This design comes from an exercise in tuning for small area, a short achievable clock period and few clock cycles per item on the open sky130 flow, not from production work.
Where RTL was checked, it was by simulation tests only, not by an equivalence proof against the original.
The series may have gaps, and a smaller design here may also do less where the tests do not look.
For runs 2 to 4 and 9, only the layout was checked, not whether the RTL still works.

Fig. 1: run 1, layout detail
Window x 111 to 151, y 374 to 414 um. Cells in grey, sequential cells in the stronger grey; small squares are vias.
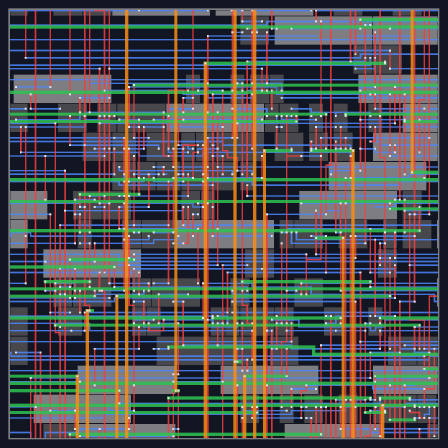
Fig. 2: run 1, cell placement
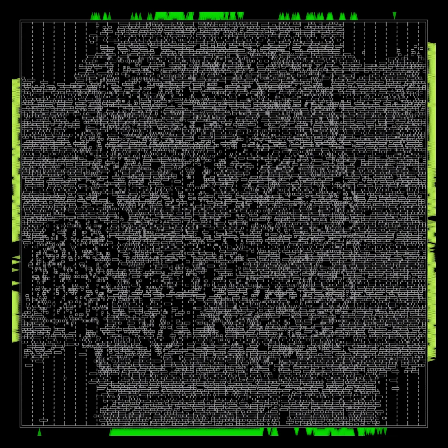
Fig. 3: run 1, cell area per tile
26 x 26 tiles, from black (low) to pale yellow (high), 0 to 100% covered.
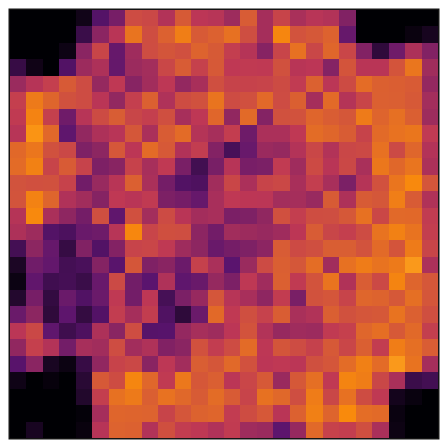
--- flow/constraint.sdc ---
create_clock -name core_clock -period 10.0 [get_ports {CLK}]
set_input_delay 2.0000 -clock core_clock [delete_from_list [all_inputs] [get_ports {CLK}]]
set_output_delay 2.0000 -clock core_clock [all_outputs]
set_load 0.01 [all_outputs]
--- flow/run.sh ---
#!/bin/bash
# synth_recipe.tcl (not shown) runs the flow's synth.tcl, then flattens the netlist and writes it again
# the make line also repeats each setting of config.mk as NAME=value (left out here)
make -C /OpenROAD-flow-scripts/flow DESIGN_CONFIG=/design/flow/config.mk WORK_HOME=/design/flow/orfs CLKGATE_MAP_FILE= SYNTH_SCRIPT=/design/flow/synth_recipe.tcl finish
--- flow/design.v ---
`timescale 1ns / 1ps
module RTL_crypto_hashblocks_sha256(
												input wire 			CLK,
                                    input	wire			RST,
                                    input	wire			start_in,
                                    input	wire	[511:0]	message_in,
                                    input	wire	[255:0]	digest_in,
                                    output	reg		[255:0]	digest_out,
                                    output	reg            	valid_out
);
    reg  [6:0] 		round_reg;
    reg				round_add;
    reg [511:0] 	message_reg;	
    wire [31:0] 	W0_wr, W1_wr, W2_wr, W3_wr, W4_wr, W5_wr, W6_wr, W7_wr, W8_wr, W9_wr, W10_wr, W11_wr, W12_wr, W13_wr, W14_wr, W15_wr, W16_wr;
    wire [31:0] 	a_wr, b_wr, c_wr, d_wr, e_wr, f_wr, g_wr, h_wr, a_new_wr, e_new_wr;
    reg [255:0] 	digest_reg;	
    reg [255:0] 	digest_init_reg;
    wire [31:0] 	sigma0_wr;
	wire [31:0] 	sigma1_wr;
	wire [31:0] 	SIGMA0_wr;
	wire [31:0] 	SIGMA1_wr;
	wire [31:0]  	Ch_wr;
	wire [31:0]  	Maj_wr;
    reg	 [31:0]		K_reg;
    always @ (posedge CLK)
    begin 
        if(RST == 1'b0) begin
            round_reg 			<= 7'b0;
            round_add			<= 1'b0;
        end
        else begin
            if(start_in) begin
                round_add			<= 1'b1;
                round_reg 			<= round_reg + 1'b1;
            end
            else if (round_reg == 7'd65) begin
                round_reg  		<= 7'b0;
                round_add		<= 1'b0;
            end
            else begin
                round_add			<= round_add;
                round_reg 			<= round_reg + round_add;
            end
        end
	end
	assign W0_wr  = (start_in) ? message_in[511:480] : message_reg[511:480];
	assign W1_wr  = (start_in) ? message_in[479:448] : message_reg[479:448];
	assign W2_wr  = (start_in) ? message_in[447:416] : message_reg[447:416];
	assign W3_wr  = (start_in) ? message_in[415:384] : message_reg[415:384];
	assign W4_wr  = (start_in) ? message_in[383:352] : message_reg[383:352];
	assign W5_wr  = (start_in) ? message_in[351:320] : message_reg[351:320];
	assign W6_wr  = (start_in) ? message_in[319:288] : message_reg[319:288];
	assign W7_wr  = (start_in) ? message_in[287:256] : message_reg[287:256];
	assign W8_wr  = (start_in) ? message_in[255:224] : message_reg[255:224];
	assign W9_wr  = (start_in) ? message_in[223:192] : message_reg[223:192];
	assign W10_wr = (start_in) ? message_in[191:160] : message_reg[191:160];
	assign W11_wr = (start_in) ? message_in[159:128] : message_reg[159:128];
	assign W12_wr = (start_in) ? message_in[127:96 ] : message_reg[127:96 ];
	assign W13_wr = (start_in) ? message_in[95:64  ] : message_reg[95:64  ];
	assign W14_wr = (start_in) ? message_in[63:32  ] : message_reg[63:32  ];
	assign W15_wr = (start_in) ? message_in[31:0   ] : message_reg[31:0   ];
    assign sigma0_wr = {W1_wr[6:0],W1_wr[31:7],W1_wr[6:0],W1_wr[31:7]}^{W1_wr[17:0],W1_wr[31:18],W1_wr[17:0],W1_wr[31:18]}^{3'b000,W1_wr[31:3],3'b000,W1_wr[31:3]};
	assign sigma1_wr = {W14_wr[16:0],W14_wr[31:17],W14_wr[16:0],W14_wr[31:17]}^{W14_wr[18:0],W14_wr[31:19],W14_wr[18:0],W14_wr[31:19]}^{10'b0000000000,W14_wr[31:10],10'b0000000000,W14_wr[31:10]};
	assign W16_wr = sigma0_wr + sigma1_wr + W0_wr + W9_wr; 
   always @(posedge CLK or negedge RST) 
	begin
		if(RST == 1'b0) begin
			message_reg 	<= 512'b0;
		end
		else begin
			message_reg <= {W1_wr, W2_wr, W3_wr, W4_wr, W5_wr, W6_wr, W7_wr, W8_wr, W9_wr, W10_wr, W11_wr, W12_wr, W13_wr, W14_wr, W15_wr, W16_wr};
		end
	end
    assign a_wr = (start_in) ? digest_in[255:224] : digest_reg[255:224];
	assign b_wr = (start_in) ? digest_in[223:192] : digest_reg[223:192];
	assign c_wr = (start_in) ? digest_in[191:160] : digest_reg[191:160];
	assign d_wr = (start_in) ? digest_in[159:128] : digest_reg[159:128];
	assign e_wr = (start_in) ? digest_in[127:96 ] : digest_reg[127:96 ];
	assign f_wr = (start_in) ? digest_in[95:64  ] : digest_reg[95:64  ];
	assign g_wr = (start_in) ? digest_in[63:32  ] : digest_reg[63:32  ];
	assign h_wr = (start_in) ? digest_in[31:0   ] : digest_reg[31:0   ];
    assign SIGMA1_wr 	= {e_wr[5:0],e_wr[31:6]} ^ {e_wr[10:0], e_wr[31:11]} ^ {e_wr[24:0], e_wr[31:25]};
	assign SIGMA0_wr 	= {a_wr[1:0], a_wr[31:2]} ^ {a_wr[12:0], a_wr[31:13]} ^ {a_wr[21:0], a_wr[31:22]};
	assign Ch_wr   	 	= (e_wr & f_wr) ^ ((~e_wr) & g_wr);
	assign Maj_wr	 	= (a_wr & b_wr) ^ (a_wr & c_wr) ^ (b_wr & c_wr);
	assign a_new_wr 		= SIGMA0_wr + Maj_wr + K_reg + W0_wr + h_wr + SIGMA1_wr + Ch_wr;
	assign e_new_wr 		= K_reg + W0_wr + h_wr + SIGMA1_wr + Ch_wr + d_wr;
    always @(posedge CLK or negedge RST)	
	begin
		if(RST == 1'b0) begin
			digest_reg			<= 256'h0;
			digest_init_reg	    <= 256'h0;
			digest_out			<= 256'h0;
			valid_out			<= 1'b0;
		end
		else begin
			digest_reg		<= {a_new_wr,a_wr,b_wr,c_wr,e_new_wr,e_wr,f_wr,g_wr};
			if(start_in) begin								
				digest_init_reg	    <= digest_in;
				digest_out			<= 256'h0;
				valid_out			<= 1'b0;
			end
			else if(round_reg == 7'd64) begin
				digest_out[255:224] <= digest_init_reg[255:224] + digest_reg[255:224];
				digest_out[223:192] <= digest_init_reg[223:192] + digest_reg[223:192];
				digest_out[191:160] <= digest_init_reg[191:160] + digest_reg[191:160];
				digest_out[159:128] <= digest_init_reg[159:128] + digest_reg[159:128];
				digest_out[127:96] 	<= digest_init_reg[127:96]  + digest_reg[127:96];
				digest_out[95:64] 	<= digest_init_reg[95:64]   + digest_reg[95:64];  
				digest_out[63:32]	<= digest_init_reg[63:32]   + digest_reg[63:32];  
				digest_out[31:0] 	<= digest_init_reg[31:0]    + digest_reg[31:0];   
				valid_out			<= 1'b1;
			end
			else begin				
				digest_init_reg	    <= digest_init_reg;				
				digest_out			<= digest_out;
				valid_out			<= 1'b0;
			end
		end
	end
    always @*
    begin
        case(round_reg)
            7'd00: K_reg <= 32'h428a2f98;
            7'd01: K_reg <= 32'h71374491;
            7'd02: K_reg <= 32'hb5c0fbcf;
            7'd03: K_reg <= 32'he9b5dba5;
            7'd04: K_reg <= 32'h3956c25b;
            7'd05: K_reg <= 32'h59f111f1;
            7'd06: K_reg <= 32'h923f82a4;
            7'd07: K_reg <= 32'hab1c5ed5;
            7'd08: K_reg <= 32'hd807aa98;
            7'd09: K_reg <= 32'h12835b01;
            7'd10: K_reg <= 32'h243185be;
            7'd11: K_reg <= 32'h550c7dc3;
            7'd12: K_reg <= 32'h72be5d74;
            7'd13: K_reg <= 32'h80deb1fe;
            7'd14: K_reg <= 32'h9bdc06a7;
            7'd15: K_reg <= 32'hc19bf174;
            7'd16: K_reg <= 32'he49b69c1;
            7'd17: K_reg <= 32'hefbe4786;
            7'd18: K_reg <= 32'h0fc19dc6;
            7'd19: K_reg <= 32'h240ca1cc;
            7'd20: K_reg <= 32'h2de92c6f;
            7'd21: K_reg <= 32'h4a7484aa;
            7'd22: K_reg <= 32'h5cb0a9dc;
            7'd23: K_reg <= 32'h76f988da;
            7'd24: K_reg <= 32'h983e5152;
            7'd25: K_reg <= 32'ha831c66d;
            7'd26: K_reg <= 32'hb00327c8;
            7'd27: K_reg <= 32'hbf597fc7;
            7'd28: K_reg <= 32'hc6e00bf3;
            7'd29: K_reg <= 32'hd5a79147;
            7'd30: K_reg <= 32'h06ca6351;
            7'd31: K_reg <= 32'h14292967;
            7'd32: K_reg <= 32'h27b70a85;
            7'd33: K_reg <= 32'h2e1b2138;
            7'd34: K_reg <= 32'h4d2c6dfc;
            7'd35: K_reg <= 32'h53380d13;
            7'd36: K_reg <= 32'h650a7354;
            7'd37: K_reg <= 32'h766a0abb;
            7'd38: K_reg <= 32'h81c2c92e;
            7'd39: K_reg <= 32'h92722c85;
            7'd40: K_reg <= 32'ha2bfe8a1;
            7'd41: K_reg <= 32'ha81a664b;
            7'd42: K_reg <= 32'hc24b8b70;
            7'd43: K_reg <= 32'hc76c51a3;
            7'd44: K_reg <= 32'hd192e819;
            7'd45: K_reg <= 32'hd6990624;
            7'd46: K_reg <= 32'hf40e3585;
            7'd47: K_reg <= 32'h106aa070;
            7'd48: K_reg <= 32'h19a4c116;
            7'd49: K_reg <= 32'h1e376c08;
            7'd50: K_reg <= 32'h2748774c;
            7'd51: K_reg <= 32'h34b0bcb5;
            7'd52: K_reg <= 32'h391c0cb3;
            7'd53: K_reg <= 32'h4ed8aa4a;
            7'd54: K_reg <= 32'h5b9cca4f;
            7'd55: K_reg <= 32'h682e6ff3;
            7'd56: K_reg <= 32'h748f82ee;
            7'd57: K_reg <= 32'h78a5636f;
            7'd58: K_reg <= 32'h84c87814;
            7'd59: K_reg <= 32'h8cc70208;
            7'd60: K_reg <= 32'h90befffa;
            7'd61: K_reg <= 32'ha4506ceb;
            7'd62: K_reg <= 32'hbef9a3f7;
            7'd63: K_reg <= 32'hc67178f2;
            default: K_reg <= 32'b0;
        endcase
    end
endmodule
`timescale 1ns/1ps
module sphincs_compute_H_msg (
  input  wire         CLK,
  input  wire         RST,         
  input  wire         start,       
  input  wire [127:0] R_in,
  input  wire [127:0] PKseed,
  input  wire [127:0] PKroot,
  input  wire [263:0] msg,         
  output reg  [271:0] H_msg,       
  output reg          valid
);
  localparam [255:0] SHA256_IV = {
    32'h6a09e667, 32'hbb67ae85, 32'h3c6ef372, 32'ha54ff53a,
    32'h510e527f, 32'h9b05688c, 32'h1f83d9ab, 32'h5be0cd19
  };
  wire [127:0] msg_hi16 = msg[263:136];
  wire [135:0] msg_lo17 = msg[135:0];
  wire [511:0] H_blk0 = {R_in, PKseed, PKroot, msg_hi16};
  wire [511:0] H_blk1 = { msg_lo17, 8'h80, 304'h0, 64'h0000_0000_0000_0288 };
  wire [511:0] MGF1_blk0 = { 256'b0, 256'h0 };  
  wire [511:0] MGF1_blk1 = { 256'b0, 256'h0 };
  reg          core_start;
  reg  [511:0] core_msg;
  reg  [255:0] core_digest_in;
  wire [255:0] core_digest_out;
  wire         core_valid_out;
  RTL_crypto_hashblocks_sha256 core (
    .CLK(CLK), .RST(RST), .start_in(core_start),
    .message_in(core_msg), .digest_in(core_digest_in),
    .digest_out(core_digest_out), .valid_out(core_valid_out)
  );
  localparam S_IDLE  = 4'd0;
  localparam S_H0_P  = 4'd1;
  localparam S_H0_W  = 4'd2;
  localparam S_H1_P  = 4'd3;
  localparam S_H1_W  = 4'd4;
  localparam S_M0_P  = 4'd5;
  localparam S_M0_W  = 4'd6;
  localparam S_M1_P  = 4'd7;
  localparam S_M1_W  = 4'd8;
  localparam S_DONE  = 4'd9;
  reg [3:0]  state, state_n;
  reg [255:0] h_digest;
  reg [255:0] T0, T1;
  wire [511:0] mgf_blk0 = { h_digest, 32'h00000000, 8'h80, 152'h0, 64'h0000_0000_0000_0120 };
  wire [511:0] mgf_blk1 = { h_digest, 32'h00000001, 8'h80, 152'h0, 64'h0000_0000_0000_0120 };
  always @(posedge CLK or negedge RST) begin
    if (RST == 1'b0) begin
      state     <= S_IDLE;
      h_digest  <= 256'b0;
      T0        <= 256'b0;
      T1        <= 256'b0;
      H_msg     <= 272'b0;
      valid     <= 1'b0;
    end else begin
      state <= state_n;
      if (state == S_H1_W && core_valid_out) begin
        h_digest <= core_digest_out;
      end
      if (state == S_M0_W && core_valid_out) begin
        T0 <= core_digest_out;
      end
      if (state == S_M1_W && core_valid_out) begin
        T1    <= core_digest_out;
        H_msg <= { T0, core_digest_out[255:240] };
        valid <= 1'b1;
      end else begin
        valid <= 1'b0;
      end
    end
  end
  always @* begin
    state_n        = state;
    core_start     = 1'b0;
    core_msg       = 512'b0;
    core_digest_in = 256'b0;
    case (state)
      S_IDLE: begin
        if (start) begin
          core_start     = 1'b1;
          core_msg       = H_blk0;
          core_digest_in = SHA256_IV;
          state_n        = S_H0_W;
        end
      end
      S_H0_W: begin
        if (core_valid_out) begin
          state_n = S_H1_P;
        end
      end
      S_H1_P: begin
        core_start     = 1'b1;
        core_msg       = H_blk1;
        core_digest_in = core_digest_out;  
        state_n        = S_H1_W;
      end
      S_H1_W: begin
        if (core_valid_out) begin
          state_n = S_M0_P;
        end
      end
      S_M0_P: begin
        core_start     = 1'b1;
        core_msg       = mgf_blk0;
        core_digest_in = SHA256_IV;
        state_n        = S_M0_W;
      end
      S_M0_W: begin
        if (core_valid_out) begin
          state_n = S_M1_P;
        end
      end
      S_M1_P: begin
        core_start     = 1'b1;
        core_msg       = mgf_blk1;
        core_digest_in = SHA256_IV;
        state_n        = S_M1_W;
      end
      S_M1_W: begin
        if (core_valid_out) begin
          state_n = S_DONE;
        end
      end
      S_DONE: begin
        if (start) begin
          core_start     = 1'b1;
          core_msg       = H_blk0;
          core_digest_in = SHA256_IV;
          state_n        = S_H0_W;
        end
      end
      default: state_n = S_IDLE;
    endcase
  end
endmodule
--- flow/config.mk ---
export PLATFORM = sky130hd
export DESIGN_NAME = sphincs_compute_H_msg
export DESIGN_NICKNAME = sphincs_compute_H_msg
export VERILOG_FILES = /design/flow/design.v
export SDC_FILE = /design/flow/constraint.sdc
export NUM_CORES = 4
export LEC_CHECK = 0
export CAP_MARGIN = 20
export CORE_MARGIN = 2
export CORE_UTILIZATION = 40
export SLEW_MARGIN = 20
==> reports/qor.txt, run 1 <==
Dpl ws: 0.200 ns
Async S/R FF share, synth: 98.1%
GRT Util Overall: 34.0%
Max_cap viols: 0
Setup repair bufs after CTS: 0
Synth area leaders: dfrtp_1, mux2_2, fa_1
Number of non-clock buffers: 1,200
Largest net degree at the start of global routing: 167
Row Count: 191
#MultiIn Comb: 6,476
Multiplexer share of the synthesized area: 8.49%
Worst Path Arrival: 9.78 ns
H-tree levels: 4
Number of global-route vias before repair: 84,300
Unrepaired setup endpoints after global routing: no
Complex-gate fraction of the synthesized area: 16.1%
Hold Path Sink: core.message_reg[43]
Fin area: 131,000 um^2
Number of synthesized flops with an enable pin: 0
CP peak stage delay: 0.80 ns
Top sig layer: met5
Final wirelength: 477,000 um
DP Wirelength: 372,000 um
Die height: 525 um
Fmax: 112 MHz
Width of the die: 525 um
Sum Neg Setup Slack: 0 ns
# setup viols final: 0
Die ar.: 276,000 um^2
WL met2: 204,000 um
Flip-flop and latch count after synthesis: 2,110
Levels on crit path: 23
Setup slack, reg-to-reg: 1.17 ns
Dominant kind of cell: registers
Crit. Startpoint: start
Fin crit period: 8.95 ns
Slew Limit Fails: 0
Met2 Resource Use GR: 49.5%
Crit-path leading delay family: compound AO/OA/AOI/OAI gates
PostCTS Resize Cnt: 0
GR Util met3: 8.78%
Vias per inst: 5.94
Final net count: 12,000
Via count: 85,800
Max Root-Sink Buffers: 4
N_diodes: 36
Top-Level Pins: 924
Synth Area in Adders: 10.8%
Netlist Area Pre-Place: 109,000 um^2
Area Overhead vs Synth: 20.5%
WHS: 0.416 ns
N_taps: 3,570
Synth cell types: 101
Avg WL per Cell: 33.1 um
CP max FO: 8
Clock Latency Late Sink: 0.96 ns
Worst Hold Class: register to register
CP required: 10.83 ns
Hold Path Stages: 1
Inverters: 618
Clock sink total: 2,110
Hold path start: core.message_reg[11]
GRT met1 Usage: 48.2%
Post-synth top cells: dfrtp_1, nand2_1, mux2_2
Port Buffers: 923
Met1 Wirelength: 205,000 um
Top-area cell type share of the netlist area: 47.7%
Synth warnings: 2
Reg2Reg Depth: 24
Crit Reg-Reg Endpoint: core.digest_reg[255]
Setup crit end kind: register
ClkCell Share: 6.26%
Final hold violation count: 0
Syn_area_per_cell: 11.1 um^2
DR pass1 iterations: 10
Hold buffer count at cts: 0
DR DRC count: 0
Buffering overhead: 8.93%
Crit path kind: input pin to register
Final GP Congestion: 1.02
CP cell instances: clkdlybuf4s50_1 -> nor3b_2 -> a22oi_2 -> a22oi_1 -> xnor2_1 -> xor2_1 -> fa_1 -> fa_1 -> fa_1 -> inv_1 -> ha_1 -> ha_1 -> fa_1 -> a211oi_2 -> o21ai_1 -> a41oi_2 -> nor4b_1 -> o21a_1 -> a221o_1 -> a41o_1 -> or4_4 -> a31oi_4 -> xor2_1
Multi-input logic area: 51,500 um^2
Crit-path slowest cell: a22oi_2
Area leader, netlist: dfrtp_1
Seq/Total Area, Yosys: 48.5%
Largest family of logic cells by synthesized area: compound AO/OA/AOI/OAI gates
GRT busiest layer: met2
Tightest Pin Transition: 1.30 ns
Finished Layout Cells: 14,400
Slew margin rel.: 13.4%
Ratio of cells with drive above 1 in the final layout: 14.1%
Num CTS Buffers: 232
Top-count cell post-synth: dfrtp_1
CTS tree: done
CP Launch Type: input pin
Cell count after synthesis: 9,750
Final WS setup: 1.05 ns
Cell mode on critical path: fa_1
First-pass GRT wire length: 669,000 um
Max reg flops: 512
Worst-path clk slew: 0.07 ns
Seq/total area: 40.2%
Total congestion overflow: 0
Worst r2r src: state[0]
Cells after DPL: 14,000
Xor and xnor area share after synthesis: 4.39%
Initial antenna violation count: 73
Final Cycle Share: 89.5%
# clk buffers: 332
Initial drt markers: 11,300
CP Capture Point: core.digest_reg[255]
Storage element area: 52,600 um^2
CTS root buffer: clkbuf_16
Status: finished clean
Multi-input combinational area share: 39.3%
DP Area: 123,000 um^2
Met3 WL: 46,400 um
Synthesized Nets: 11,100
Commonest non-fill, non-tap cell in the layout: dfrtp_1
Commonest non-fill, non-tap cells in the layout: dfrtp_1, nand2_1, clkdlybuf4s50_1, mux2_2, a21oi_1
Sequential cell count: 2,110
Buf/Inv on CP: 2
Most used DFF post-synth: dfrtp_1
Simple-gate share of the synthesized area: 7.53%
Skew final: 0.109 ns
Final ANT Viol Nets: 0
Testbench counts for the RTL of run 1, summed over its fixed seeds: cycles 33,792, hashes 128.
About Fig. 1:
[red] met2
[green] met3
[orange] met4
[blue] met1
sequential cells in the window: 16
most frequent: a21oi_1 (17), dfrtp_1 (16), nand2_1 (15)
cells with their middle in the window: 91
netlist names of flops here include: `core.digest_out` (5), `core.digest_init_reg` (4), `core.message_reg` (4)

About Fig. 2:
Core Box Area: 270,000 um^2
Filler Cells Inserted: 24,400

About Fig. 3:
emptiest ninth of the die: bottom left
nearly empty tiles: 5.9%
mean over tiles: 46%
densest ninth of the die: right middle
final core occ: 48.4%
Starting Density: 40.2%

Fig. 4: run 1, the metal 2 layer
Drawn at 1 px/um. Cells faint in the background.
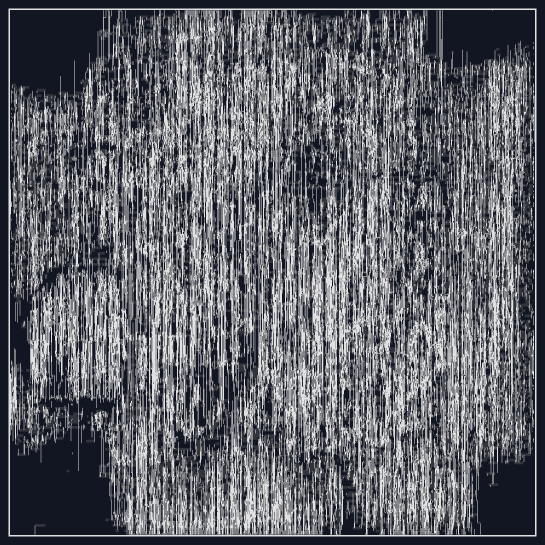

==> run 2: a larger rewrite; changed files in full <==
==> flow/design.v <==
`timescale 1ns/1ps
module sphincs_compute_H_msg (
  input  wire         CLK,
  input  wire         RST,         
  input  wire         start,       
  input  wire [127:0] R_in,
  input  wire [127:0] PKseed,
  input  wire [127:0] PKroot,
  input  wire [263:0] msg,         
  output wire [271:0] H_msg,       
  output reg          valid
);
  localparam [255:0] IV = {
    32'h6a09e667, 32'hbb67ae85, 32'h3c6ef372, 32'ha54ff53a,
    32'h510e527f, 32'h9b05688c, 32'h1f83d9ab, 32'h5be0cd19
  };
  localparam [31:0] K0_PLUS_IVH = 32'h428a2f98 + 32'h5be0cd19;
  function [31:0] rotr;
    input [31:0] x;
    input integer n;
    rotr = (x >> n) | (x << (32 - n));
  endfunction
  function [63:0] csa;
    input [31:0] x, y, z;
    reg [31:0] s, c;
    begin
      s = x ^ y ^ z;
      c = (x & y) | (x & z) | (y & z);
      csa = {s, c[30:0], 1'b0};
    end
  endfunction
  function [31:0] kconst;
    input [5:0] i;
    case (i)
      6'd00: kconst = 32'h428a2f98; 6'd01: kconst = 32'h71374491;
      6'd02: kconst = 32'hb5c0fbcf; 6'd03: kconst = 32'he9b5dba5;
      6'd04: kconst = 32'h3956c25b; 6'd05: kconst = 32'h59f111f1;
      6'd06: kconst = 32'h923f82a4; 6'd07: kconst = 32'hab1c5ed5;
      6'd08: kconst = 32'hd807aa98; 6'd09: kconst = 32'h12835b01;
      6'd10: kconst = 32'h243185be; 6'd11: kconst = 32'h550c7dc3;
      6'd12: kconst = 32'h72be5d74; 6'd13: kconst = 32'h80deb1fe;
      6'd14: kconst = 32'h9bdc06a7; 6'd15: kconst = 32'hc19bf174;
      6'd16: kconst = 32'he49b69c1; 6'd17: kconst = 32'hefbe4786;
      6'd18: kconst = 32'h0fc19dc6; 6'd19: kconst = 32'h240ca1cc;
      6'd20: kconst = 32'h2de92c6f; 6'd21: kconst = 32'h4a7484aa;
      6'd22: kconst = 32'h5cb0a9dc; 6'd23: kconst = 32'h76f988da;
      6'd24: kconst = 32'h983e5152; 6'd25: kconst = 32'ha831c66d;
      6'd26: kconst = 32'hb00327c8; 6'd27: kconst = 32'hbf597fc7;
      6'd28: kconst = 32'hc6e00bf3; 6'd29: kconst = 32'hd5a79147;
      6'd30: kconst = 32'h06ca6351; 6'd31: kconst = 32'h14292967;
      6'd32: kconst = 32'h27b70a85; 6'd33: kconst = 32'h2e1b2138;
      6'd34: kconst = 32'h4d2c6dfc; 6'd35: kconst = 32'h53380d13;
      6'd36: kconst = 32'h650a7354; 6'd37: kconst = 32'h766a0abb;
      6'd38: kconst = 32'h81c2c92e; 6'd39: kconst = 32'h92722c85;
      6'd40: kconst = 32'ha2bfe8a1; 6'd41: kconst = 32'ha81a664b;
      6'd42: kconst = 32'hc24b8b70; 6'd43: kconst = 32'hc76c51a3;
      6'd44: kconst = 32'hd192e819; 6'd45: kconst = 32'hd6990624;
      6'd46: kconst = 32'hf40e3585; 6'd47: kconst = 32'h106aa070;
      6'd48: kconst = 32'h19a4c116; 6'd49: kconst = 32'h1e376c08;
      6'd50: kconst = 32'h2748774c; 6'd51: kconst = 32'h34b0bcb5;
      6'd52: kconst = 32'h391c0cb3; 6'd53: kconst = 32'h4ed8aa4a;
      6'd54: kconst = 32'h5b9cca4f; 6'd55: kconst = 32'h682e6ff3;
      6'd56: kconst = 32'h748f82ee; 6'd57: kconst = 32'h78a5636f;
      6'd58: kconst = 32'h84c87814; 6'd59: kconst = 32'h8cc70208;
      6'd60: kconst = 32'h90befffa; 6'd61: kconst = 32'ha4506ceb;
      6'd62: kconst = 32'hbef9a3f7; default: kconst = 32'hc67178f2;
    endcase
  endfunction
  reg        busy;      
  reg        su;        
  reg [1:0]  blk;       
  reg [5:0]  rnd;       
  wire       rounding = busy & ~su;
  wire       setup    = ~busy | su;           
  wire [1:0] sblk     = busy ? blk : 2'd0;    
  wire       last     = (rnd == 6'd63);
  always @(posedge CLK or negedge RST) begin
    if (RST == 1'b0) begin
      busy  <= 1'b0;
      su    <= 1'b0;
      blk   <= 2'd0;
      rnd   <= 6'd0;
      valid <= 1'b0;
    end else begin
      valid <= rounding & last & (blk == 2'd3);
      if (!busy) begin
        if (start) begin
          busy <= 1'b1;
          su   <= 1'b0;
          blk  <= 2'd0;
          rnd  <= 6'd0;
        end
      end else if (su) begin
        su <= 1'b0;
      end else begin
        rnd <= rnd + 6'd1;
        if (last) begin
          if (blk == 2'd3) busy <= 1'b0;
          else begin
            su  <= 1'b1;
            blk <= blk + 2'd1;
          end
        end
      end
    end
  end
  reg [31:0] a, b, c, d, e, f, g, h;
  reg [31:0] P;
  reg [31:0] w0, w1, w2, w3, w4, w5, w6, w7, w8, w9, w10, w11, w12, w13, w14, w15;
  reg [255:0] hr;        
  reg [15:0]  t1top;     
  wire [255:0] state = {a, b, c, d, e, f, g, h};
  wire         ff_hr = busy & su & (blk == 2'd2);
  wire [255:0] ffx   = ff_hr ? hr : IV;
  wire [255:0] ff;
  genvar gi;
  generate
    for (gi = 0; gi < 8; gi = gi + 1) begin : g_ff
      assign ff[32*gi +: 32] = ffx[32*gi +: 32] + state[32*gi +: 32];
    end
  endgenerate
  assign H_msg = {ff, t1top};
  wire [31:0] S1 = rotr(e, 6) ^ rotr(e, 11) ^ rotr(e, 25);
  wire [31:0] S0 = rotr(a, 2) ^ rotr(a, 13) ^ rotr(a, 22);
  wire [31:0] ch = (e & f) ^ (~e & g);
  wire [31:0] mj = (a & b) | (c & (a | b));
  wire [63:0] l1 = csa(P, S1, ch);
  wire [63:0] le = csa(d, l1[63:32], l1[31:0]);
  wire [63:0] la2 = csa(l1[63:32], l1[31:0], S0);
  wire [63:0] la3 = csa(la2[63:32], la2[31:0], mj);
  wire [31:0] e_new = le[63:32] + le[31:0];
  wire [31:0] a_new = la3[63:32] + la3[31:0];
  wire [511:0] blk0 = {R_in, PKseed, PKroot, msg[263:136]};
  reg [31:0] srcw;
  always @* begin
    srcw = 32'h0;
    case (blk)
      2'd0: srcw = blk0[511 - 32*(rnd[3:0] + 4'd2) -: 32];
      2'd1: case (rnd[3:0] + 4'd2)
              4'd2:  srcw = msg[71:40];
              4'd3:  srcw = msg[39:8];
              4'd4:  srcw = {msg[7:0], 8'h80, 16'h0};
              4'd15: srcw = 32'h00000288;
              default: srcw = 32'h0;
            endcase
      default: case (rnd[3:0] + 4'd2)
              4'd2:  srcw = hr[191:160];
              4'd3:  srcw = hr[159:128];
              4'd4:  srcw = hr[127:96];
              4'd5:  srcw = hr[95:64];
              4'd6:  srcw = hr[63:32];
              4'd7:  srcw = hr[31:0];
              4'd8:  srcw = {31'h0, ~blk[0]};
              4'd9:  srcw = 32'h80000000;
              4'd15: srcw = 32'h00000120;
              default: srcw = 32'h0;
            endcase
    endcase
  end
  reg [31:0] src0, src1;
  always @* begin
    case (sblk)
      2'd0: begin src0 = R_in[127:96];  src1 = R_in[95:64];  end
      2'd1: begin src0 = msg[135:104];  src1 = msg[103:72];  end
      2'd2: begin src0 = ff[255:224];   src1 = ff[223:192];  end
      default: begin src0 = hr[255:224]; src1 = hr[223:192]; end
    endcase
  end
  wire [31:0] s0w = rotr(w1, 7) ^ rotr(w1, 18) ^ (w1 >> 3);
  wire [31:0] s1w = rotr(w14, 17) ^ rotr(w14, 19) ^ (w14 >> 10);
  wire [63:0] lw1 = csa(w0, w9, s0w);
  wire [63:0] lw2 = csa(lw1[63:32], lw1[31:0], s1w);
  wire [31:0] wcomp = lw2[63:32] + lw2[31:0];
  reg  [31:0] px, pw, pk;
  always @* begin
    if (setup) begin
      pk = K0_PLUS_IVH;
      case (sblk)
        2'd0: begin px = 32'h0; pw = R_in[127:96]; end
        2'd1: begin px = h;     pw = msg[135:104]; end
        2'd2: begin px = a;     pw = hr[255:224];  end
        default: begin px = 32'h0; pw = hr[255:224]; end
      endcase
    end else begin
      pk = kconst(rnd + 6'd1);
      px = g;
      pw = w15;
    end
  end
  wire [63:0] lp = csa(px, pw, pk);
  wire [31:0] p_new = lp[63:32] + lp[31:0];
  always @(posedge CLK) begin
    P <= p_new;
    if (setup) begin
      if (sblk == 2'd1) {a, b, c, d, e, f, g, h} <= ff;
      else              {a, b, c, d, e, f, g, h} <= IV;
    end else begin
      {a, b, c, d, e, f, g, h} <= {a_new, a, b, c, e_new, e, f, g};
    end
    {w0, w1, w2, w3, w4, w5, w6, w7, w8, w9, w10, w11, w12, w13} <=
      {w1, w2, w3, w4, w5, w6, w7, w8, w9, w10, w11, w12, w13, w14};
    if (setup) begin
      w14 <= src0;
      w15 <= src1;
    end else begin
      w14 <= w15;
      w15 <= (rnd < 6'd14) ? srcw : wcomp;
    end
    if (busy & su & (blk == 2'd1 | blk == 2'd2)) hr <= ff;
    if (busy & su & (blk == 2'd3)) t1top <= ff[255:240];
  end
endmodule
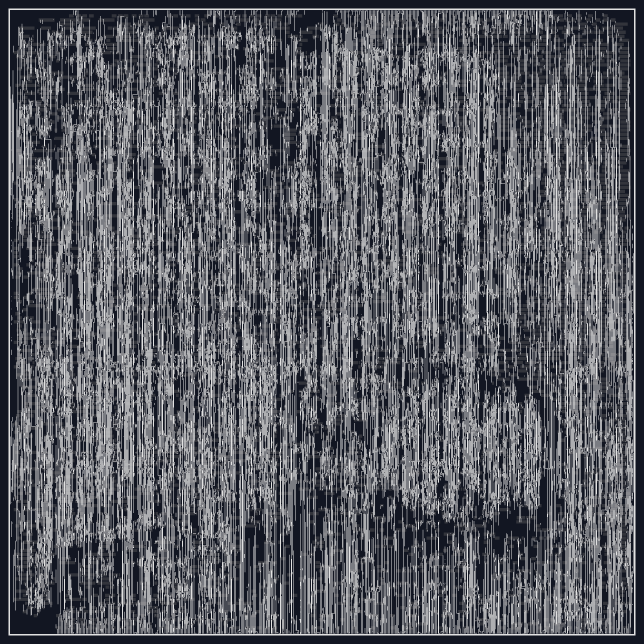
Fig. 5. The metal 2 layer (run 2).
Drawn at 1.5 px/um. Cells faint in the background.
main direction: vertical
longest straight run: 160 um
wire length on this layer: 172 mm
share of all routed wire: 42%

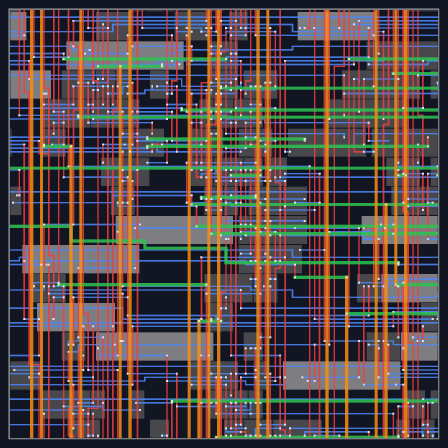
Fig. 6. Layout detail (run 2).
Window x 84 to 124, y 292 to 332 um. Cells in grey, sequential cells in the stronger grey; small squares are vias.

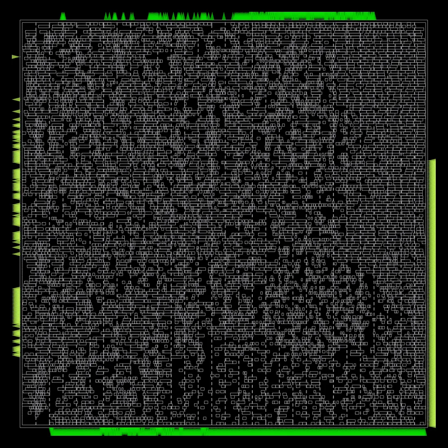
Fig. 7. Cell placement (run 2).
Seq/total area: 29.2%
sequential cell count: 1,083
Finished Layout Cells: 10,200

==> run 2 against run 1 <==
Global-route usage rose by 12 points; area after synthesis fell by 37%; non-clock buffer count fell by 132; synthesized cell count fell by 27%; cell count fell by 29%; clock-buffer cell count fell by 180; largest cell class is now multi-input gates.
==> reports/qor.txt, run 2 <==
N_taps: 2,218 (-38%)
Top-Level Pins: 924 (unchanged)
Multiplexer share of the synthesized area: 4.37% (-4.1 points)
Synth cell types: 107 (+5.9%)
Number of global-route vias before repair: 60,300 (-28%)
Fin area: 83,800 um^2 (-36%)
Filler Cells Inserted: 15,900 (-35%)
Commonest non-fill, non-tap cells in the layout: clkdlybuf4s50_1, dfxtp_1, nand2_1, a21oi_1, xnor2_1
Crit path kind: register to output port
Simple-gate share of the synthesized area: 11.9% (+4.4 points)
Top-area cell type share of the netlist area: 23.6% (-24 points)
Slew margin rel.: 11.5% (-1.9 points)
Width of the die: 416 um (-21%)
Final ANT Viol Nets: 0 (unchanged)
Starting Density: 40.2% (about the same)
Crit-path leading delay family: compound AO/OA/AOI/OAI gates
Initial drt markers: 9,361 (-17%)
Tightest Pin Transition: 1.32 ns (+0.0196 ns)
WHS: 0.303 ns (-0.113 ns)
Buffering overhead: 12.4% (+3.5 points)
Setup repair bufs after CTS: 0 (unchanged)
H-tree levels: 3 (-1)
Top sig layer: met5
CP cell instances: and3_4 -> buf_4 -> buf_4 -> nand2b_1 -> ha_1 -> a21o_1 -> a21o_1 -> a21oi_1 -> a21boi_0 -> a2111oi_0 -> o21ai_1 -> a311o_1 -> xnor2_1 -> clkdlybuf4s50_1
Initial antenna violation count: 62 (-15%)
Total congestion overflow: 0 (unchanged)
GRT met1 Usage: 56.1% (+7.9 points)
Met3 WL: 39,500 um (-15%)
CP required: 8.00 ns (-2.83 ns)
Complex-gate fraction of the synthesized area: 21.8% (+5.6 points)
N_diodes: 46 (+28%)
Number of synthesized flops with an enable pin: 272 (+272)
Max reg flops: 256 (-50%)
Dpl ws: 2.08 ns (+1.88 ns)
Met1 Wirelength: 153,000 um (-25%)
GR Util met3: 10.0% (+1.3 points)
Avg WL per Cell: 40.1 um (+21%)
ClkCell Share: 4.83% (-1.4 points)
Worst-path clk slew: 0.07 ns (about the same)
DR pass1 iterations: 7 (-3)
Worst Hold Class: register to register
Synth warnings: 1 (-1)
Buf/Inv on CP: 3 (+1)
Fmax: 112 MHz (+0.55%)
Status: finished clean
WL met2: 172,000 um (-16%)
Area leader, netlist: dfxtp_1
Synth Area in Adders: 13.9% (+3.1 points)
Hold path start: w12[14]
CTS tree: done
Num CTS Buffers: 118 (-49%)
Cells after DPL: 9,973 (-29%)
Inverters: 245 (-60%)
Met2 Resource Use GR: 67.1% (+18 points)
Syn_area_per_cell: 9.54 um^2 (-14%)
First-pass GRT wire length: 538,000 um (-20%)
Hold Path Stages: 0 (-1)
Final Cycle Share: 89.0% (-0.49 points)
Crit. Startpoint: busy
Via count: 65,600 (-24%)
Most used DFF post-synth: dfxtp_1
Unrepaired setup endpoints after global routing: no
Final WS setup: 1.10 ns (+0.0489 ns)
PostCTS Resize Cnt: 0 (unchanged)
DP Wirelength: 333,000 um (-11%)
Multi-input logic area: 41,100 um^2 (-20%)
Worst r2r src: rnd[0]
Largest net degree at the start of global routing: 135 (-19%)
Top-count cell post-synth: dfxtp_1
Multi-input combinational area share: 49.0% (+9.7 points)
CP peak stage delay: 0.88 ns (+0.08 ns)
Setup crit end kind: output port
Final hold violation count: 0 (unchanged)
Hold buffer count at cts: 0 (unchanged)
Storage element area: 24,500 um^2 (-53%)
Dominant kind of cell: multi-input gates
Die ar.: 173,000 um^2 (-37%)
Max_cap viols: 0 (unchanged)
Seq/Total Area, Yosys: 36.0% (-12 points)
Flip-flop and latch count after synthesis: 1,083 (-49%)
Reg2Reg Depth: 18 (-25%)
CTS root buffer: clkbuf_16
Commonest non-fill, non-tap cell in the layout: clkdlybuf4s50_1
Post-synth top cells: dfxtp_1, nand2_1, a21oi_1
Levels on crit path: 14 (-39%)
Row Count: 151 (-21%)
Clock Latency Late Sink: 0.83 ns (-0.13 ns)
Final GP Congestion: 1.08 (+6.0%)
Synth area leaders: dfxtp_1, edfxtp_1, ha_1
Final net count: 9,135 (-24%)
DP Area: 79,700 um^2 (-35%)
Worst Path Arrival: 6.90 ns (-2.88 ns)
Area Overhead vs Synth: 23.4%
Crit Reg-Reg Endpoint: P[26]
Core Box Area: 169,000 um^2 (-37%)
CP Capture Point: H_msg[269]
Crit-path slowest cell: and3_4
Final core occ: 49.6% (+1.2 points)
GRT Util Overall: 45.8% (+12 points)
Synthesized Nets: 8,379 (-25%)
Ratio of cells with drive above 1 in the final layout: 6.93% (-7.1 points)
Xor and xnor area share after synthesis: 8.25% (+3.9 points)
Fig. 8: run 2, cell area per tile
Drawn at 1 px/um. 21 x 21 tiles, from black (low) to pale yellow (high), 0 to 100% covered.
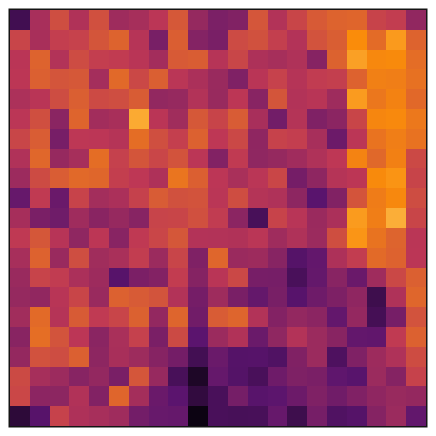

==> run 3: a larger rewrite; changed files in full <==
==> flow/design.v <==
`timescale 1ns/1ps
module sphincs_compute_H_msg (
  input  wire         CLK,
  input  wire         RST,         
  input  wire         start,       
  input  wire [127:0] R_in,
  input  wire [127:0] PKseed,
  input  wire [127:0] PKroot,
  input  wire [263:0] msg,         
  output wire [271:0] H_msg,       
  output reg          valid
);
  localparam [255:0] IV = {
    32'h6a09e667, 32'hbb67ae85, 32'h3c6ef372, 32'ha54ff53a,
    32'h510e527f, 32'h9b05688c, 32'h1f83d9ab, 32'h5be0cd19
  };
  localparam [31:0] K0_PLUS_IVH = 32'h428a2f98 + 32'h5be0cd19;
  function [31:0] rotr;
    input [31:0] x;
    input integer n;
    rotr = (x >> n) | (x << (32 - n));
  endfunction
  function [63:0] csa;
    input [31:0] x, y, z;
    reg [31:0] s, c;
    begin
      s = x ^ y ^ z;
      c = (x & y) | (x & z) | (y & z);
      csa = {s, c[30:0], 1'b0};
    end
  endfunction
  function [31:0] knext;
    input [5:0] i;
    case (i)
      6'd00: knext = 32'h71374491;
      6'd01: knext = 32'hb5c0fbcf;
      6'd02: knext = 32'he9b5dba5;
      6'd03: knext = 32'h3956c25b;
      6'd04: knext = 32'h59f111f1;
      6'd05: knext = 32'h923f82a4;
      6'd06: knext = 32'hab1c5ed5;
      6'd07: knext = 32'hd807aa98;
      6'd08: knext = 32'h12835b01;
      6'd09: knext = 32'h243185be;
      6'd10: knext = 32'h550c7dc3;
      6'd11: knext = 32'h72be5d74;
      6'd12: knext = 32'h80deb1fe;
      6'd13: knext = 32'h9bdc06a7;
      6'd14: knext = 32'hc19bf174;
      6'd15: knext = 32'he49b69c1;
      6'd16: knext = 32'hefbe4786;
      6'd17: knext = 32'h0fc19dc6;
      6'd18: knext = 32'h240ca1cc;
      6'd19: knext = 32'h2de92c6f;
      6'd20: knext = 32'h4a7484aa;
      6'd21: knext = 32'h5cb0a9dc;
      6'd22: knext = 32'h76f988da;
      6'd23: knext = 32'h983e5152;
      6'd24: knext = 32'ha831c66d;
      6'd25: knext = 32'hb00327c8;
      6'd26: knext = 32'hbf597fc7;
      6'd27: knext = 32'hc6e00bf3;
      6'd28: knext = 32'hd5a79147;
      6'd29: knext = 32'h06ca6351;
      6'd30: knext = 32'h14292967;
      6'd31: knext = 32'h27b70a85;
      6'd32: knext = 32'h2e1b2138;
      6'd33: knext = 32'h4d2c6dfc;
      6'd34: knext = 32'h53380d13;
      6'd35: knext = 32'h650a7354;
      6'd36: knext = 32'h766a0abb;
      6'd37: knext = 32'h81c2c92e;
      6'd38: knext = 32'h92722c85;
      6'd39: knext = 32'ha2bfe8a1;
      6'd40: knext = 32'ha81a664b;
      6'd41: knext = 32'hc24b8b70;
      6'd42: knext = 32'hc76c51a3;
      6'd43: knext = 32'hd192e819;
      6'd44: knext = 32'hd6990624;
      6'd45: knext = 32'hf40e3585;
      6'd46: knext = 32'h106aa070;
      6'd47: knext = 32'h19a4c116;
      6'd48: knext = 32'h1e376c08;
      6'd49: knext = 32'h2748774c;
      6'd50: knext = 32'h34b0bcb5;
      6'd51: knext = 32'h391c0cb3;
      6'd52: knext = 32'h4ed8aa4a;
      6'd53: knext = 32'h5b9cca4f;
      6'd54: knext = 32'h682e6ff3;
      6'd55: knext = 32'h748f82ee;
      6'd56: knext = 32'h78a5636f;
      6'd57: knext = 32'h84c87814;
      6'd58: knext = 32'h8cc70208;
      6'd59: knext = 32'h90befffa;
      6'd60: knext = 32'ha4506ceb;
      6'd61: knext = 32'hbef9a3f7;
      6'd62: knext = 32'hc67178f2;
      default: knext = 32'h428a2f98;
    endcase
  endfunction
  reg        busy;      
  reg        su;        
  reg [1:0]  blk;       
  reg [5:0]  rnd;       
  wire       rounding = busy & ~su;
  wire       setup    = ~busy | su;           
  wire [1:0] sblk     = busy ? blk : 2'd0;    
  wire       last     = (rnd == 6'd63);
  wire       fin      = busy & su & (blk == 2'd0);   
  always @(posedge CLK or negedge RST) begin
    if (RST == 1'b0) begin
      busy  <= 1'b0;
      su    <= 1'b0;
      blk   <= 2'd0;
      rnd   <= 6'd0;
      valid <= 1'b0;
    end else begin
      valid <= fin;
      if (!busy) begin
        if (start) begin
          busy <= 1'b1;
          su   <= 1'b0;
          blk  <= 2'd0;
          rnd  <= 6'd0;
        end
      end else if (su) begin
        su <= 1'b0;
        if (blk == 2'd0) busy <= 1'b0;    
      end else begin
        rnd <= rnd + 6'd1;
        if (last) begin
          su  <= 1'b1;
          blk <= blk + 2'd1;
        end
      end
    end
  end
  reg [31:0] a, b, c, d, e, f, g, h;
  reg [31:0] P;
  reg [31:0] w0, w1, w2, w3, w4, w5, w6, w7, w8, w9, w10, w11, w12, w13, w14, w15;
  reg [255:0] hr;        
  reg [15:0]  t1top;     
  wire [255:0] state = {a, b, c, d, e, f, g, h};
  wire         ff_hr = busy & su & (blk == 2'd2);
  wire [255:0] ffx   = ff_hr ? hr : IV;
  wire [255:0] ff;
  genvar gi;
  generate
    for (gi = 0; gi < 8; gi = gi + 1) begin : g_ff
      assign ff[32*gi +: 32] = ffx[32*gi +: 32] + state[32*gi +: 32];
    end
  endgenerate
  assign H_msg = {a, b, c, d, e, f, g, h, t1top};
  wire [31:0] S1 = rotr(e, 6) ^ rotr(e, 11) ^ rotr(e, 25);
  wire [31:0] S0 = rotr(a, 2) ^ rotr(a, 13) ^ rotr(a, 22);
  wire [31:0] ch = (e & f) ^ (~e & g);
  wire [31:0] mj = (a & b) | (c & (a | b));
  wire [63:0] l1 = csa(P, S1, ch);
  wire [63:0] le = csa(d, l1[63:32], l1[31:0]);
  wire [63:0] la2 = csa(l1[63:32], l1[31:0], S0);
  wire [63:0] la3 = csa(la2[63:32], la2[31:0], mj);
  wire [31:0] e_new = le[63:32] + le[31:0];
  wire [31:0] a_new = la3[63:32] + la3[31:0];
  wire [511:0] blk0 = {R_in, PKseed, PKroot, msg[263:136]};
  reg [31:0] srcw;
  always @* begin
    srcw = 32'h0;
    case (blk)
      2'd0: srcw = blk0[511 - 32*(rnd[3:0] + 4'd2) -: 32];
      2'd1: case (rnd[3:0] + 4'd2)
              4'd2:  srcw = msg[71:40];
              4'd3:  srcw = msg[39:8];
              4'd4:  srcw = {msg[7:0], 8'h80, 16'h0};
              4'd15: srcw = 32'h00000288;
              default: srcw = 32'h0;
            endcase
      default: case (rnd[3:0] + 4'd2)
              4'd2:  srcw = hr[191:160];
              4'd3:  srcw = hr[159:128];
              4'd4:  srcw = hr[127:96];
              4'd5:  srcw = hr[95:64];
              4'd6:  srcw = hr[63:32];
              4'd7:  srcw = hr[31:0];
              4'd8:  srcw = {31'h0, ~blk[0]};
              4'd9:  srcw = 32'h80000000;
              4'd15: srcw = 32'h00000120;
              default: srcw = 32'h0;
            endcase
    endcase
  end
  reg [31:0] src0, src1;
  always @* begin
    case (sblk)
      2'd0: begin src0 = R_in[127:96];  src1 = R_in[95:64];  end
      2'd1: begin src0 = msg[135:104];  src1 = msg[103:72];  end
      2'd2: begin src0 = ff[255:224];   src1 = ff[223:192];  end
      default: begin src0 = hr[255:224]; src1 = hr[223:192]; end
    endcase
  end
  wire [31:0] s0w = rotr(w1, 7) ^ rotr(w1, 18) ^ (w1 >> 3);
  wire [31:0] s1w = rotr(w14, 17) ^ rotr(w14, 19) ^ (w14 >> 10);
  wire [63:0] lw1 = csa(w0, w9, s0w);
  wire [63:0] lw2 = csa(lw1[63:32], lw1[31:0], s1w);
  wire [31:0] wcomp = lw2[63:32] + lw2[31:0];
  reg  [31:0] px, pw, pk;
  always @* begin
    if (setup) begin
      pk = K0_PLUS_IVH;
      case (sblk)
        2'd0: begin px = 32'h0; pw = R_in[127:96]; end
        2'd1: begin px = h;     pw = msg[135:104]; end
        2'd2: begin px = a;     pw = hr[255:224];  end
        default: begin px = 32'h0; pw = hr[255:224]; end
      endcase
    end else begin
      pk = knext(rnd);
      px = g;
      pw = w15;
    end
  end
  wire [63:0] lp = csa(px, pw, pk);
  wire [31:0] p_new = lp[63:32] + lp[31:0];
  always @(posedge CLK) begin
    P <= p_new;
    if (setup) begin
      if (sblk == 2'd1 || fin) {a, b, c, d, e, f, g, h} <= ff;
      else              {a, b, c, d, e, f, g, h} <= IV;
    end else begin
      {a, b, c, d, e, f, g, h} <= {a_new, a, b, c, e_new, e, f, g};
    end
    {w0, w1, w2, w3, w4, w5, w6, w7, w8, w9, w10, w11, w12, w13} <=
      {w1, w2, w3, w4, w5, w6, w7, w8, w9, w10, w11, w12, w13, w14};
    if (setup) begin
      w14 <= src0;
      w15 <= src1;
    end else begin
      w14 <= w15;
      w15 <= (rnd < 6'd14) ? srcw : wcomp;
    end
    if (busy & su & (blk == 2'd1 | blk == 2'd2)) hr <= ff;
    if (busy & su & (blk == 2'd3)) t1top <= ff[255:240];
  end
endmodule
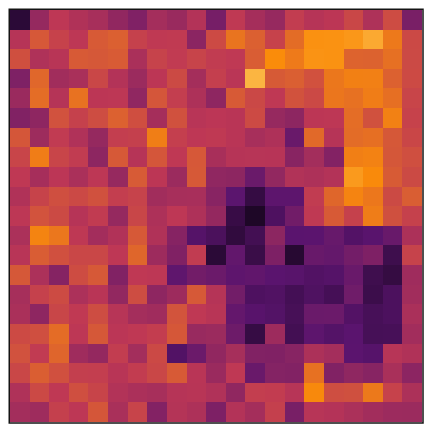
Fig. 9. Cell area per tile (run 3).
Drawn at 1 px/um. 21 x 21 tiles, from black (low) to pale yellow (high), 0 to 100% covered.
tiles over 75% full: 1.8%
densest ninth of the die: top right
fullest tile: 84%
mean over tiles: 47%

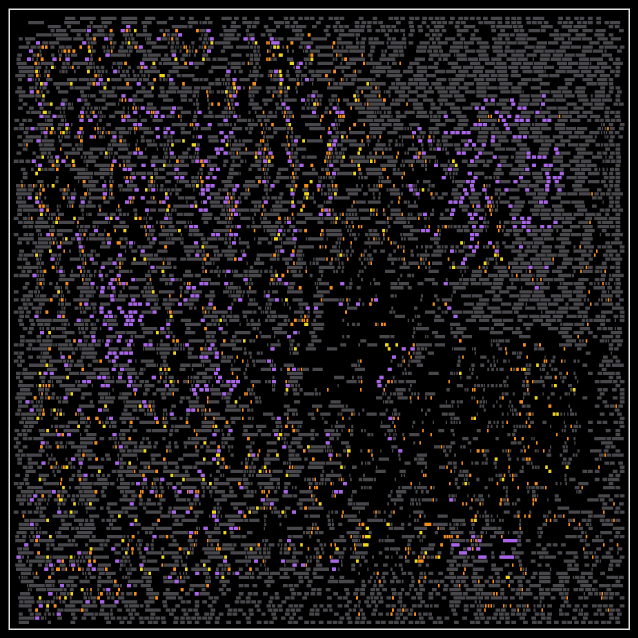
Fig. 10. Logic cells by family (run 3).
Drawn at 1.5 px/um.
[purple] XOR/XNOR gates | cells: 641 | where: widely spread
[orange] NAND gates | cells: 802 | where: widely spread
[yellow] AND and OR gates | cells: 225 | where: widely spread
Finished Layout Cells: 9,961
commonest non-fill, non-tap cell in the layout: clkdlybuf4s50_1
multi-input combinational area share: 48.5%

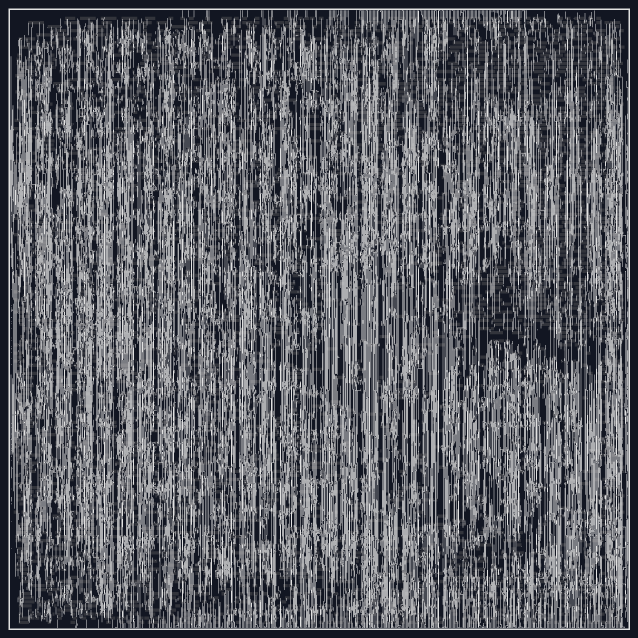
Fig. 11. The metal 2 layer (run 3).
Drawn at 1.5 px/um. Cells faint in the background.
met2 Resource Use GR: 70.7%
via count: 63,600

==> run 3 against run 2 <==
Cell count is 2.8% lower; non-clock buffer count is 6 lower; still clean on timing, DRC and antenna; global-route usage is 0.72 points higher; sequential share of layout area is 0.42 points higher; synthesized cell count is 4.3% lower; area after synthesis is 1.8% lower; core utilization is 0.47 points higher; worst hold slack worse by 0.0012 ns; setup slack better by 1.5 ns.
==> reports/qor.txt, run 3 <==
GRT met1 Usage: 52.3% (-3.9 points)
Filler Cells Inserted: 15,600 (-1.7%)
Final hold violation count: 0 (unchanged)
Hold buffer count at cts: 0 (unchanged)
Slew margin rel.: 17.1% (+5.6 points)
Area leader, netlist: dfxtp_1
Reg2Reg Depth: 19 (+1)
Status: finished clean
Final core occ: 50.0% (+0.47 points)
Dominant kind of cell: multi-input gates
Max_cap viols: 0 (unchanged)
Number of global-route vias before repair: 60,500 (+0.20%)
First-pass GRT wire length: 533,000 um (-0.93%)
Met3 WL: 37,300 um (-5.7%)
Worst-path clk slew: 0.06 ns (about the same)
Dpl ws: 2.75 ns (+0.668 ns)
Worst Path Arrival: 8.02 ns (+1.12 ns)
WHS: 0.301 ns (-0.00124 ns)
Number of synthesized flops with an enable pin: 272 (unchanged)
Top-count cell post-synth: dfxtp_1
CP cell instances: nand2_2 -> ha_4 -> a22oi_1 -> nand2_1 -> o21ai_0 -> o21ai_0 -> fa_1 -> ha_1 -> a2111oi_0 -> o211ai_1 -> nand2_1 -> a221oi_1 -> o21a_1 -> a21oi_1 -> o21bai_1 -> o21a_1 -> a21oi_1 -> a21oi_1 -> xor2_1
Storage element area: 24,500 um^2 (about the same)
DP Wirelength: 322,000 um (-3.0%)
Hold path start: w8[17]
Avg WL per Cell: 40.7 um (+1.4%)
Area Overhead vs Synth: 24.0%
CP peak stage delay: 0.93 ns (+0.05 ns)
Post-synth top cells: dfxtp_1, a21oi_1, nand2_1
Crit-path leading delay family: compound AO/OA/AOI/OAI gates
Num CTS Buffers: 119 (+0.85%)
Worst Hold Class: register to register
ClkCell Share: 4.85% (+0.019 points)
Complex-gate fraction of the synthesized area: 21.4% (-0.38 points)
Largest net degree at the start of global routing: 131 (-3.0%)
Width of the die: 412 um (-0.90%)
Initial antenna violation count: 70 (+13%)
Total congestion overflow: 0 (unchanged)
Synth area leaders: dfxtp_1, edfxtp_1, ha_1
Synth Area in Adders: 14.3% (+0.47 points)
Die ar.: 170,000 um^2 (-1.8%)
Synth cell types: 105 (-1.9%)
CP required: 10.66 ns (+2.66 ns)
Top-Level Pins: 924 (unchanged)
Starting Density: 40.4% (+0.21 points)
Final Cycle Share: 73.6% (-15 points)
Simple-gate share of the synthesized area: 10.9% (-1.1 points)
WL met2: 176,000 um (+2.3%)
CP Capture Point: P[29]
Crit Reg-Reg Endpoint: P[29]
Hold Path Stages: 0 (unchanged)
Flip-flop and latch count after synthesis: 1,083 (unchanged)
Clock Latency Late Sink: 0.85 ns (+0.02 ns)
N_taps: 2,189 (-1.3%)
Cells after DPL: 9,660 (-3.1%)
Max reg flops: 256 (unchanged)
Crit-path slowest cell: ha_4
Buffering overhead: 12.6% (+0.12 points)
Seq/Total Area, Yosys: 36.7% (+0.66 points)
Synth warnings: 1 (unchanged)
Crit. Startpoint: busy
Core Box Area: 165,000 um^2 (-2.3%)
N_diodes: 66 (+43%)
DP Area: 78,400 um^2 (-1.6%)
Buf/Inv on CP: 0 (-3)
Setup repair bufs after CTS: 0 (unchanged)
Xor and xnor area share after synthesis: 8.45% (+0.20 points)
Syn_area_per_cell: 9.78 um^2 (+2.6%)
DR pass1 iterations: 10 (+3)
Levels on crit path: 19 (+5)
# clk buffers: 170
Synthesized Nets: 8,087 (-3.5%)
Ratio of cells with drive above 1 in the final layout: 7.07% (+0.14 points)
Final net count: 8,870 (-2.9%)
H-tree levels: 3 (unchanged)
Top-area cell type share of the netlist area: 24.0% (+0.43 points)
Fmax: 136 MHz (+21%)
Final ANT Viol Nets: 0 (unchanged)
GRT Util Overall: 46.5% (+0.72 points)
Commonest non-fill, non-tap cells in the layout: clkdlybuf4s50_1, dfxtp_1, a21oi_1, nand2_1, xnor2_1
PostCTS Resize Cnt: 0 (unchanged)
CTS tree: done
Unrepaired setup endpoints after global routing: no
GR Util met3: 11.5% (+1.4 points)
Setup crit end kind: register
Seq/total area: 29.6% (+0.42 points)
Met1 Wirelength: 141,000 um (-7.6%)
Crit path kind: register to register
Top sig layer: met5
Fig. 12: run 3, cell placement
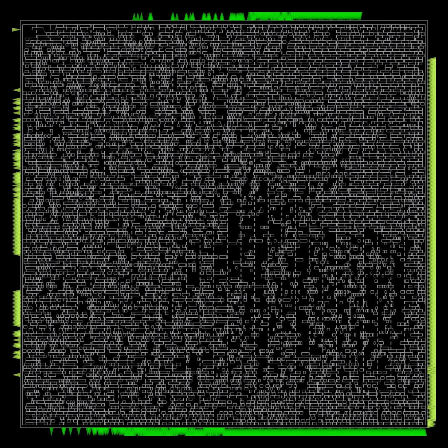

==> inputs of run 4 (changes only) <==
--- a/flow/config.mk
+++ b/flow/config.mk
@@ -7,2 +7,3 @@
 export LEC_CHECK = 0
+export ABC_CLOCK_PERIOD_IN_PS = 5000
 export CAP_MARGIN = 20
@@ -10,2 +11,3 @@
 export CORE_UTILIZATION = 40
+export SETUP_SLACK_MARGIN = 4
 export SLEW_MARGIN = 20
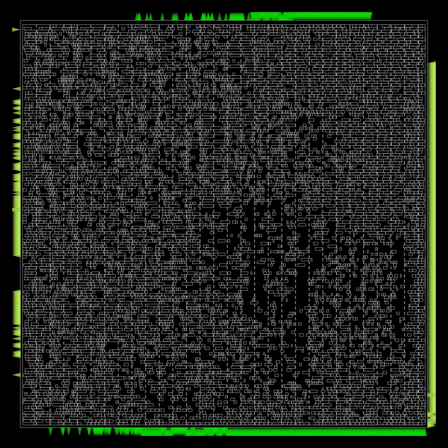
Fig. 13. Cell placement (run 4).
Row Count: 149
final core occ: 50.3%
Finished Layout Cells: 9,941
Core Box Area: 165,000 um^2

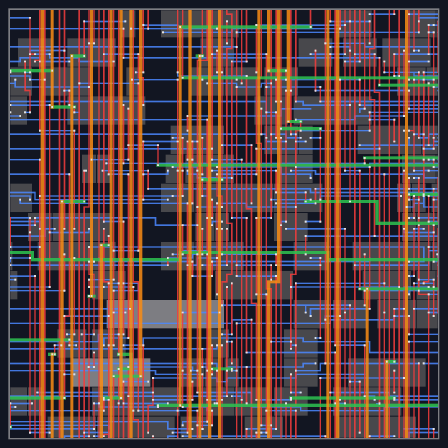
Fig. 14. Layout detail (run 4).
Window x 83 to 123, y 289 to 329 um. Cells in grey, sequential cells in the stronger grey; small squares are vias.
[green] met3
[orange] met4
[blue] met1
[red] met2
most frequent: xnor2_1 (26), nand2_1 (11), fa_1 (10)
sequential cells in the window: 2
cells with their middle in the window: 89
netlist names of flops here include: `c` (1), `hr` (1)

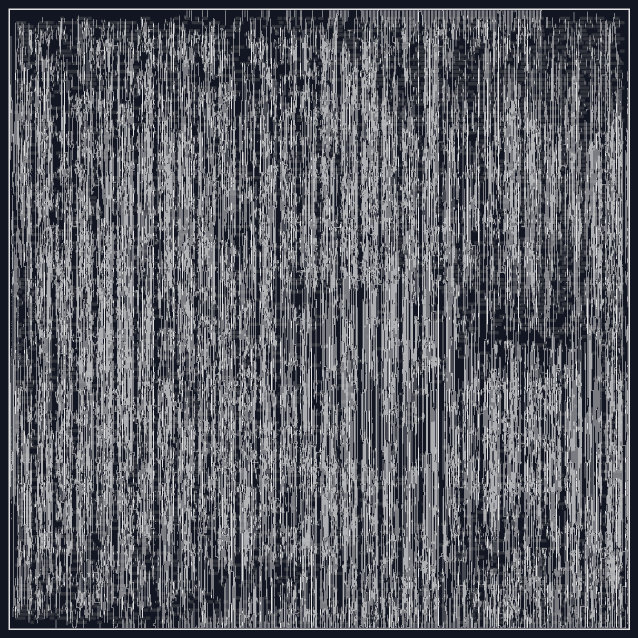
Fig. 15. The metal 2 layer (run 4).
Drawn at 1.5 px/um. Cells faint in the background.
longest straight run: 202 um
nets with wire on the layer: 7,740

==> run 4 against run 3 <==
Still clean on timing, DRC and antenna; worst hold slack improved by 0.015 ns; design area rose by 0.59%; critical path depth fell by 7; via count up 0.12%; critical endpoint is now w15[9]; die area stayed put; area after synthesis is the same; sequential cell count did not move; first-iteration DRC count is 3.1% higher; global-route usage grew 0.22 points.
==> reports/qor.txt, run 4 <==
Max_cap viols: 0 (unchanged)
Worst Path Arrival: 6.65 ns (-1.37 ns)
Via count: 63,600 (+0.12%)
Die ar.: 170,000 um^2 (unchanged)
Initial antenna violation count: 61 (-13%)
Storage element area: 24,500 um^2 (about the same)
CTS root buffer: clkbuf_16
Top-count cell post-synth: dfxtp_1
CP peak stage delay: 0.68 ns (-0.25 ns)
Buf/Inv on CP: 2 (+2)
Hold buffer count at cts: 0 (unchanged)
Worst Hold Class: register to register
Starting Density: 40.4% (unchanged)
Multi-input combinational area share: 48.5% (+0.063 points)
First-pass GRT wire length: 536,000 um (+0.53%)
PostCTS Resize Cnt: 42 (+42)
H-tree levels: 3 (unchanged)
Number of global-route vias before repair: 60,400 (-0.074%)
Area Overhead vs Synth: 24.7%
Final ANT Viol Nets: 0 (unchanged)
Total congestion overflow: 0 (unchanged)
Hold Path Stages: 0 (unchanged)
Crit-path leading delay family: compound AO/OA/AOI/OAI gates
Final Cycle Share: 59.9% (-14 points)
Dominant kind of cell: multi-input gates
Met2 Resource Use GR: 70.5% (-0.28 points)
DP Wirelength: 323,000 um (+0.33%)
Ratio of cells with drive above 1 in the final layout: 7.84% (+0.77 points)
Top sig layer: met5
Commonest non-fill, non-tap cells in the layout: clkdlybuf4s50_1, dfxtp_1, a21oi_1, nand2_1, xnor2_1
Crit-path slowest cell: o21ai_1
Synth warnings: 1 (unchanged)
Seq/total area: 29.4% (-0.17 points)
N_diodes: 48 (-27%)
Final hold violation count: 0 (unchanged)
Synth area leaders: dfxtp_1, edfxtp_1, ha_1
ClkCell Share: 4.93% (+0.084 points)
GR Util met3: 10.8% (-0.68 points)
WL met2: 177,000 um (+0.70%)
Unrepaired setup endpoints after global routing: no
Setup crit end kind: register
Status: finished clean
Syn_area_per_cell: 9.78 um^2 (unchanged)
Multi-input logic area: 40,400 um^2
Synth cell types: 105 (unchanged)
Num CTS Buffers: 118 (-0.84%)
Final net count: 8,870 (unchanged)
Reg2Reg Depth: 12 (-7)
DR pass1 iterations: 8 (-2)
Clock Latency Late Sink: 0.83 ns (-0.02 ns)
Xor and xnor area share after synthesis: 8.45% (unchanged)
Max reg flops: 256 (unchanged)
GRT Util Overall: 46.8% (+0.22 points)
Buffering overhead: 12.6% (+0.081 points)
CP Capture Point: w15[9]
Synthesized Nets: 8,087 (unchanged)
Crit Reg-Reg Endpoint: w15[9]
GRT met1 Usage: 53.3% (+1.1 points)
Top-Level Pins: 924 (unchanged)
Setup repair bufs after CTS: 3 (+3)
Area leader, netlist: dfxtp_1
Largest net degree at the start of global routing: 129 (-1.5%)
CP required: 10.66 ns (about the same)
Crit. Startpoint: rnd[2]
CP cell instances: buf_8 -> ha_1 -> xor2_4 -> nor2_2 -> and2_2 -> buf_6 -> a221o_1 -> a221oi_1 -> o22ai_1 -> o21ai_1 -> o21ai_0 -> a21o_1
Avg WL per Cell: 41.3 um (+1.7%)
WHS: 0.317 ns (+0.0153 ns)
Complex-gate fraction of the synthesized area: 21.4% (unchanged)
Synth Area in Adders: 14.3% (unchanged)
Slew margin rel.: 17.0% (-0.065 points)
Hold path start: w10[27]
Met3 WL: 39,200 um (+5.3%)
Width of the die: 412 um (unchanged)
Worst-path clk slew: 0.07 ns (about the same)
Simple-gate share of the synthesized area: 10.9% (unchanged)
Crit path kind: register to register
Number of synthesized flops with an enable pin: 272 (unchanged)
Top-area cell type share of the netlist area: 24.0% (unchanged)
Filler Cells Inserted: 15,600 (-0.19%)
Fmax: 167 MHz (+23%)
N_taps: 2,189 (unchanged)
Met1 Wirelength: 144,000 um (+1.6%)
Fig. 16: run 4, logic cells by family
Drawn at 1.5 px/um.
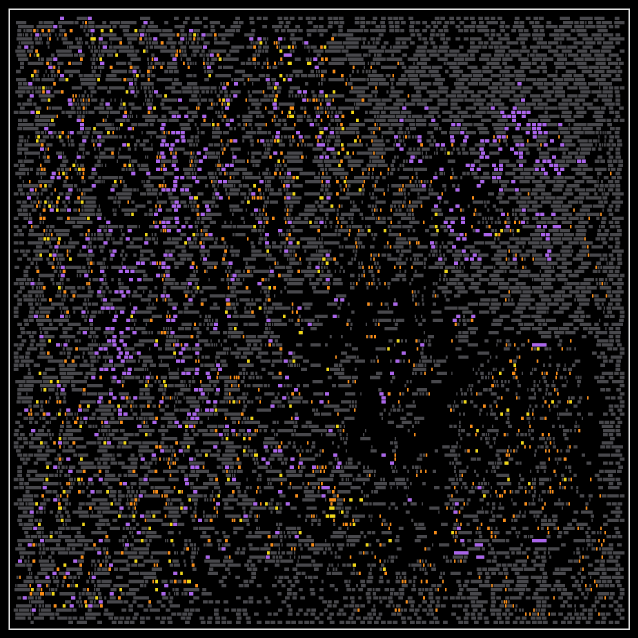

--- run 5 (changed files replaced; the others as in run 4) ---
==> flow/design.v <==
`timescale 1ns/1ps
module sphincs_compute_H_msg (
  input  wire         CLK,
  input  wire         RST,         
  input  wire         start,       
  input  wire [127:0] R_in,
  input  wire [127:0] PKseed,
  input  wire [127:0] PKroot,
  input  wire [263:0] msg,         
  output wire [271:0] H_msg,       
  output reg          valid
);
  localparam [255:0] IV = {
    32'h6a09e667, 32'hbb67ae85, 32'h3c6ef372, 32'ha54ff53a,
    32'h510e527f, 32'h9b05688c, 32'h1f83d9ab, 32'h5be0cd19
  };
  localparam [31:0] K0          = 32'h428a2f98;
  localparam [31:0] K0_PLUS_IVH = 32'h428a2f98 + 32'h5be0cd19;
  function [31:0] rotr;
    input [31:0] x;
    input integer n;
    rotr = (x >> n) | (x << (32 - n));
  endfunction
  function [63:0] csa;
    input [31:0] x, y, z;
    reg [31:0] s, c;
    begin
      s = x ^ y ^ z;
      c = (x & y) | (x & z) | (y & z);
      csa = {s, c[30:0], 1'b0};
    end
  endfunction
  function [31:0] knext;
    input [5:0] i;
    case (i)
      6'd00: knext = 32'h71374491;
      6'd01: knext = 32'hb5c0fbcf;
      6'd02: knext = 32'he9b5dba5;
      6'd03: knext = 32'h3956c25b;
      6'd04: knext = 32'h59f111f1;
      6'd05: knext = 32'h923f82a4;
      6'd06: knext = 32'hab1c5ed5;
      6'd07: knext = 32'hd807aa98;
      6'd08: knext = 32'h12835b01;
      6'd09: knext = 32'h243185be;
      6'd10: knext = 32'h550c7dc3;
      6'd11: knext = 32'h72be5d74;
      6'd12: knext = 32'h80deb1fe;
      6'd13: knext = 32'h9bdc06a7;
      6'd14: knext = 32'hc19bf174;
      6'd15: knext = 32'he49b69c1;
      6'd16: knext = 32'hefbe4786;
      6'd17: knext = 32'h0fc19dc6;
      6'd18: knext = 32'h240ca1cc;
      6'd19: knext = 32'h2de92c6f;
      6'd20: knext = 32'h4a7484aa;
      6'd21: knext = 32'h5cb0a9dc;
      6'd22: knext = 32'h76f988da;
      6'd23: knext = 32'h983e5152;
      6'd24: knext = 32'ha831c66d;
      6'd25: knext = 32'hb00327c8;
      6'd26: knext = 32'hbf597fc7;
      6'd27: knext = 32'hc6e00bf3;
      6'd28: knext = 32'hd5a79147;
      6'd29: knext = 32'h06ca6351;
      6'd30: knext = 32'h14292967;
      6'd31: knext = 32'h27b70a85;
      6'd32: knext = 32'h2e1b2138;
      6'd33: knext = 32'h4d2c6dfc;
      6'd34: knext = 32'h53380d13;
      6'd35: knext = 32'h650a7354;
      6'd36: knext = 32'h766a0abb;
      6'd37: knext = 32'h81c2c92e;
      6'd38: knext = 32'h92722c85;
      6'd39: knext = 32'ha2bfe8a1;
      6'd40: knext = 32'ha81a664b;
      6'd41: knext = 32'hc24b8b70;
      6'd42: knext = 32'hc76c51a3;
      6'd43: knext = 32'hd192e819;
      6'd44: knext = 32'hd6990624;
      6'd45: knext = 32'hf40e3585;
      6'd46: knext = 32'h106aa070;
      6'd47: knext = 32'h19a4c116;
      6'd48: knext = 32'h1e376c08;
      6'd49: knext = 32'h2748774c;
      6'd50: knext = 32'h34b0bcb5;
      6'd51: knext = 32'h391c0cb3;
      6'd52: knext = 32'h4ed8aa4a;
      6'd53: knext = 32'h5b9cca4f;
      6'd54: knext = 32'h682e6ff3;
      6'd55: knext = 32'h748f82ee;
      6'd56: knext = 32'h78a5636f;
      6'd57: knext = 32'h84c87814;
      6'd58: knext = 32'h8cc70208;
      6'd59: knext = 32'h90befffa;
      6'd60: knext = 32'ha4506ceb;
      6'd61: knext = 32'hbef9a3f7;
      6'd62: knext = 32'hc67178f2;
      default: knext = 32'h428a2f98;
    endcase
  endfunction
  reg        busy;      
  reg        dr;        
  reg        su;        
  reg [1:0]  dk;
  reg [1:0]  blk;       
  reg [5:0]  rnd;       
  wire rounding = busy & ~dr & ~su;
  wire last     = (rnd == 6'd63);
  wire dlast    = (dk == 2'd3);
  wire d1       = busy & dr & (blk == 2'd0);    
  wire d2       = busy & dr & (blk == 2'd1);    
  wire d3       = busy & dr & (blk == 2'd3);    
  wire su_b0    = ~busy;                        
  wire su_b1    = d1 & dlast;
  wire su_t1    = d2 & dlast;
  wire su_t0    = busy & su;
  wire load_iv  = su_b0 | su_t1 | su_t0;
  always @(posedge CLK or negedge RST) begin
    if (RST == 1'b0) begin
      busy  <= 1'b0;
      dr    <= 1'b0;
      su    <= 1'b0;
      dk    <= 2'd0;
      blk   <= 2'd0;
      rnd   <= 6'd0;
      valid <= 1'b0;
    end else begin
      valid <= d3 & dlast;
      if (!busy) begin
        if (start) begin
          busy <= 1'b1;
          dr   <= 1'b0;
          su   <= 1'b0;
          dk   <= 2'd0;
          blk  <= 2'd0;
          rnd  <= 6'd0;
        end
      end else if (su) begin
        su <= 1'b0;
      end else if (dr) begin
        dk <= dk + 2'd1;
        if (dlast) begin
          dr  <= 1'b0;
          blk <= blk + 2'd1;
          if (blk == 2'd3) busy <= 1'b0;
        end
      end else begin
        rnd <= rnd + 6'd1;
        if (last) begin
          if (blk == 2'd2) begin
            su  <= 1'b1;
            blk <= 2'd3;
          end else begin
            dr <= 1'b1;
          end
        end
      end
    end
  end
  reg [31:0] a, b, c, d, e, f, g, h;
  reg [31:0] P;
  reg [31:0] w0, w1, w2, w3, w4, w5, w6, w7, w8, w9, w10, w11, w12, w13, w14, w15;
  reg [31:0] ha, hb, hc, hd, he, hf, hg, hh;    
  reg [15:0] t1top;                             
  assign H_msg = {a, b, c, d, e, f, g, h, t1top};
  reg [31:0] xa_iv, xe_iv;
  always @* begin
    case (dk)
      2'd0: begin xa_iv = IV[159:128]; xe_iv = IV[31:0];   end
      2'd1: begin xa_iv = IV[191:160]; xe_iv = IV[63:32];  end
      2'd2: begin xa_iv = IV[223:192]; xe_iv = IV[95:64];  end
      default: begin xa_iv = IV[255:224]; xe_iv = IV[127:96]; end
    endcase
    if (su_t0) xa_iv = IV[255:224];
  end
  wire [31:0] opa  = su_t0 ? a : d;
  wire [31:0] xa   = d2 ? hd : xa_iv;
  wire [31:0] xe   = d2 ? hh : xe_iv;
  wire [31:0] suma = opa + xa;
  wire [31:0] sume = h + xe;
  wire [31:0] S1 = rotr(e, 6) ^ rotr(e, 11) ^ rotr(e, 25);
  wire [31:0] S0 = rotr(a, 2) ^ rotr(a, 13) ^ rotr(a, 22);
  wire [31:0] ch = (e & f) ^ (~e & g);
  wire [31:0] mj = (a & b) | (c & (a | b));
  wire [63:0] l1  = csa(P, S1, ch);
  wire [63:0] le  = csa(d, l1[63:32], l1[31:0]);
  wire [63:0] la2 = csa(l1[63:32], l1[31:0], S0);
  wire [63:0] la3 = csa(la2[63:32], la2[31:0], mj);
  wire [31:0] e_new = le[63:32] + le[31:0];
  wire [31:0] a_new = la3[63:32] + la3[31:0];
  wire [511:0] blk0 = {R_in, PKseed, PKroot, msg[263:136]};
  reg [31:0] srcw;
  always @* begin
    srcw = 32'h0;
    case (blk)
      2'd0: srcw = blk0[511 - 32*(rnd[3:0] + 4'd2) -: 32];
      2'd1: case (rnd[3:0] + 4'd2)
              4'd2:  srcw = msg[71:40];
              4'd3:  srcw = msg[39:8];
              4'd4:  srcw = {msg[7:0], 8'h80, 16'h0};
              4'd15: srcw = 32'h00000288;
              default: srcw = 32'h0;
            endcase
      default: case (rnd[3:0] + 4'd2)
              4'd2:  srcw = hc;
              4'd3:  srcw = hd;
              4'd4:  srcw = he;
              4'd5:  srcw = hf;
              4'd6:  srcw = hg;
              4'd7:  srcw = hh;
              4'd8:  srcw = {31'h0, ~blk[0]};
              4'd9:  srcw = 32'h80000000;
              4'd15: srcw = 32'h00000120;
              default: srcw = 32'h0;
            endcase
    endcase
  end
  wire [31:0] s0w = rotr(w1, 7) ^ rotr(w1, 18) ^ (w1 >> 3);
  wire [31:0] s1w = rotr(w14, 17) ^ rotr(w14, 19) ^ (w14 >> 10);
  wire [63:0] lw1 = csa(w0, w9, s0w);
  wire [63:0] lw2 = csa(lw1[63:32], lw1[31:0], s1w);
  wire [31:0] wcomp = lw2[63:32] + lw2[31:0];
  reg [31:0] px, pw, pk, src0, src1;
  always @* begin
    px = g; pw = w15; pk = knext(rnd);
    src0 = w15; src1 = srcw;
    if (su_b0) begin
      px = 32'h0; pw = R_in[127:96]; pk = K0_PLUS_IVH;
      src0 = R_in[127:96]; src1 = R_in[95:64];
    end else if (su_b1) begin
      px = g; pw = msg[135:104]; pk = K0;              
      src0 = msg[135:104]; src1 = msg[103:72];
    end else if (su_t1) begin
      px = d; pw = hd; pk = K0_PLUS_IVH;               
      src0 = suma; src1 = ha;                          
    end else if (su_t0) begin
      px = 32'h0; pw = ha; pk = K0_PLUS_IVH;
      src0 = ha; src1 = hb;
    end
  end
  wire [63:0] lp = csa(px, pw, pk);
  wire [31:0] p_new = lp[63:32] + lp[31:0];
  wire setup = su_b0 | su_b1 | su_t1 | su_t0;
  always @(posedge CLK) begin
    P <= p_new;
    if (load_iv) {a, b, c, d, e, f, g, h} <= IV;
    else {a, b, c, d, e, f, g, h} <= {rounding ? a_new : suma, a, b, c,
                                      rounding ? e_new : sume, e, f, g};
    {w0, w1, w2, w3, w4, w5, w6, w7, w8, w9, w10, w11, w12, w13} <=
      {w1, w2, w3, w4, w5, w6, w7, w8, w9, w10, w11, w12, w13, w14};
    w14 <= src0;
    w15 <= (setup | rnd < 6'd14) ? src1 : wcomp;
    if (d1 | d2) begin
      {ha, hb, hc, hd} <= {suma, ha, hb, hc};
      {he, hf, hg, hh} <= {sume, he, hf, hg};
    end
    if (su_t0) t1top <= suma[31:16];
  end
endmodule
==> flow/config.mk <==
export PLATFORM = sky130hd
export DESIGN_NAME = sphincs_compute_H_msg
export DESIGN_NICKNAME = sphincs_compute_H_msg
export VERILOG_FILES = /design/flow/design.v
export SDC_FILE = /design/flow/constraint.sdc
export NUM_CORES = 4
export LEC_CHECK = 0
export ABC_CLOCK_PERIOD_IN_PS = 4000
export CAP_MARGIN = 20
export CORE_MARGIN = 2
export CORE_UTILIZATION = 40
export SETUP_SLACK_MARGIN = 5
export SLEW_MARGIN = 20
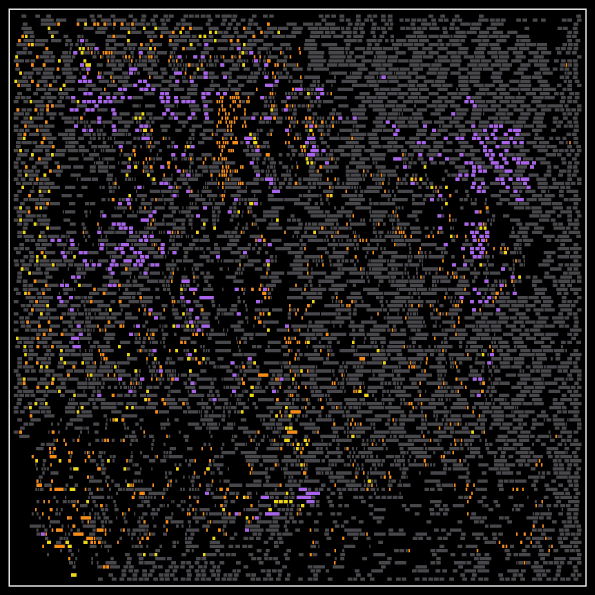
Fig. 17. Logic cells by family (run 5).
Drawn at 1.5 px/um.
[orange] NAND gates | cells: 798 | where: widely spread
[yellow] AND and OR gates | cells: 205
[purple] XOR/XNOR gates | cells: 414

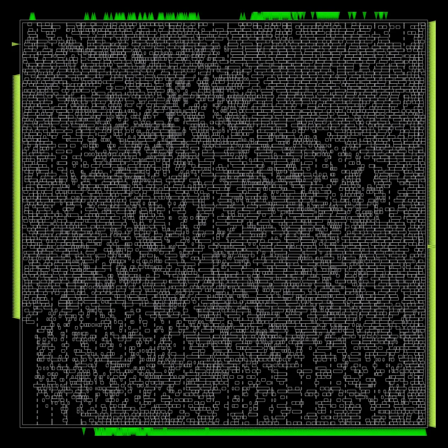
Fig. 18. Cell placement (run 5).
Row Count: 139
Core Box Area: 143,000 um^2

==> run 5 against run 4 <==
Clock skew shrank 0.046 ns; first-iteration DRC count decreased by 14%; design area decreased by 9.6%; die area shrank 13%; fmax increased by 13%; via count decreased by 17%; wire length decreased by 20%; critical endpoint is now P[31]; highest routed layer unchanged.
==> reports/qor.txt, run 5 <==
Worst-path clk slew: 0.06 ns (about the same)
Final GP Congestion: 1.09
Slew Limit Fails: 0
Multi-input combinational area share: 43.2% (-5.4 points)
Simple-gate share of the synthesized area: 11.5% (+0.59 points)
Die height: 383 um
Synth area leaders: dfxtp_1, edfxtp_1, fa_1
Multi-input logic area: 32,400 um^2 (-20%)
Avg WL per Cell: 39.0 um (-5.6%)
CP Launch Type: input pin
Synth cell types: 87 (-17%)
Final ANT Viol Nets: 0 (unchanged)
GRT Util Overall: 43.8% (-3.0 points)
Crit Reg-Reg Endpoint: P[30]
Initial drt markers: 7,360
GRT met1 Usage: 52.2% (-1.2 points)
Complex-gate fraction of the synthesized area: 16.6% (-4.8 points)
Top-count cell post-synth: dfxtp_1
Initial antenna violation count: 38 (-38%)
Number of global-route vias before repair: 50,800 (-16%)
Hold Path Stages: 0 (unchanged)
Syn_area_per_cell: 10.2 um^2 (+4.7%)
Final wirelength: 331,000 um
Cells after DPL: 8,159
WHS: 0.293 ns (-0.0235 ns)
Async S/R FF share, synth: 1.29%
N_taps: 1,903 (-13%)
Multiplexer share of the synthesized area: 6.25%
Slew margin rel.: 11.7% (-5.3 points)
Area leader, netlist: dfxtp_1
Setup crit end kind: register
H-tree levels: 3 (unchanged)
Number of non-clock buffers: 1,075
Num CTS Buffers: 115 (-2.5%)
Synth Area in Adders: 12.9% (-1.4 points)
ClkCell Share: 5.41% (+0.47 points)
Buf/Inv on CP: 1 (-1)
Met2 Resource Use GR: 66.0% (-4.5 points)
CP peak stage delay: 0.88 ns (+0.20 ns)
Worst Path Arrival: 5.92 ns (-0.73 ns)
Final hold violation count: 0 (unchanged)
Largest net degree at the start of global routing: 170 (+32%)
Area Overhead vs Synth: 30.5%
PostCTS Resize Cnt: 286 (+580%)
Crit-path slowest cell: a21oi_1
CTS root buffer: clkbuf_16
Fmax: 188 MHz (+13%)
Filler Cells Inserted: 13,000 (-17%)
Fin area: 75,100 um^2
Port Buffers: 923
Crit-path leading delay family: compound AO/OA/AOI/OAI gates
Reg2Reg Depth: 19 (+7)
Crit path kind: input pin to register
CTS tree: done
Top-Level Pins: 924 (unchanged)
First-pass GRT wire length: 438,000 um (-18%)
Max_cap viols: 0 (unchanged)
Dominant kind of cell: multi-input gates
Worst r2r src: rnd[1]
Hold Path Sink: w6[27]
Worst Hold Class: register to register
Status: finished clean
Final Cycle Share: 53.1% (-6.8 points)
Total congestion overflow: 0 (unchanged)
DR pass1 iterations: 8 (unchanged)
Vias per inst: 6.20
Hold buffer count at cts: 0 (unchanged)
Unrepaired setup endpoints after global routing: yes
Cell mode on critical path: a21oi_1
Ratio of cells with drive above 1 in the final layout: 12.5% (+4.7 points)
GR Util met3: 11.7% (+0.89 points)
Synth warnings: 1 (unchanged)
Fin crit period: 5.31 ns
Setup slack, reg-to-reg: 4.69 ns
Buffering overhead: 14.4% (+1.8 points)
Setup repair bufs after CTS: 55 (+52)
# setup viols final: 0
Met3 WL: 34,100 um (-13%)
Hold path start: w7[27]
CP cell instances: clkdlybuf4s50_1 -> a21oi_1 -> a21oi_1 -> fa_1 -> ha_1 -> and2_1 -> a31o_2 -> a311o_1 -> a31oi_1 -> o21bai_1 -> xnor2_1
N_diodes: 20 (-58%)
Via count: 52,600 (-17%)
Top-area cell type share of the netlist area: 27.8% (+3.8 points)
Max Root-Sink Buffers: 3
Sequential cell count: 1,086
Final net count: 7,541 (-15%)
Tightest Pin Transition: 1.31 ns
Width of the die: 383 um (-7.0%)
Die ar.: 147,000 um^2 (-13%)
Netlist Area Pre-Place: 57,600 um^2
Seq/total area: 32.8% (+3.3 points)
CP required: 10.60 ns (-0.06 ns)
Xor and xnor area share after synthesis: 6.35% (-2.1 points)
Storage element area: 24,600 um^2 (+0.55%)
DR DRC count: 0
Post-synth top cells: dfxtp_1, nand2_1, a21oi_1
WL met2: 141,000 um (-20%)
Cell count after synthesis: 5,623
Top sig layer: met5
Clock Latency Late Sink: 0.80 ns (-0.03 ns)
CP Capture Point: P[31]
Commonest non-fill, non-tap cells in the layout: clkdlybuf4s50_1, dfxtp_1, nand2_1, a21oi_1, xnor2_1
DP Wirelength: 259,000 um (-20%)
Number of synthesized flops with an enable pin: 272 (unchanged)
Finished Layout Cells: 8,475 (-15%)
Crit. Startpoint: msg[129]
Synthesized Nets: 6,712 (-17%)
Met1 Wirelength: 121,000 um (-16%)
Testbench counts for the RTL of run 5, summed over its fixed seeds: cycles 34,560, hashes 128.
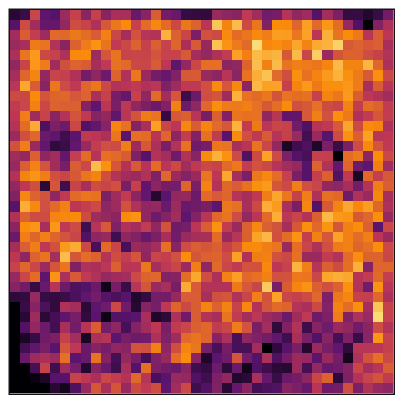
Fig. 19. Cell area per tile (run 5).
Drawn at 1 px/um. 38 x 38 tiles, from black (low) to pale yellow (high), 0 to 100% covered.
final core occ: 52.4%
Starting Density: 40.2%

Fig. 20: run 5, layout detail
Window x 76 to 116, y 268 to 308 um. Cells in grey, sequential cells in the stronger grey; small squares are vias.
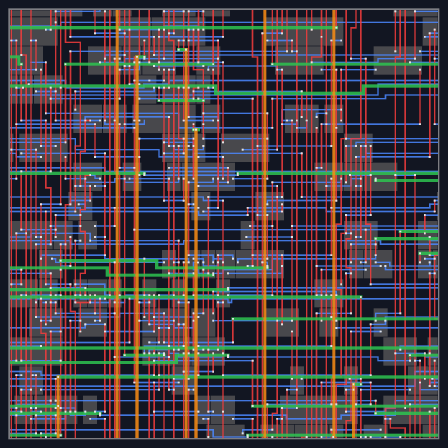

==> inputs of run 6 (changes only) <==
==> flow/flow/run.sh (new file) <==
#!/bin/bash
# The standard layout (standard.sh, standard synthesis unchanged), with
# every input and output port buffered by a buf_1 instead of the default
# clkdlybuf4s50_1 that buffer_ports picks.
set -euo pipefail
export BUFFER_PORTS_ARGS="-buffer_cell sky130_fd_sc_hd__buf_1"
bash standard.sh > standard_make.log 2>&1
==> flow/standard.sh (new file) <==
#!/bin/bash
# synth_recipe.tcl (not shown) runs the flow's synth.tcl, then flattens the netlist and writes it again
# the make line also repeats each setting of config.mk as NAME=value (left out here)
make -C /OpenROAD-flow-scripts/flow DESIGN_CONFIG=/design/flow/config.mk WORK_HOME=/design/flow/orfs CLKGATE_MAP_FILE= SYNTH_SCRIPT=/design/flow/synth_recipe.tcl "${@:-finish}"
removed: flow/run.sh
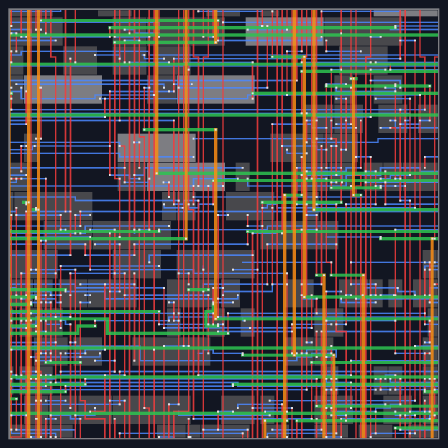
Fig. 21. Layout detail (run 6).
Window x 76 to 116, y 268 to 308 um. Cells in grey, sequential cells in the stronger grey; small squares are vias.

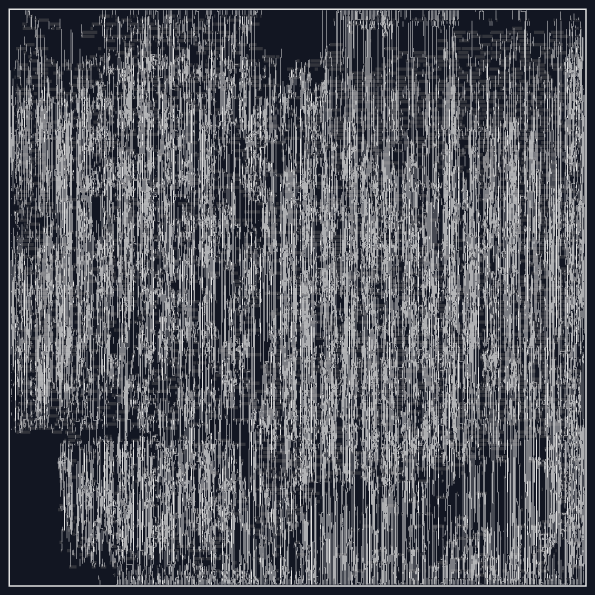
Fig. 22. The metal 2 layer (run 6).
Drawn at 1.5 px/um. Cells faint in the background.
met2 Resource Use GR: 64.5%
via count: 52,600

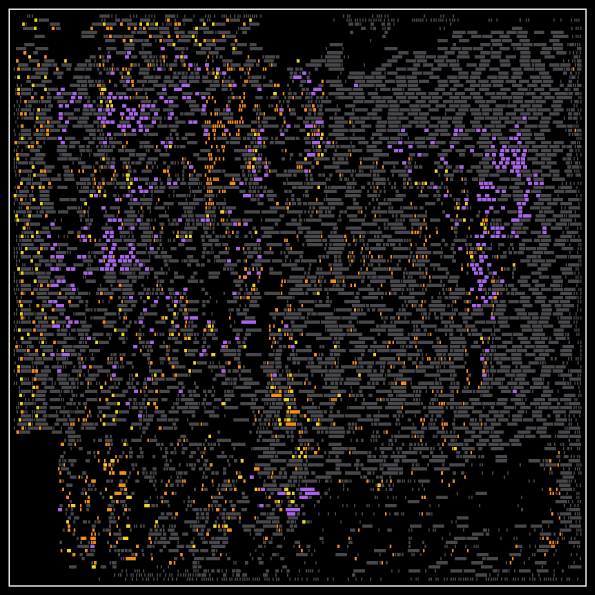
Fig. 23. Logic cells by family (run 6).
Drawn at 1.5 px/um.
[orange] NAND gates | cells: 799 | where: widely spread
[yellow] AND and OR gates | cells: 204
[purple] XOR/XNOR gates | cells: 414

==> run 6 against run 5 <==
Setup slack improved by 0.16 ns; wire length down 2.2%; first-iteration DRC count decreased by 1.3%; non-clock buffer count grew 34; register-to-register slack better by 0.16 ns; largest cell class unchanged.
==> reports/qor.txt, run 6 <==
Top sig layer: met5
Hold Path Stages: 0 (unchanged)
Multiplexer share of the synthesized area: 6.25% (unchanged)
Final core occ: 48.5% (-4.0 points)
Vias per inst: 6.18 (-0.28%)
Unrepaired setup endpoints after global routing: yes
Met3 WL: 33,400 um (-2.1%)
Reg2Reg Depth: 15 (-4)
Fmax: 194 MHz (+3.1%)
CP cell instances: buf_4 -> nor2_1 -> o211ai_1 -> nand4_1 -> fa_1 -> ha_1 -> nor2_1 -> a21oi_2 -> a311o_1 -> nand4b_1 -> o31ai_4 -> a41o_1 -> o31a_1 -> mux2i_1 -> nand2_1
GRT met1 Usage: 52.2% (about the same)
# setup viols final: 0 (unchanged)
Number of global-route vias before repair: 49,700 (-2.1%)
Core Box Area: 143,000 um^2 (unchanged)
Multi-input logic area: 32,300 um^2 (-0.29%)
Xor and xnor area share after synthesis: 6.35% (unchanged)
Largest net degree at the start of global routing: 177 (+4.1%)
Clock Latency Late Sink: 0.79 ns (about the same)
Seq/total area: 35.4% (+2.7 points)
Max Root-Sink Buffers: 3 (unchanged)
Async S/R FF share, synth: 1.29% (unchanged)
Crit path kind: register to register
Worst Path Arrival: 5.80 ns (-0.12 ns)
Netlist Area Pre-Place: 57,600 um^2 (unchanged)
Worst Hold Class: register to register
Status: finished clean
Number of synthesized flops with an enable pin: 272 (unchanged)
Synth area leaders: dfxtp_1, edfxtp_1, fa_1
Synth cell types: 87 (unchanged)
PostCTS Resize Cnt: 246 (-14%)
Fin crit period: 5.16 ns (-0.159 ns)
Final hold violation count: 0 (unchanged)
Cells after DPL: 8,170 (+0.13%)
Post-synth top cells: dfxtp_1, nand2_1, a21oi_1
Met1 Wirelength: 118,000 um (-2.2%)
Finished Layout Cells: 8,513 (+0.45%)
Final net count: 7,573 (+0.42%)
Crit. Startpoint: rnd[5]
DR pass1 iterations: 10 (+2)
Fin area: 69,500 um^2 (-7.5%)
Max_cap viols: 0 (unchanged)
WL met2: 140,000 um (-0.92%)
WHS: 0.304 ns (+0.0113 ns)
Final GP Congestion: 1.07 (-1.4%)
Crit Reg-Reg Endpoint: P[30]
Die ar.: 147,000 um^2 (unchanged)
Top-Level Pins: 924 (unchanged)
Buffering overhead: 7.80% (-6.6 points)
Synth warnings: 1 (unchanged)
GR Util met3: 9.82% (-1.8 points)
Initial drt markers: 7,267 (-1.3%)
Final Cycle Share: 51.6% (-1.6 points)
Hold path start: w2[31]
Filler Cells Inserted: 13,600 (+4.8%)
Synthesized Nets: 6,712 (unchanged)
First-pass GRT wire length: 426,000 um (-2.6%)
Top-count cell post-synth: dfxtp_1
Setup slack, reg-to-reg: 4.84 ns (+0.16 ns)
DP Wirelength: 254,000 um (-2.1%)
CP Capture Point: P[30]
Cell count after synthesis: 5,623 (unchanged)
Setup repair bufs after CTS: 63 (+15%)
Storage element area: 24,600 um^2 (about the same)
N_diodes: 30 (+50%)
Complex-gate fraction of the synthesized area: 16.6% (unchanged)
Setup crit end kind: register
Row Count: 139 (unchanged)
ClkCell Share: 5.58% (+0.18 points)
GRT Util Overall: 42.6% (-1.1 points)
Worst-path clk slew: 0.06 ns (about the same)
Crit-path slowest cell: nor2_1
CTS root buffer: clkbuf_16
Buf/Inv on CP: 1 (unchanged)
Number of non-clock buffers: 1,109 (+3.2%)
DR DRC count: 0 (unchanged)
Avg WL per Cell: 38.0 um (-2.7%)
Synth Area in Adders: 12.9% (unchanged)
Fig. 24: run 6, cell placement
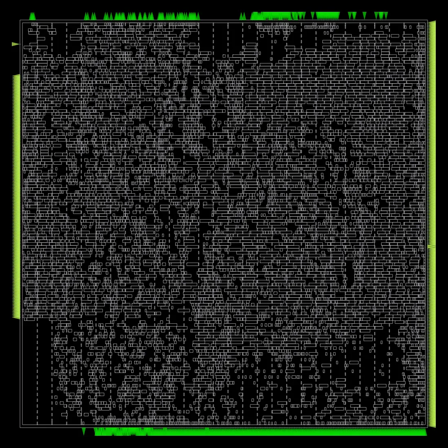

==> inputs of run 7 (changes only) <==
--- a/flow/design.v
+++ b/flow/design.v
@@ -30,2 +30,20 @@
       csa = {s, c[30:0], 1'b0};
+    end
+  endfunction
+  function [31:0] add32;
+    input [31:0] x, y;
+    reg [31:0] gg, pp, p0;
+    integer l, i, j;
+    begin
+      gg = x & y;
+      p0 = x ^ y;
+      pp = p0;
+      for (l = 0; l < 5; l = l + 1)
+        for (i = 0; i < 32; i = i + 1)
+          if ((i >> l) & 1) begin
+            j = ((i >> l) << l) - 1;
+            gg[i] = gg[i] | (pp[i] & gg[j]);
+            pp[i] = pp[i] & pp[j];
+          end
+      add32 = p0 ^ {gg[30:0], 1'b0};
     end
@@ -162,2 +180,3 @@
   reg [31:0] P;
+  reg [31:0] Kr;        
   reg [31:0] w0, w1, w2, w3, w4, w5, w6, w7, w8, w9, w10, w11, w12, w13, w14, w15;
@@ -189,4 +208,4 @@
   wire [63:0] la3 = csa(la2[63:32], la2[31:0], mj);
-  wire [31:0] e_new = le[63:32] + le[31:0];
-  wire [31:0] a_new = la3[63:32] + la3[31:0];
+  wire [31:0] e_new = add32(le[63:32], le[31:0]);
+  wire [31:0] a_new = add32(la3[63:32], la3[31:0]);
   wire [511:0] blk0 = {R_in, PKseed, PKroot, msg[263:136]};
@@ -225,3 +244,3 @@
   always @* begin
-    px = g; pw = w15; pk = knext(rnd);
+    px = g; pw = w15; pk = Kr;
     src0 = w15; src1 = srcw;
@@ -242,3 +261,3 @@
   wire [63:0] lp = csa(px, pw, pk);
-  wire [31:0] p_new = lp[63:32] + lp[31:0];
+  wire [31:0] p_new = add32(lp[63:32], lp[31:0]);
   wire setup = su_b0 | su_b1 | su_t1 | su_t0;
@@ -246,2 +265,3 @@
     P <= p_new;
+    Kr <= rounding ? knext(rnd + 6'd1) : 32'h71374491;
     if (load_iv) {a, b, c, d, e, f, g, h} <= IV;
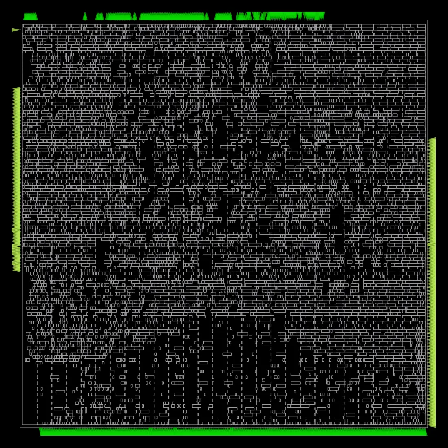
Fig. 25. Cell placement (run 7).
sequential cell count: 1,118
n_taps: 1,903

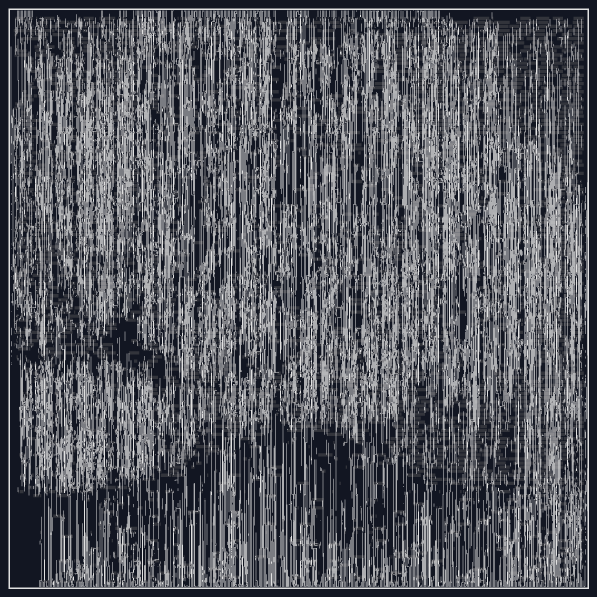
Fig. 26. The metal 2 layer (run 7).
Drawn at 1.5 px/um. Cells faint in the background.
nets with wire on the layer: 6,498
share of all routed wire: 42%
longest straight run: 201 um
main direction: vertical
wire length on this layer: 139 mm
final wirelength: 332,000 um
met2 Resource Use GR: 62.8%

==> run 7 against run 6 <==
Register-to-register slack better by 0.14 ns; fmax up 2.7%; first-iteration DRC count up 9.9%; sequential cell count up 32; clock-buffer cell count down 13; largest cell class unchanged.
==> reports/qor.txt, run 7 <==
Multiplexer share of the synthesized area: 6.20% (-0.049 points)
Avg WL per Cell: 39.3 um (+3.5%)
Row Count: 139 (unchanged)
Post-synth top cells: dfxtp_1, nand2_1, a21oi_1
CTS root buffer: clkbuf_16
Worst-path clk slew: 0.07 ns (about the same)
Filler Cells Inserted: 13,400 (-1.6%)
Status: finished clean
Top sig layer: met5
Largest net degree at the start of global routing: 150 (-15%)
Max_cap viols: 0 (unchanged)
Reg2Reg Depth: 18 (+3)
GRT Util Overall: 43.1% (+0.50 points)
N_diodes: 35 (+17%)
Top-Level Pins: 924 (unchanged)
Cell count after synthesis: 5,589 (-0.60%)
DP Wirelength: 263,000 um (+3.6%)
Synth warnings: 1 (unchanged)
Multi-input logic area: 31,700 um^2 (-2.0%)
Setup repair bufs after CTS: 20 (-68%)
Crit Reg-Reg Endpoint: a[31]
Hold path start: w13[10]
Netlist Area Pre-Place: 58,100 um^2 (+0.80%)
Complex-gate fraction of the synthesized area: 16.2% (-0.43 points)
Cells after DPL: 8,149 (-0.26%)
Setup slack, reg-to-reg: 4.98 ns (+0.14 ns)
Met3 WL: 40,700 um (+22%)
PostCTS Resize Cnt: 124 (-50%)
Top-count cell post-synth: dfxtp_1
Initial drt markers: 7,987 (+9.9%)
Hold Path Stages: 0 (unchanged)
Worst Hold Class: register to register
CP Capture Point: a[31]
Max Root-Sink Buffers: 3 (unchanged)
CP cell instances: xor2_1 -> xnor2_1 -> fa_2 -> nor2_1 -> o21ai_0 -> fa_1 -> inv_1 -> ha_1 -> a21o_1 -> a221o_1 -> o31ai_4 -> o2111ai_2 -> o21ai_2 -> o21ai_2 -> o41ai_2 -> xnor2_1 -> nand2_1 -> o211a_1
Core Box Area: 144,000 um^2 (+0.36%)
Number of global-route vias before repair: 49,100 (-1.2%)
Async S/R FF share, synth: 1.25% (-0.037 points)
WL met2: 139,000 um (-0.23%)
Synthesized Nets: 6,685 (-0.40%)
Crit-path slowest cell: fa_2
Worst Path Arrival: 5.66 ns (-0.14 ns)
Buf/Inv on CP: 1 (unchanged)
Die ar.: 148,000 um^2 (+0.79%)
Storage element area: 25,300 um^2 (+2.7%)
GRT met1 Usage: 58.1% (+6.0 points)
Final GP Congestion: 1.09 (+1.9%)
DR DRC count: 0 (unchanged)
Fmax: 199 MHz (+2.7%)
Number of synthesized flops with an enable pin: 272 (unchanged)
Synth cell types: 95 (+9.2%)
Xor and xnor area share after synthesis: 6.66% (+0.31 points)
Unrepaired setup endpoints after global routing: yes
Final net count: 7,520 (-0.70%)
WHS: 0.302 ns (-0.00243 ns)
Fin crit period: 5.02 ns (-0.136 ns)
Vias per inst: 6.27 (+1.3%)
Final core occ: 48.3% (-0.23 points)
GR Util met3: 13.0% (+3.2 points)
Final Cycle Share: 50.2% (-1.4 points)
Crit. Startpoint: e[20]
Testbench counts for the RTL of run 7, summed over its fixed seeds: cycles 34,560, hashes 128.
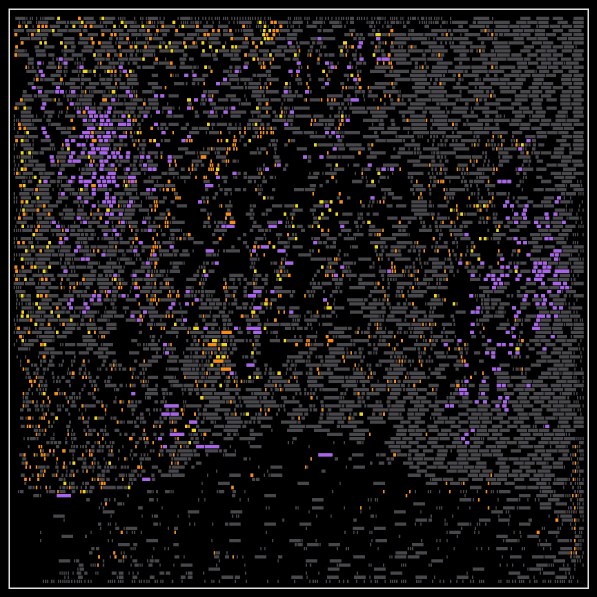
Fig. 27. Logic cells by family (run 7).
Drawn at 1.5 px/um.
commonest non-fill, non-tap cell in the layout: buf_1
multi-input combinational area share: 45.7%
Finished Layout Cells: 8,456

Fig. 28: run 7, cell area per tile
Drawn at 1 px/um. 38 x 38 tiles, from black (low) to pale yellow (high), 0 to 100% covered.
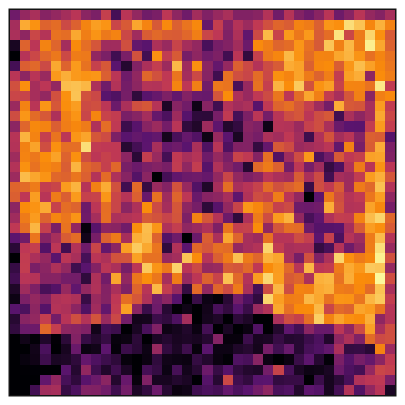

==> inputs of run 8 (changes only) <==
==> flow/flow/run.sh (replaced) <==
#!/bin/bash
# The standard layout (standard.sh, standard synthesis unchanged), with
# every input and output port buffered by a buf_1 instead of the default
# clkdlybuf4s50_1 that buffer_ports picks, and timing repair aiming at a
# setup slack of 6 ns (the clock period stays the design's).
set -euo pipefail
export BUFFER_PORTS_ARGS="-buffer_cell sky130_fd_sc_hd__buf_1"
export SETUP_SLACK_MARGIN=6
bash standard.sh > standard_make.log 2>&1
--- a/flow/config.mk
+++ b/flow/config.mk
@@ -11,3 +11,2 @@
 export CORE_UTILIZATION = 40
-export SETUP_SLACK_MARGIN = 5
 export SLEW_MARGIN = 20
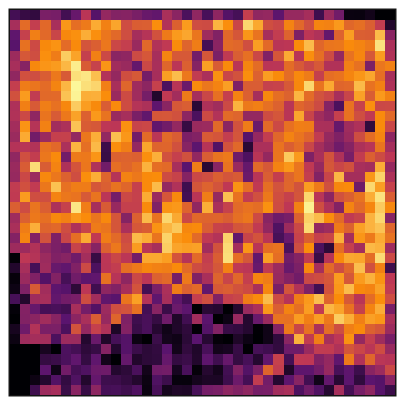
Fig. 29. Cell area per tile (run 8).
Drawn at 1 px/um. 38 x 38 tiles, from black (low) to pale yellow (high), 0 to 100% covered.
Starting Density: 40.4%
final core occ: 53.2%
Core Box Area: 144,000 um^2

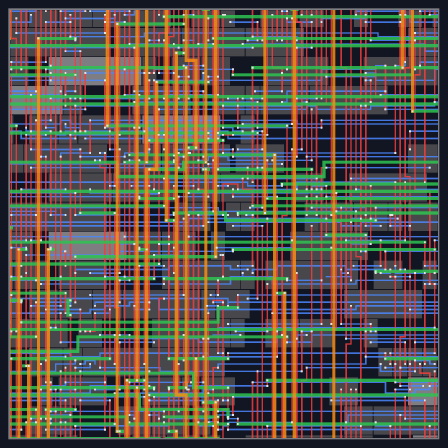
Fig. 30. Layout detail (run 8).
Window x 76 to 116, y 269 to 309 um. Cells in grey, sequential cells in the stronger grey; small squares are vias.
[green] met3
[orange] met4
[red] met2
[blue] met1
cells with their middle in the window: 102
netlist names of flops here include: `a` (3), `e` (1)
sequential cells in the window: 4
most frequent: xnor2_1 (14), nand2_1 (13), buf_4 (10)

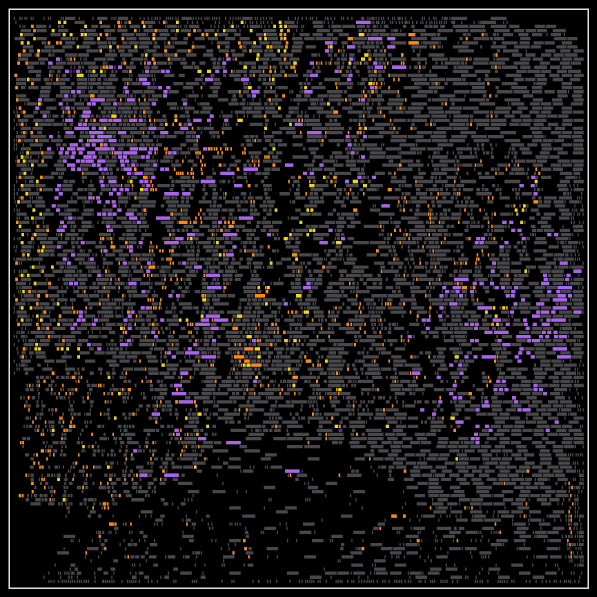
Fig. 31. Logic cells by family (run 8).
Drawn at 1.5 px/um.
[orange] NAND gates | cells: 764 | where: widely spread
[purple] XOR/XNOR gates | cells: 438
[yellow] AND and OR gates | cells: 183
Finished Layout Cells: 8,737
multi-input combinational area share: 46.3%

==> run 8 against run 7 <==
Clock skew down 0.010 ns; core utilization rose by 4.9 points; synthesized cell count unchanged.
==> reports/qor.txt, run 8 <==
Status: finished clean
Dominant kind of cell: multi-input gates
Hold Path Sink: w3[17]
Largest family of logic cells by synthesized area: compound AO/OA/AOI/OAI gates
PostCTS Resize Cnt: 705 (+470%)
Levels on crit path: 16
Syn_area_per_cell: 10.4 um^2
Number of non-clock buffers: 1,378
Setup crit end kind: register
GR Util met3: 12.8% (-0.26 points)
N_taps: 1,903 (unchanged)
Die ar.: 148,000 um^2 (unchanged)
Slew Limit Fails: 0
Met2 Resource Use GR: 62.9% (+0.12 points)
Netlist Area Pre-Place: 58,100 um^2 (unchanged)
Vias per inst: 6.31 (+0.71%)
Avg WL per Cell: 39.0 um (-0.75%)
Fin crit period: 4.99 ns (-0.0294 ns)
Post-synth top cells: dfxtp_1, nand2_1, a21oi_1
DR pass1 iterations: 7
Top-area cell type share of the netlist area: 28.7%
Die height: 385 um
Crit-path slowest cell: dfxtp_2
Final Cycle Share: 49.9% (-0.29 points)
Port Buffers: 923
Fin area: 76,400 um^2
Largest net degree at the start of global routing: 151 (+0.67%)
Commonest non-fill, non-tap cells in the layout: buf_1, dfxtp_1, nand2_1, buf_4, a21oi_1
Tightest Pin Transition: 1.29 ns
Seq/Total Area, Yosys: 43.4%
Total congestion overflow: 0
WL met2: 140,000 um (+0.37%)
Reg2Reg Depth: 16 (-2)
Clock sink total: 1,118
First-pass GRT wire length: 444,000 um
CP cell instances: xor2_1 -> xnor2_1 -> fa_1 -> inv_1 -> fa_1 -> fa_1 -> ha_1 -> a21o_1 -> a21oi_1 -> o2111ai_2 -> o21ai_4 -> o21ai_4 -> o41ai_4 -> xnor2_1 -> nand2_1 -> o211a_1
Xor and xnor area share after synthesis: 6.66% (unchanged)
Worst Hold Class: register to register
Buf/Inv on CP: 1 (unchanged)
Area leader, netlist: dfxtp_1
Final ANT Viol Nets: 0
Setup repair bufs after CTS: 213 (+970%)
Max Root-Sink Buffers: 3 (unchanged)
Multiplexer share of the synthesized area: 6.20% (unchanged)
# clk buffers: 136
Unrepaired setup endpoints after global routing: yes
Synth cell types: 95 (unchanged)
Synth warnings: 1 (unchanged)
GRT Util Overall: 44.2% (+1.1 points)
Multi-input logic area: 35,400 um^2 (+12%)
CP max FO: 6
Flip-flop and latch count after synthesis: 1,118
Ratio of cells with drive above 1 in the final layout: 22.3%
# setup viols final: 0
Async S/R FF share, synth: 1.25% (unchanged)
GRT busiest layer: met2
Sequential cell count: 1,118 (unchanged)
Num CTS Buffers: 110
Met3 WL: 42,100 um (+3.5%)
Row Count: 139 (unchanged)
Initial drt markers: 8,057 (+0.88%)
Hold path start: w4[17]
Slew margin rel.: 13.4%
Fmax: 200 MHz (+0.59%)
Final net count: 7,803 (+3.8%)
Top-count cell post-synth: dfxtp_1
Worst Path Arrival: 5.64 ns (-0.02 ns)
Synth Area in Adders: 12.9%
Width of the die: 385 um
N_diodes: 34 (-2.9%)
Number of synthesized flops with an enable pin: 272 (unchanged)
Setup slack, reg-to-reg: 5.01 ns (+0.03 ns)
CP Launch Type: register
Dpl ws: 3.87 ns
Buffering overhead: 11.0%
ClkCell Share: 5.12%
Cells after DPL: 8,124 (-0.31%)
CTS tree: done
Clock Latency Late Sink: 0.77 ns
GRT met1 Usage: 60.2% (+2.0 points)
Simple-gate share of the synthesized area: 10.6%
Cell count after synthesis: 5,589 (unchanged)
DR DRC count: 0 (unchanged)
Most used DFF post-synth: dfxtp_1
Final hold violation count: 0
Complex-gate fraction of the synthesized area: 16.2% (unchanged)
DP Wirelength: 259,000 um (-1.7%)
Commonest non-fill, non-tap cell in the layout: buf_1
WHS: 0.304 ns (+0.00191 ns)
Max_cap viols: 0 (unchanged)
Number of global-route vias before repair: 50,900 (+3.5%)
Crit Reg-Reg Endpoint: a[31]
CTS root buffer: clkbuf_16
Final GP Congestion: 1.05 (-3.6%)
Storage element area: 25,400 um^2 (+0.31%)
CP required: 10.65 ns
Seq/total area: 33.2%
Filler Cells Inserted: 13,000 (-3.2%)
Hold Path Stages: 0 (unchanged)
Top-Level Pins: 924 (unchanged)
Synthesized Nets: 6,685 (unchanged)
Sum Neg Setup Slack: 0 ns
Worst-path clk slew: 0.07 ns (about the same)
Final wirelength: 340,000 um (+2.5%)
Crit. Startpoint: e[0]
Top sig layer: met5
Crit path kind: register to register
Met1 Wirelength: 134,000 um
Via count: 55,100
Worst r2r src: e[0]
CP Capture Point: a[31]
Synth area leaders: dfxtp_1, edfxtp_1, fa_1
Fig. 32: run 8, the metal 2 layer
Drawn at 1.5 px/um. Cells faint in the background.
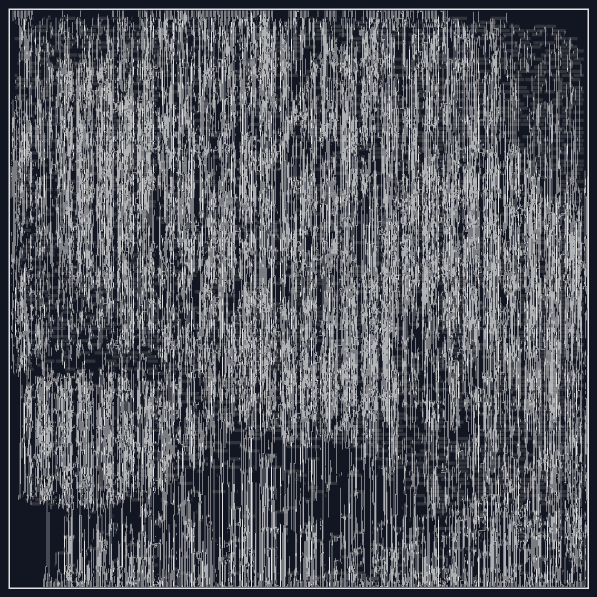

## Run 9: large edit since run 8, in outline
flow/design.v: 280 -> 281 lines; modules unchanged: 0
  sphincs_compute_H_msg: edited, 279 -> 280 lines
==> flow/flow/run.sh (replaced) <==
#!/bin/bash
# The standard layout (standard.sh, standard synthesis unchanged), with
# every input and output port buffered by a buf_1 instead of the default
# clkdlybuf4s50_1 that buffer_ports picks.
set -euo pipefail
export BUFFER_PORTS_ARGS="-buffer_cell sky130_fd_sc_hd__buf_1"
bash standard.sh > standard_make.log 2>&1
--- a/flow/config.mk
+++ b/flow/config.mk
@@ -6,7 +6,8 @@
 export NUM_CORES = 4
 export LEC_CHECK = 0
-export ABC_CLOCK_PERIOD_IN_PS = 4000
+export ABC_CLOCK_PERIOD_IN_PS = 2500
 export CAP_MARGIN = 20
 export CORE_MARGIN = 2
 export CORE_UTILIZATION = 40
+export SETUP_SLACK_MARGIN = 5
 export SLEW_MARGIN = 20
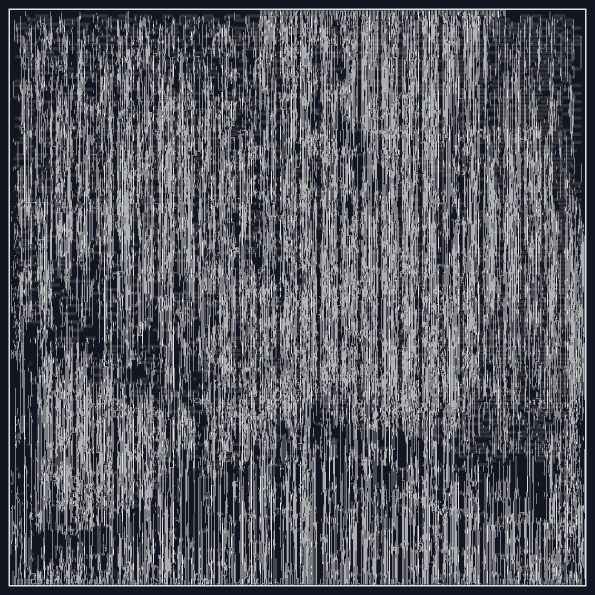
Fig. 33. The metal 2 layer (run 9).
Drawn at 1.5 px/um. Cells faint in the background.
longest straight run: 175 um
main direction: vertical
wire length on this layer: 142 mm
share of all routed wire: 40%

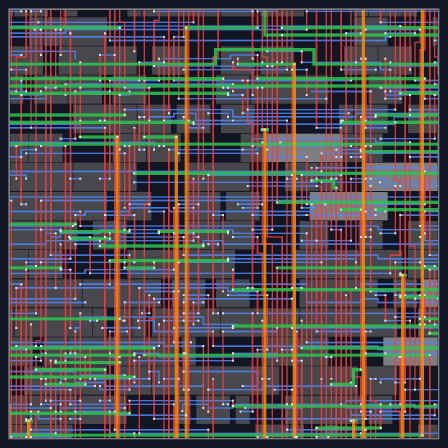
Fig. 34. Layout detail (run 9).
Window x 76 to 116, y 268 to 308 um. Cells in grey, sequential cells in the stronger grey; small squares are vias.
[blue] met1
[orange] met4
[green] met3
[red] met2
netlist names of flops here include: `b` (2)
sequential cells in the window: 4
most frequent: xnor2_1 (31), inv_1 (10), fa_1 (9)
cells with their middle in the window: 87

==> run 9 against run 8 <==
Sequential share of layout area up 2.9 points; critical endpoint is now P[30]; first-iteration DRC count increased by 7.5%; global-route usage rose by 2.2 points; design area is 8.3% lower; still clean.
==> reports/qor.txt, run 9 <==
Dpl ws: 3.25 ns (-0.613 ns)
# clk buffers: 152 (+12%)
Multi-input logic area: 31,700 um^2 (-10%)
Vias per inst: 6.29 (-0.34%)
DR DRC count: 0 (unchanged)
GRT met1 Usage: 63.2% (+3.0 points)
Slew margin rel.: 9.98% (-3.5 points)
Width of the die: 383 um (-0.41%)
Slew Limit Fails: 0 (unchanged)
Top-Level Pins: 924 (unchanged)
Synth Area in Adders: 13.2% (+0.23 points)
Port Buffers: 923 (unchanged)
Complex-gate fraction of the synthesized area: 15.3% (-0.88 points)
Avg WL per Cell: 41.6 um (+6.7%)
Multi-input combinational area share: 45.3% (-1.0 points)
GRT busiest layer: met2
Area leader, netlist: dfxtp_1
First-pass GRT wire length: 455,000 um (+2.4%)
GR Util met3: 16.9% (+4.1 points)
DP Wirelength: 283,000 um (+9.6%)
Met1 Wirelength: 141,000 um (+4.9%)
Fin crit period: 5.13 ns (+0.144 ns)
Post-synth top cells: dfxtp_1, nand2_1, nor2_1
Async S/R FF share, synth: 1.25% (unchanged)
N_diodes: 40 (+18%)
Commonest non-fill, non-tap cells in the layout: buf_1, dfxtp_1, nand2_1, inv_1, nor2_1
Sum Neg Setup Slack: 0 ns (unchanged)
Clock Latency Late Sink: 0.79 ns (+0.02 ns)
Die height: 383 um (-0.41%)
GRT Util Overall: 46.5% (+2.2 points)
Buf/Inv on CP: 5 (+4)
CP cell instances: buf_1 -> or3_1 -> o21ai_0 -> buf_4 -> a21oi_1 -> fa_1 -> ha_1 -> inv_1 -> a2111oi_4 -> nor3_4 -> buf_12 -> o21ai_4 -> o41ai_4 -> o21bai_2 -> buf_4 -> xor2_1
CTS root buffer: clkbuf_16
WL met2: 142,000 um (+1.1%)
CP max FO: 4 (-2)
Num CTS Buffers: 109 (-0.91%)
Top-count cell post-synth: dfxtp_1
Setup slack, reg-to-reg: 4.90 ns (-0.11 ns)
Initial antenna violation count: 98
Largest family of logic cells by synthesized area: compound AO/OA/AOI/OAI gates
Crit-path slowest cell: a21oi_1
Crit Reg-Reg Endpoint: w15[16]
Max_cap viols: 0 (unchanged)
Met3 WL: 48,200 um (+15%)
Sequential cell count: 1,118 (unchanged)
Fmax: 195 MHz (-2.8%)
Cell mode on critical path: buf_4
Tightest Pin Transition: 1.35 ns (+0.0611 ns)
Syn_area_per_cell: 10.4 um^2 (+0.32%)
Number of non-clock buffers: 1,138 (-17%)
Cells after DPL: 8,110 (-0.17%)
Hold Path Stages: 0 (unchanged)
Final wirelength: 352,000 um (+3.4%)
Levels on crit path: 16 (unchanged)
Die ar.: 147,000 um^2 (-0.82%)
Seq/Total Area, Yosys: 43.7% (+0.36 points)
Status: finished clean
CP required: 10.69 ns (+0.04 ns)
Initial drt markers: 8,664 (+7.5%)
CP Capture Point: P[30]
Row Count: 139 (unchanged)
Final ANT Viol Nets: 0 (unchanged)
Most used DFF post-synth: dfxtp_1
Fin area: 70,100 um^2 (-8.3%)
Simple-gate share of the synthesized area: 10.4% (-0.11 points)
Number of global-route vias before repair: 49,400 (-2.8%)
Final hold violation count: 0 (unchanged)
Dominant kind of cell: multi-input gates
Worst-path clk slew: 0.06 ns (about the same)
Via count: 53,200 (-3.4%)
Crit path kind: input pin to register
Setup crit end kind: register
Number of synthesized flops with an enable pin: 272 (unchanged)
Unrepaired setup endpoints after global routing: yes
Max Root-Sink Buffers: 3 (unchanged)
Ratio of cells with drive above 1 in the final layout: 16.1% (-6.2 points)
DR pass1 iterations: 10 (+3)
Synthesized Nets: 6,626 (-0.88%)
Hold Path Sink: w12[4]
ClkCell Share: 5.44% (+0.32 points)
Top-area cell type share of the netlist area: 28.9% (+0.24 points)
Xor and xnor area share after synthesis: 6.31% (-0.35 points)
Top sig layer: met5
Worst Path Arrival: 5.83 ns (+0.19 ns)
Clock sink total: 1,118 (unchanged)
Multiplexer share of the synthesized area: 6.68% (+0.48 points)
Final net count: 7,527 (-3.5%)
Total congestion overflow: 0 (unchanged)
Buffering overhead: 8.01% (-3.0 points)
Largest net degree at the start of global routing: 82 (-46%)
Reg2Reg Depth: 15 (-1)
Commonest non-fill, non-tap cell in the layout: buf_1
Synth area leaders: dfxtp_1, edfxtp_1, fa_1
Crit. Startpoint: msg[127]
Setup repair bufs after CTS: 59 (-72%)
Starting Density: 40.2% (-0.19 points)
Flip-flop and latch count after synthesis: 1,118 (unchanged)
CP Launch Type: input pin
WHS: 0.316 ns (+0.0120 ns)
Met2 Resource Use GR: 64.8% (+2.0 points)
Final GP Congestion: 1.10 (+4.2%)
Final Cycle Share: 51.3% (+1.4 points)
CTS tree: done
Synth cell types: 83 (-13%)
Hold path start: w13[4]
PostCTS Resize Cnt: 265 (-62%)
Worst Hold Class: register to register
N_taps: 1,903 (unchanged)
Netlist Area Pre-Place: 57,600 um^2 (-0.83%)
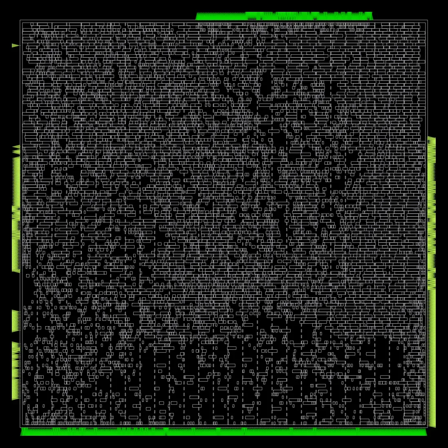
Fig. 35. Cell placement (run 9).
Filler Cells Inserted: 13,600
Core Box Area: 143,000 um^2
final core occ: 48.9%
Finished Layout Cells: 8,465
Seq/total area: 36.1%


==> layout pictures side by side <==
Cell area per tile.
(a)
Drawn at 1 px/um. 38 x 38 tiles, from black (low) to pale yellow (high), 0 to 100% covered.
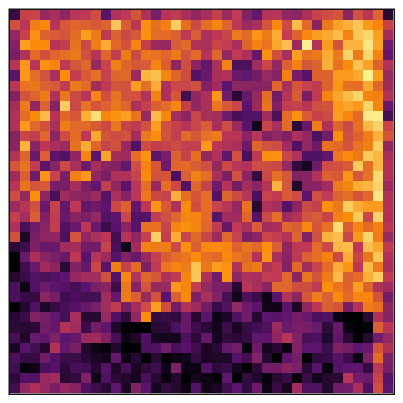
(b)
Drawn at 1 px/um. 21 x 21 tiles, from black (low) to pale yellow (high), 0 to 100% covered.
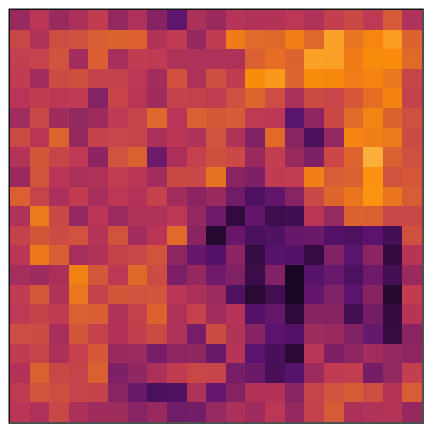
(c)
Drawn at 1 px/um. 38 x 38 tiles, from black (low) to pale yellow (high), 0 to 100% covered.
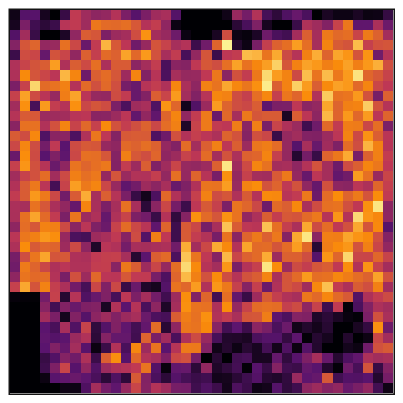
(c) is run 6.
(a) is run 9.
(b) is run 4.
Of these, largest die: (b)

Key to (b):
mean over tiles: 47%
tiles over 75% full: 2.0%
densest ninth of the die: top right
fullest tile: 83%

==> static timing again, ports no longer ideal <==
No port has a modelled driver above. Below, the same layouts with a new extraction and two added sets of constraints.
Step 1, drivers: a clkbuf_16 drives CLK and a buf_2 each remaining input, both assumed.
Step 2 also shifts input and output timing later by t, the mid clock arrival at the registers, as if the neighbouring blocks saw the same clock.
Three values: ideal, step 1, step 2; two values: the first two.
run	t (ns)	setup slack, ns	hold WS [ns]	slew at the worst register clock pin (ns)	worst data-port slew with drivers (ns)
run 1	1.030	1.054 / 1.086 / 0.056	0.416 / 0.416 / 0.416	0.07 / 0.07	0.12
run 2	0.876	1.103 / 1.010 / 1.886	0.303 / 0.303 / 0.303	0.07 / 0.07	0.31
run 3	0.911	2.640 / 2.640 / 2.378	0.301 / 0.301 / 0.301	0.08 / 0.08	0.35
run 4	0.873	4.008 / 4.008 / 3.198	0.317 / 0.317 / 0.317	0.07 / 0.07	0.41
run 5	0.844	4.685 / 4.689 / 3.864	0.293 / 0.293 / 0.293	0.07 / 0.07	0.19
run 6	0.847	4.844 / 4.844 / 4.088	0.304 / 0.304 / 0.304	0.07 / 0.07	0.26
run 7	0.841	4.981 / 4.981 / 4.238	0.302 / 0.302 / 0.302	0.08 / 0.08	0.40
run 8	0.835	5.010 / 5.010 / 4.324	0.304 / 0.304 / 0.304	0.08 / 0.08	0.33
run 9	0.834	4.866 / 4.821 / 3.987	0.316 / 0.316 / 0.316	0.08 / 0.08	0.31
After both steps setup and hold are still met in every run listed. For run 1, which loses most, drivers alone change the setup slack by +0.032 ns; drivers and shift together by -0.998 ns.
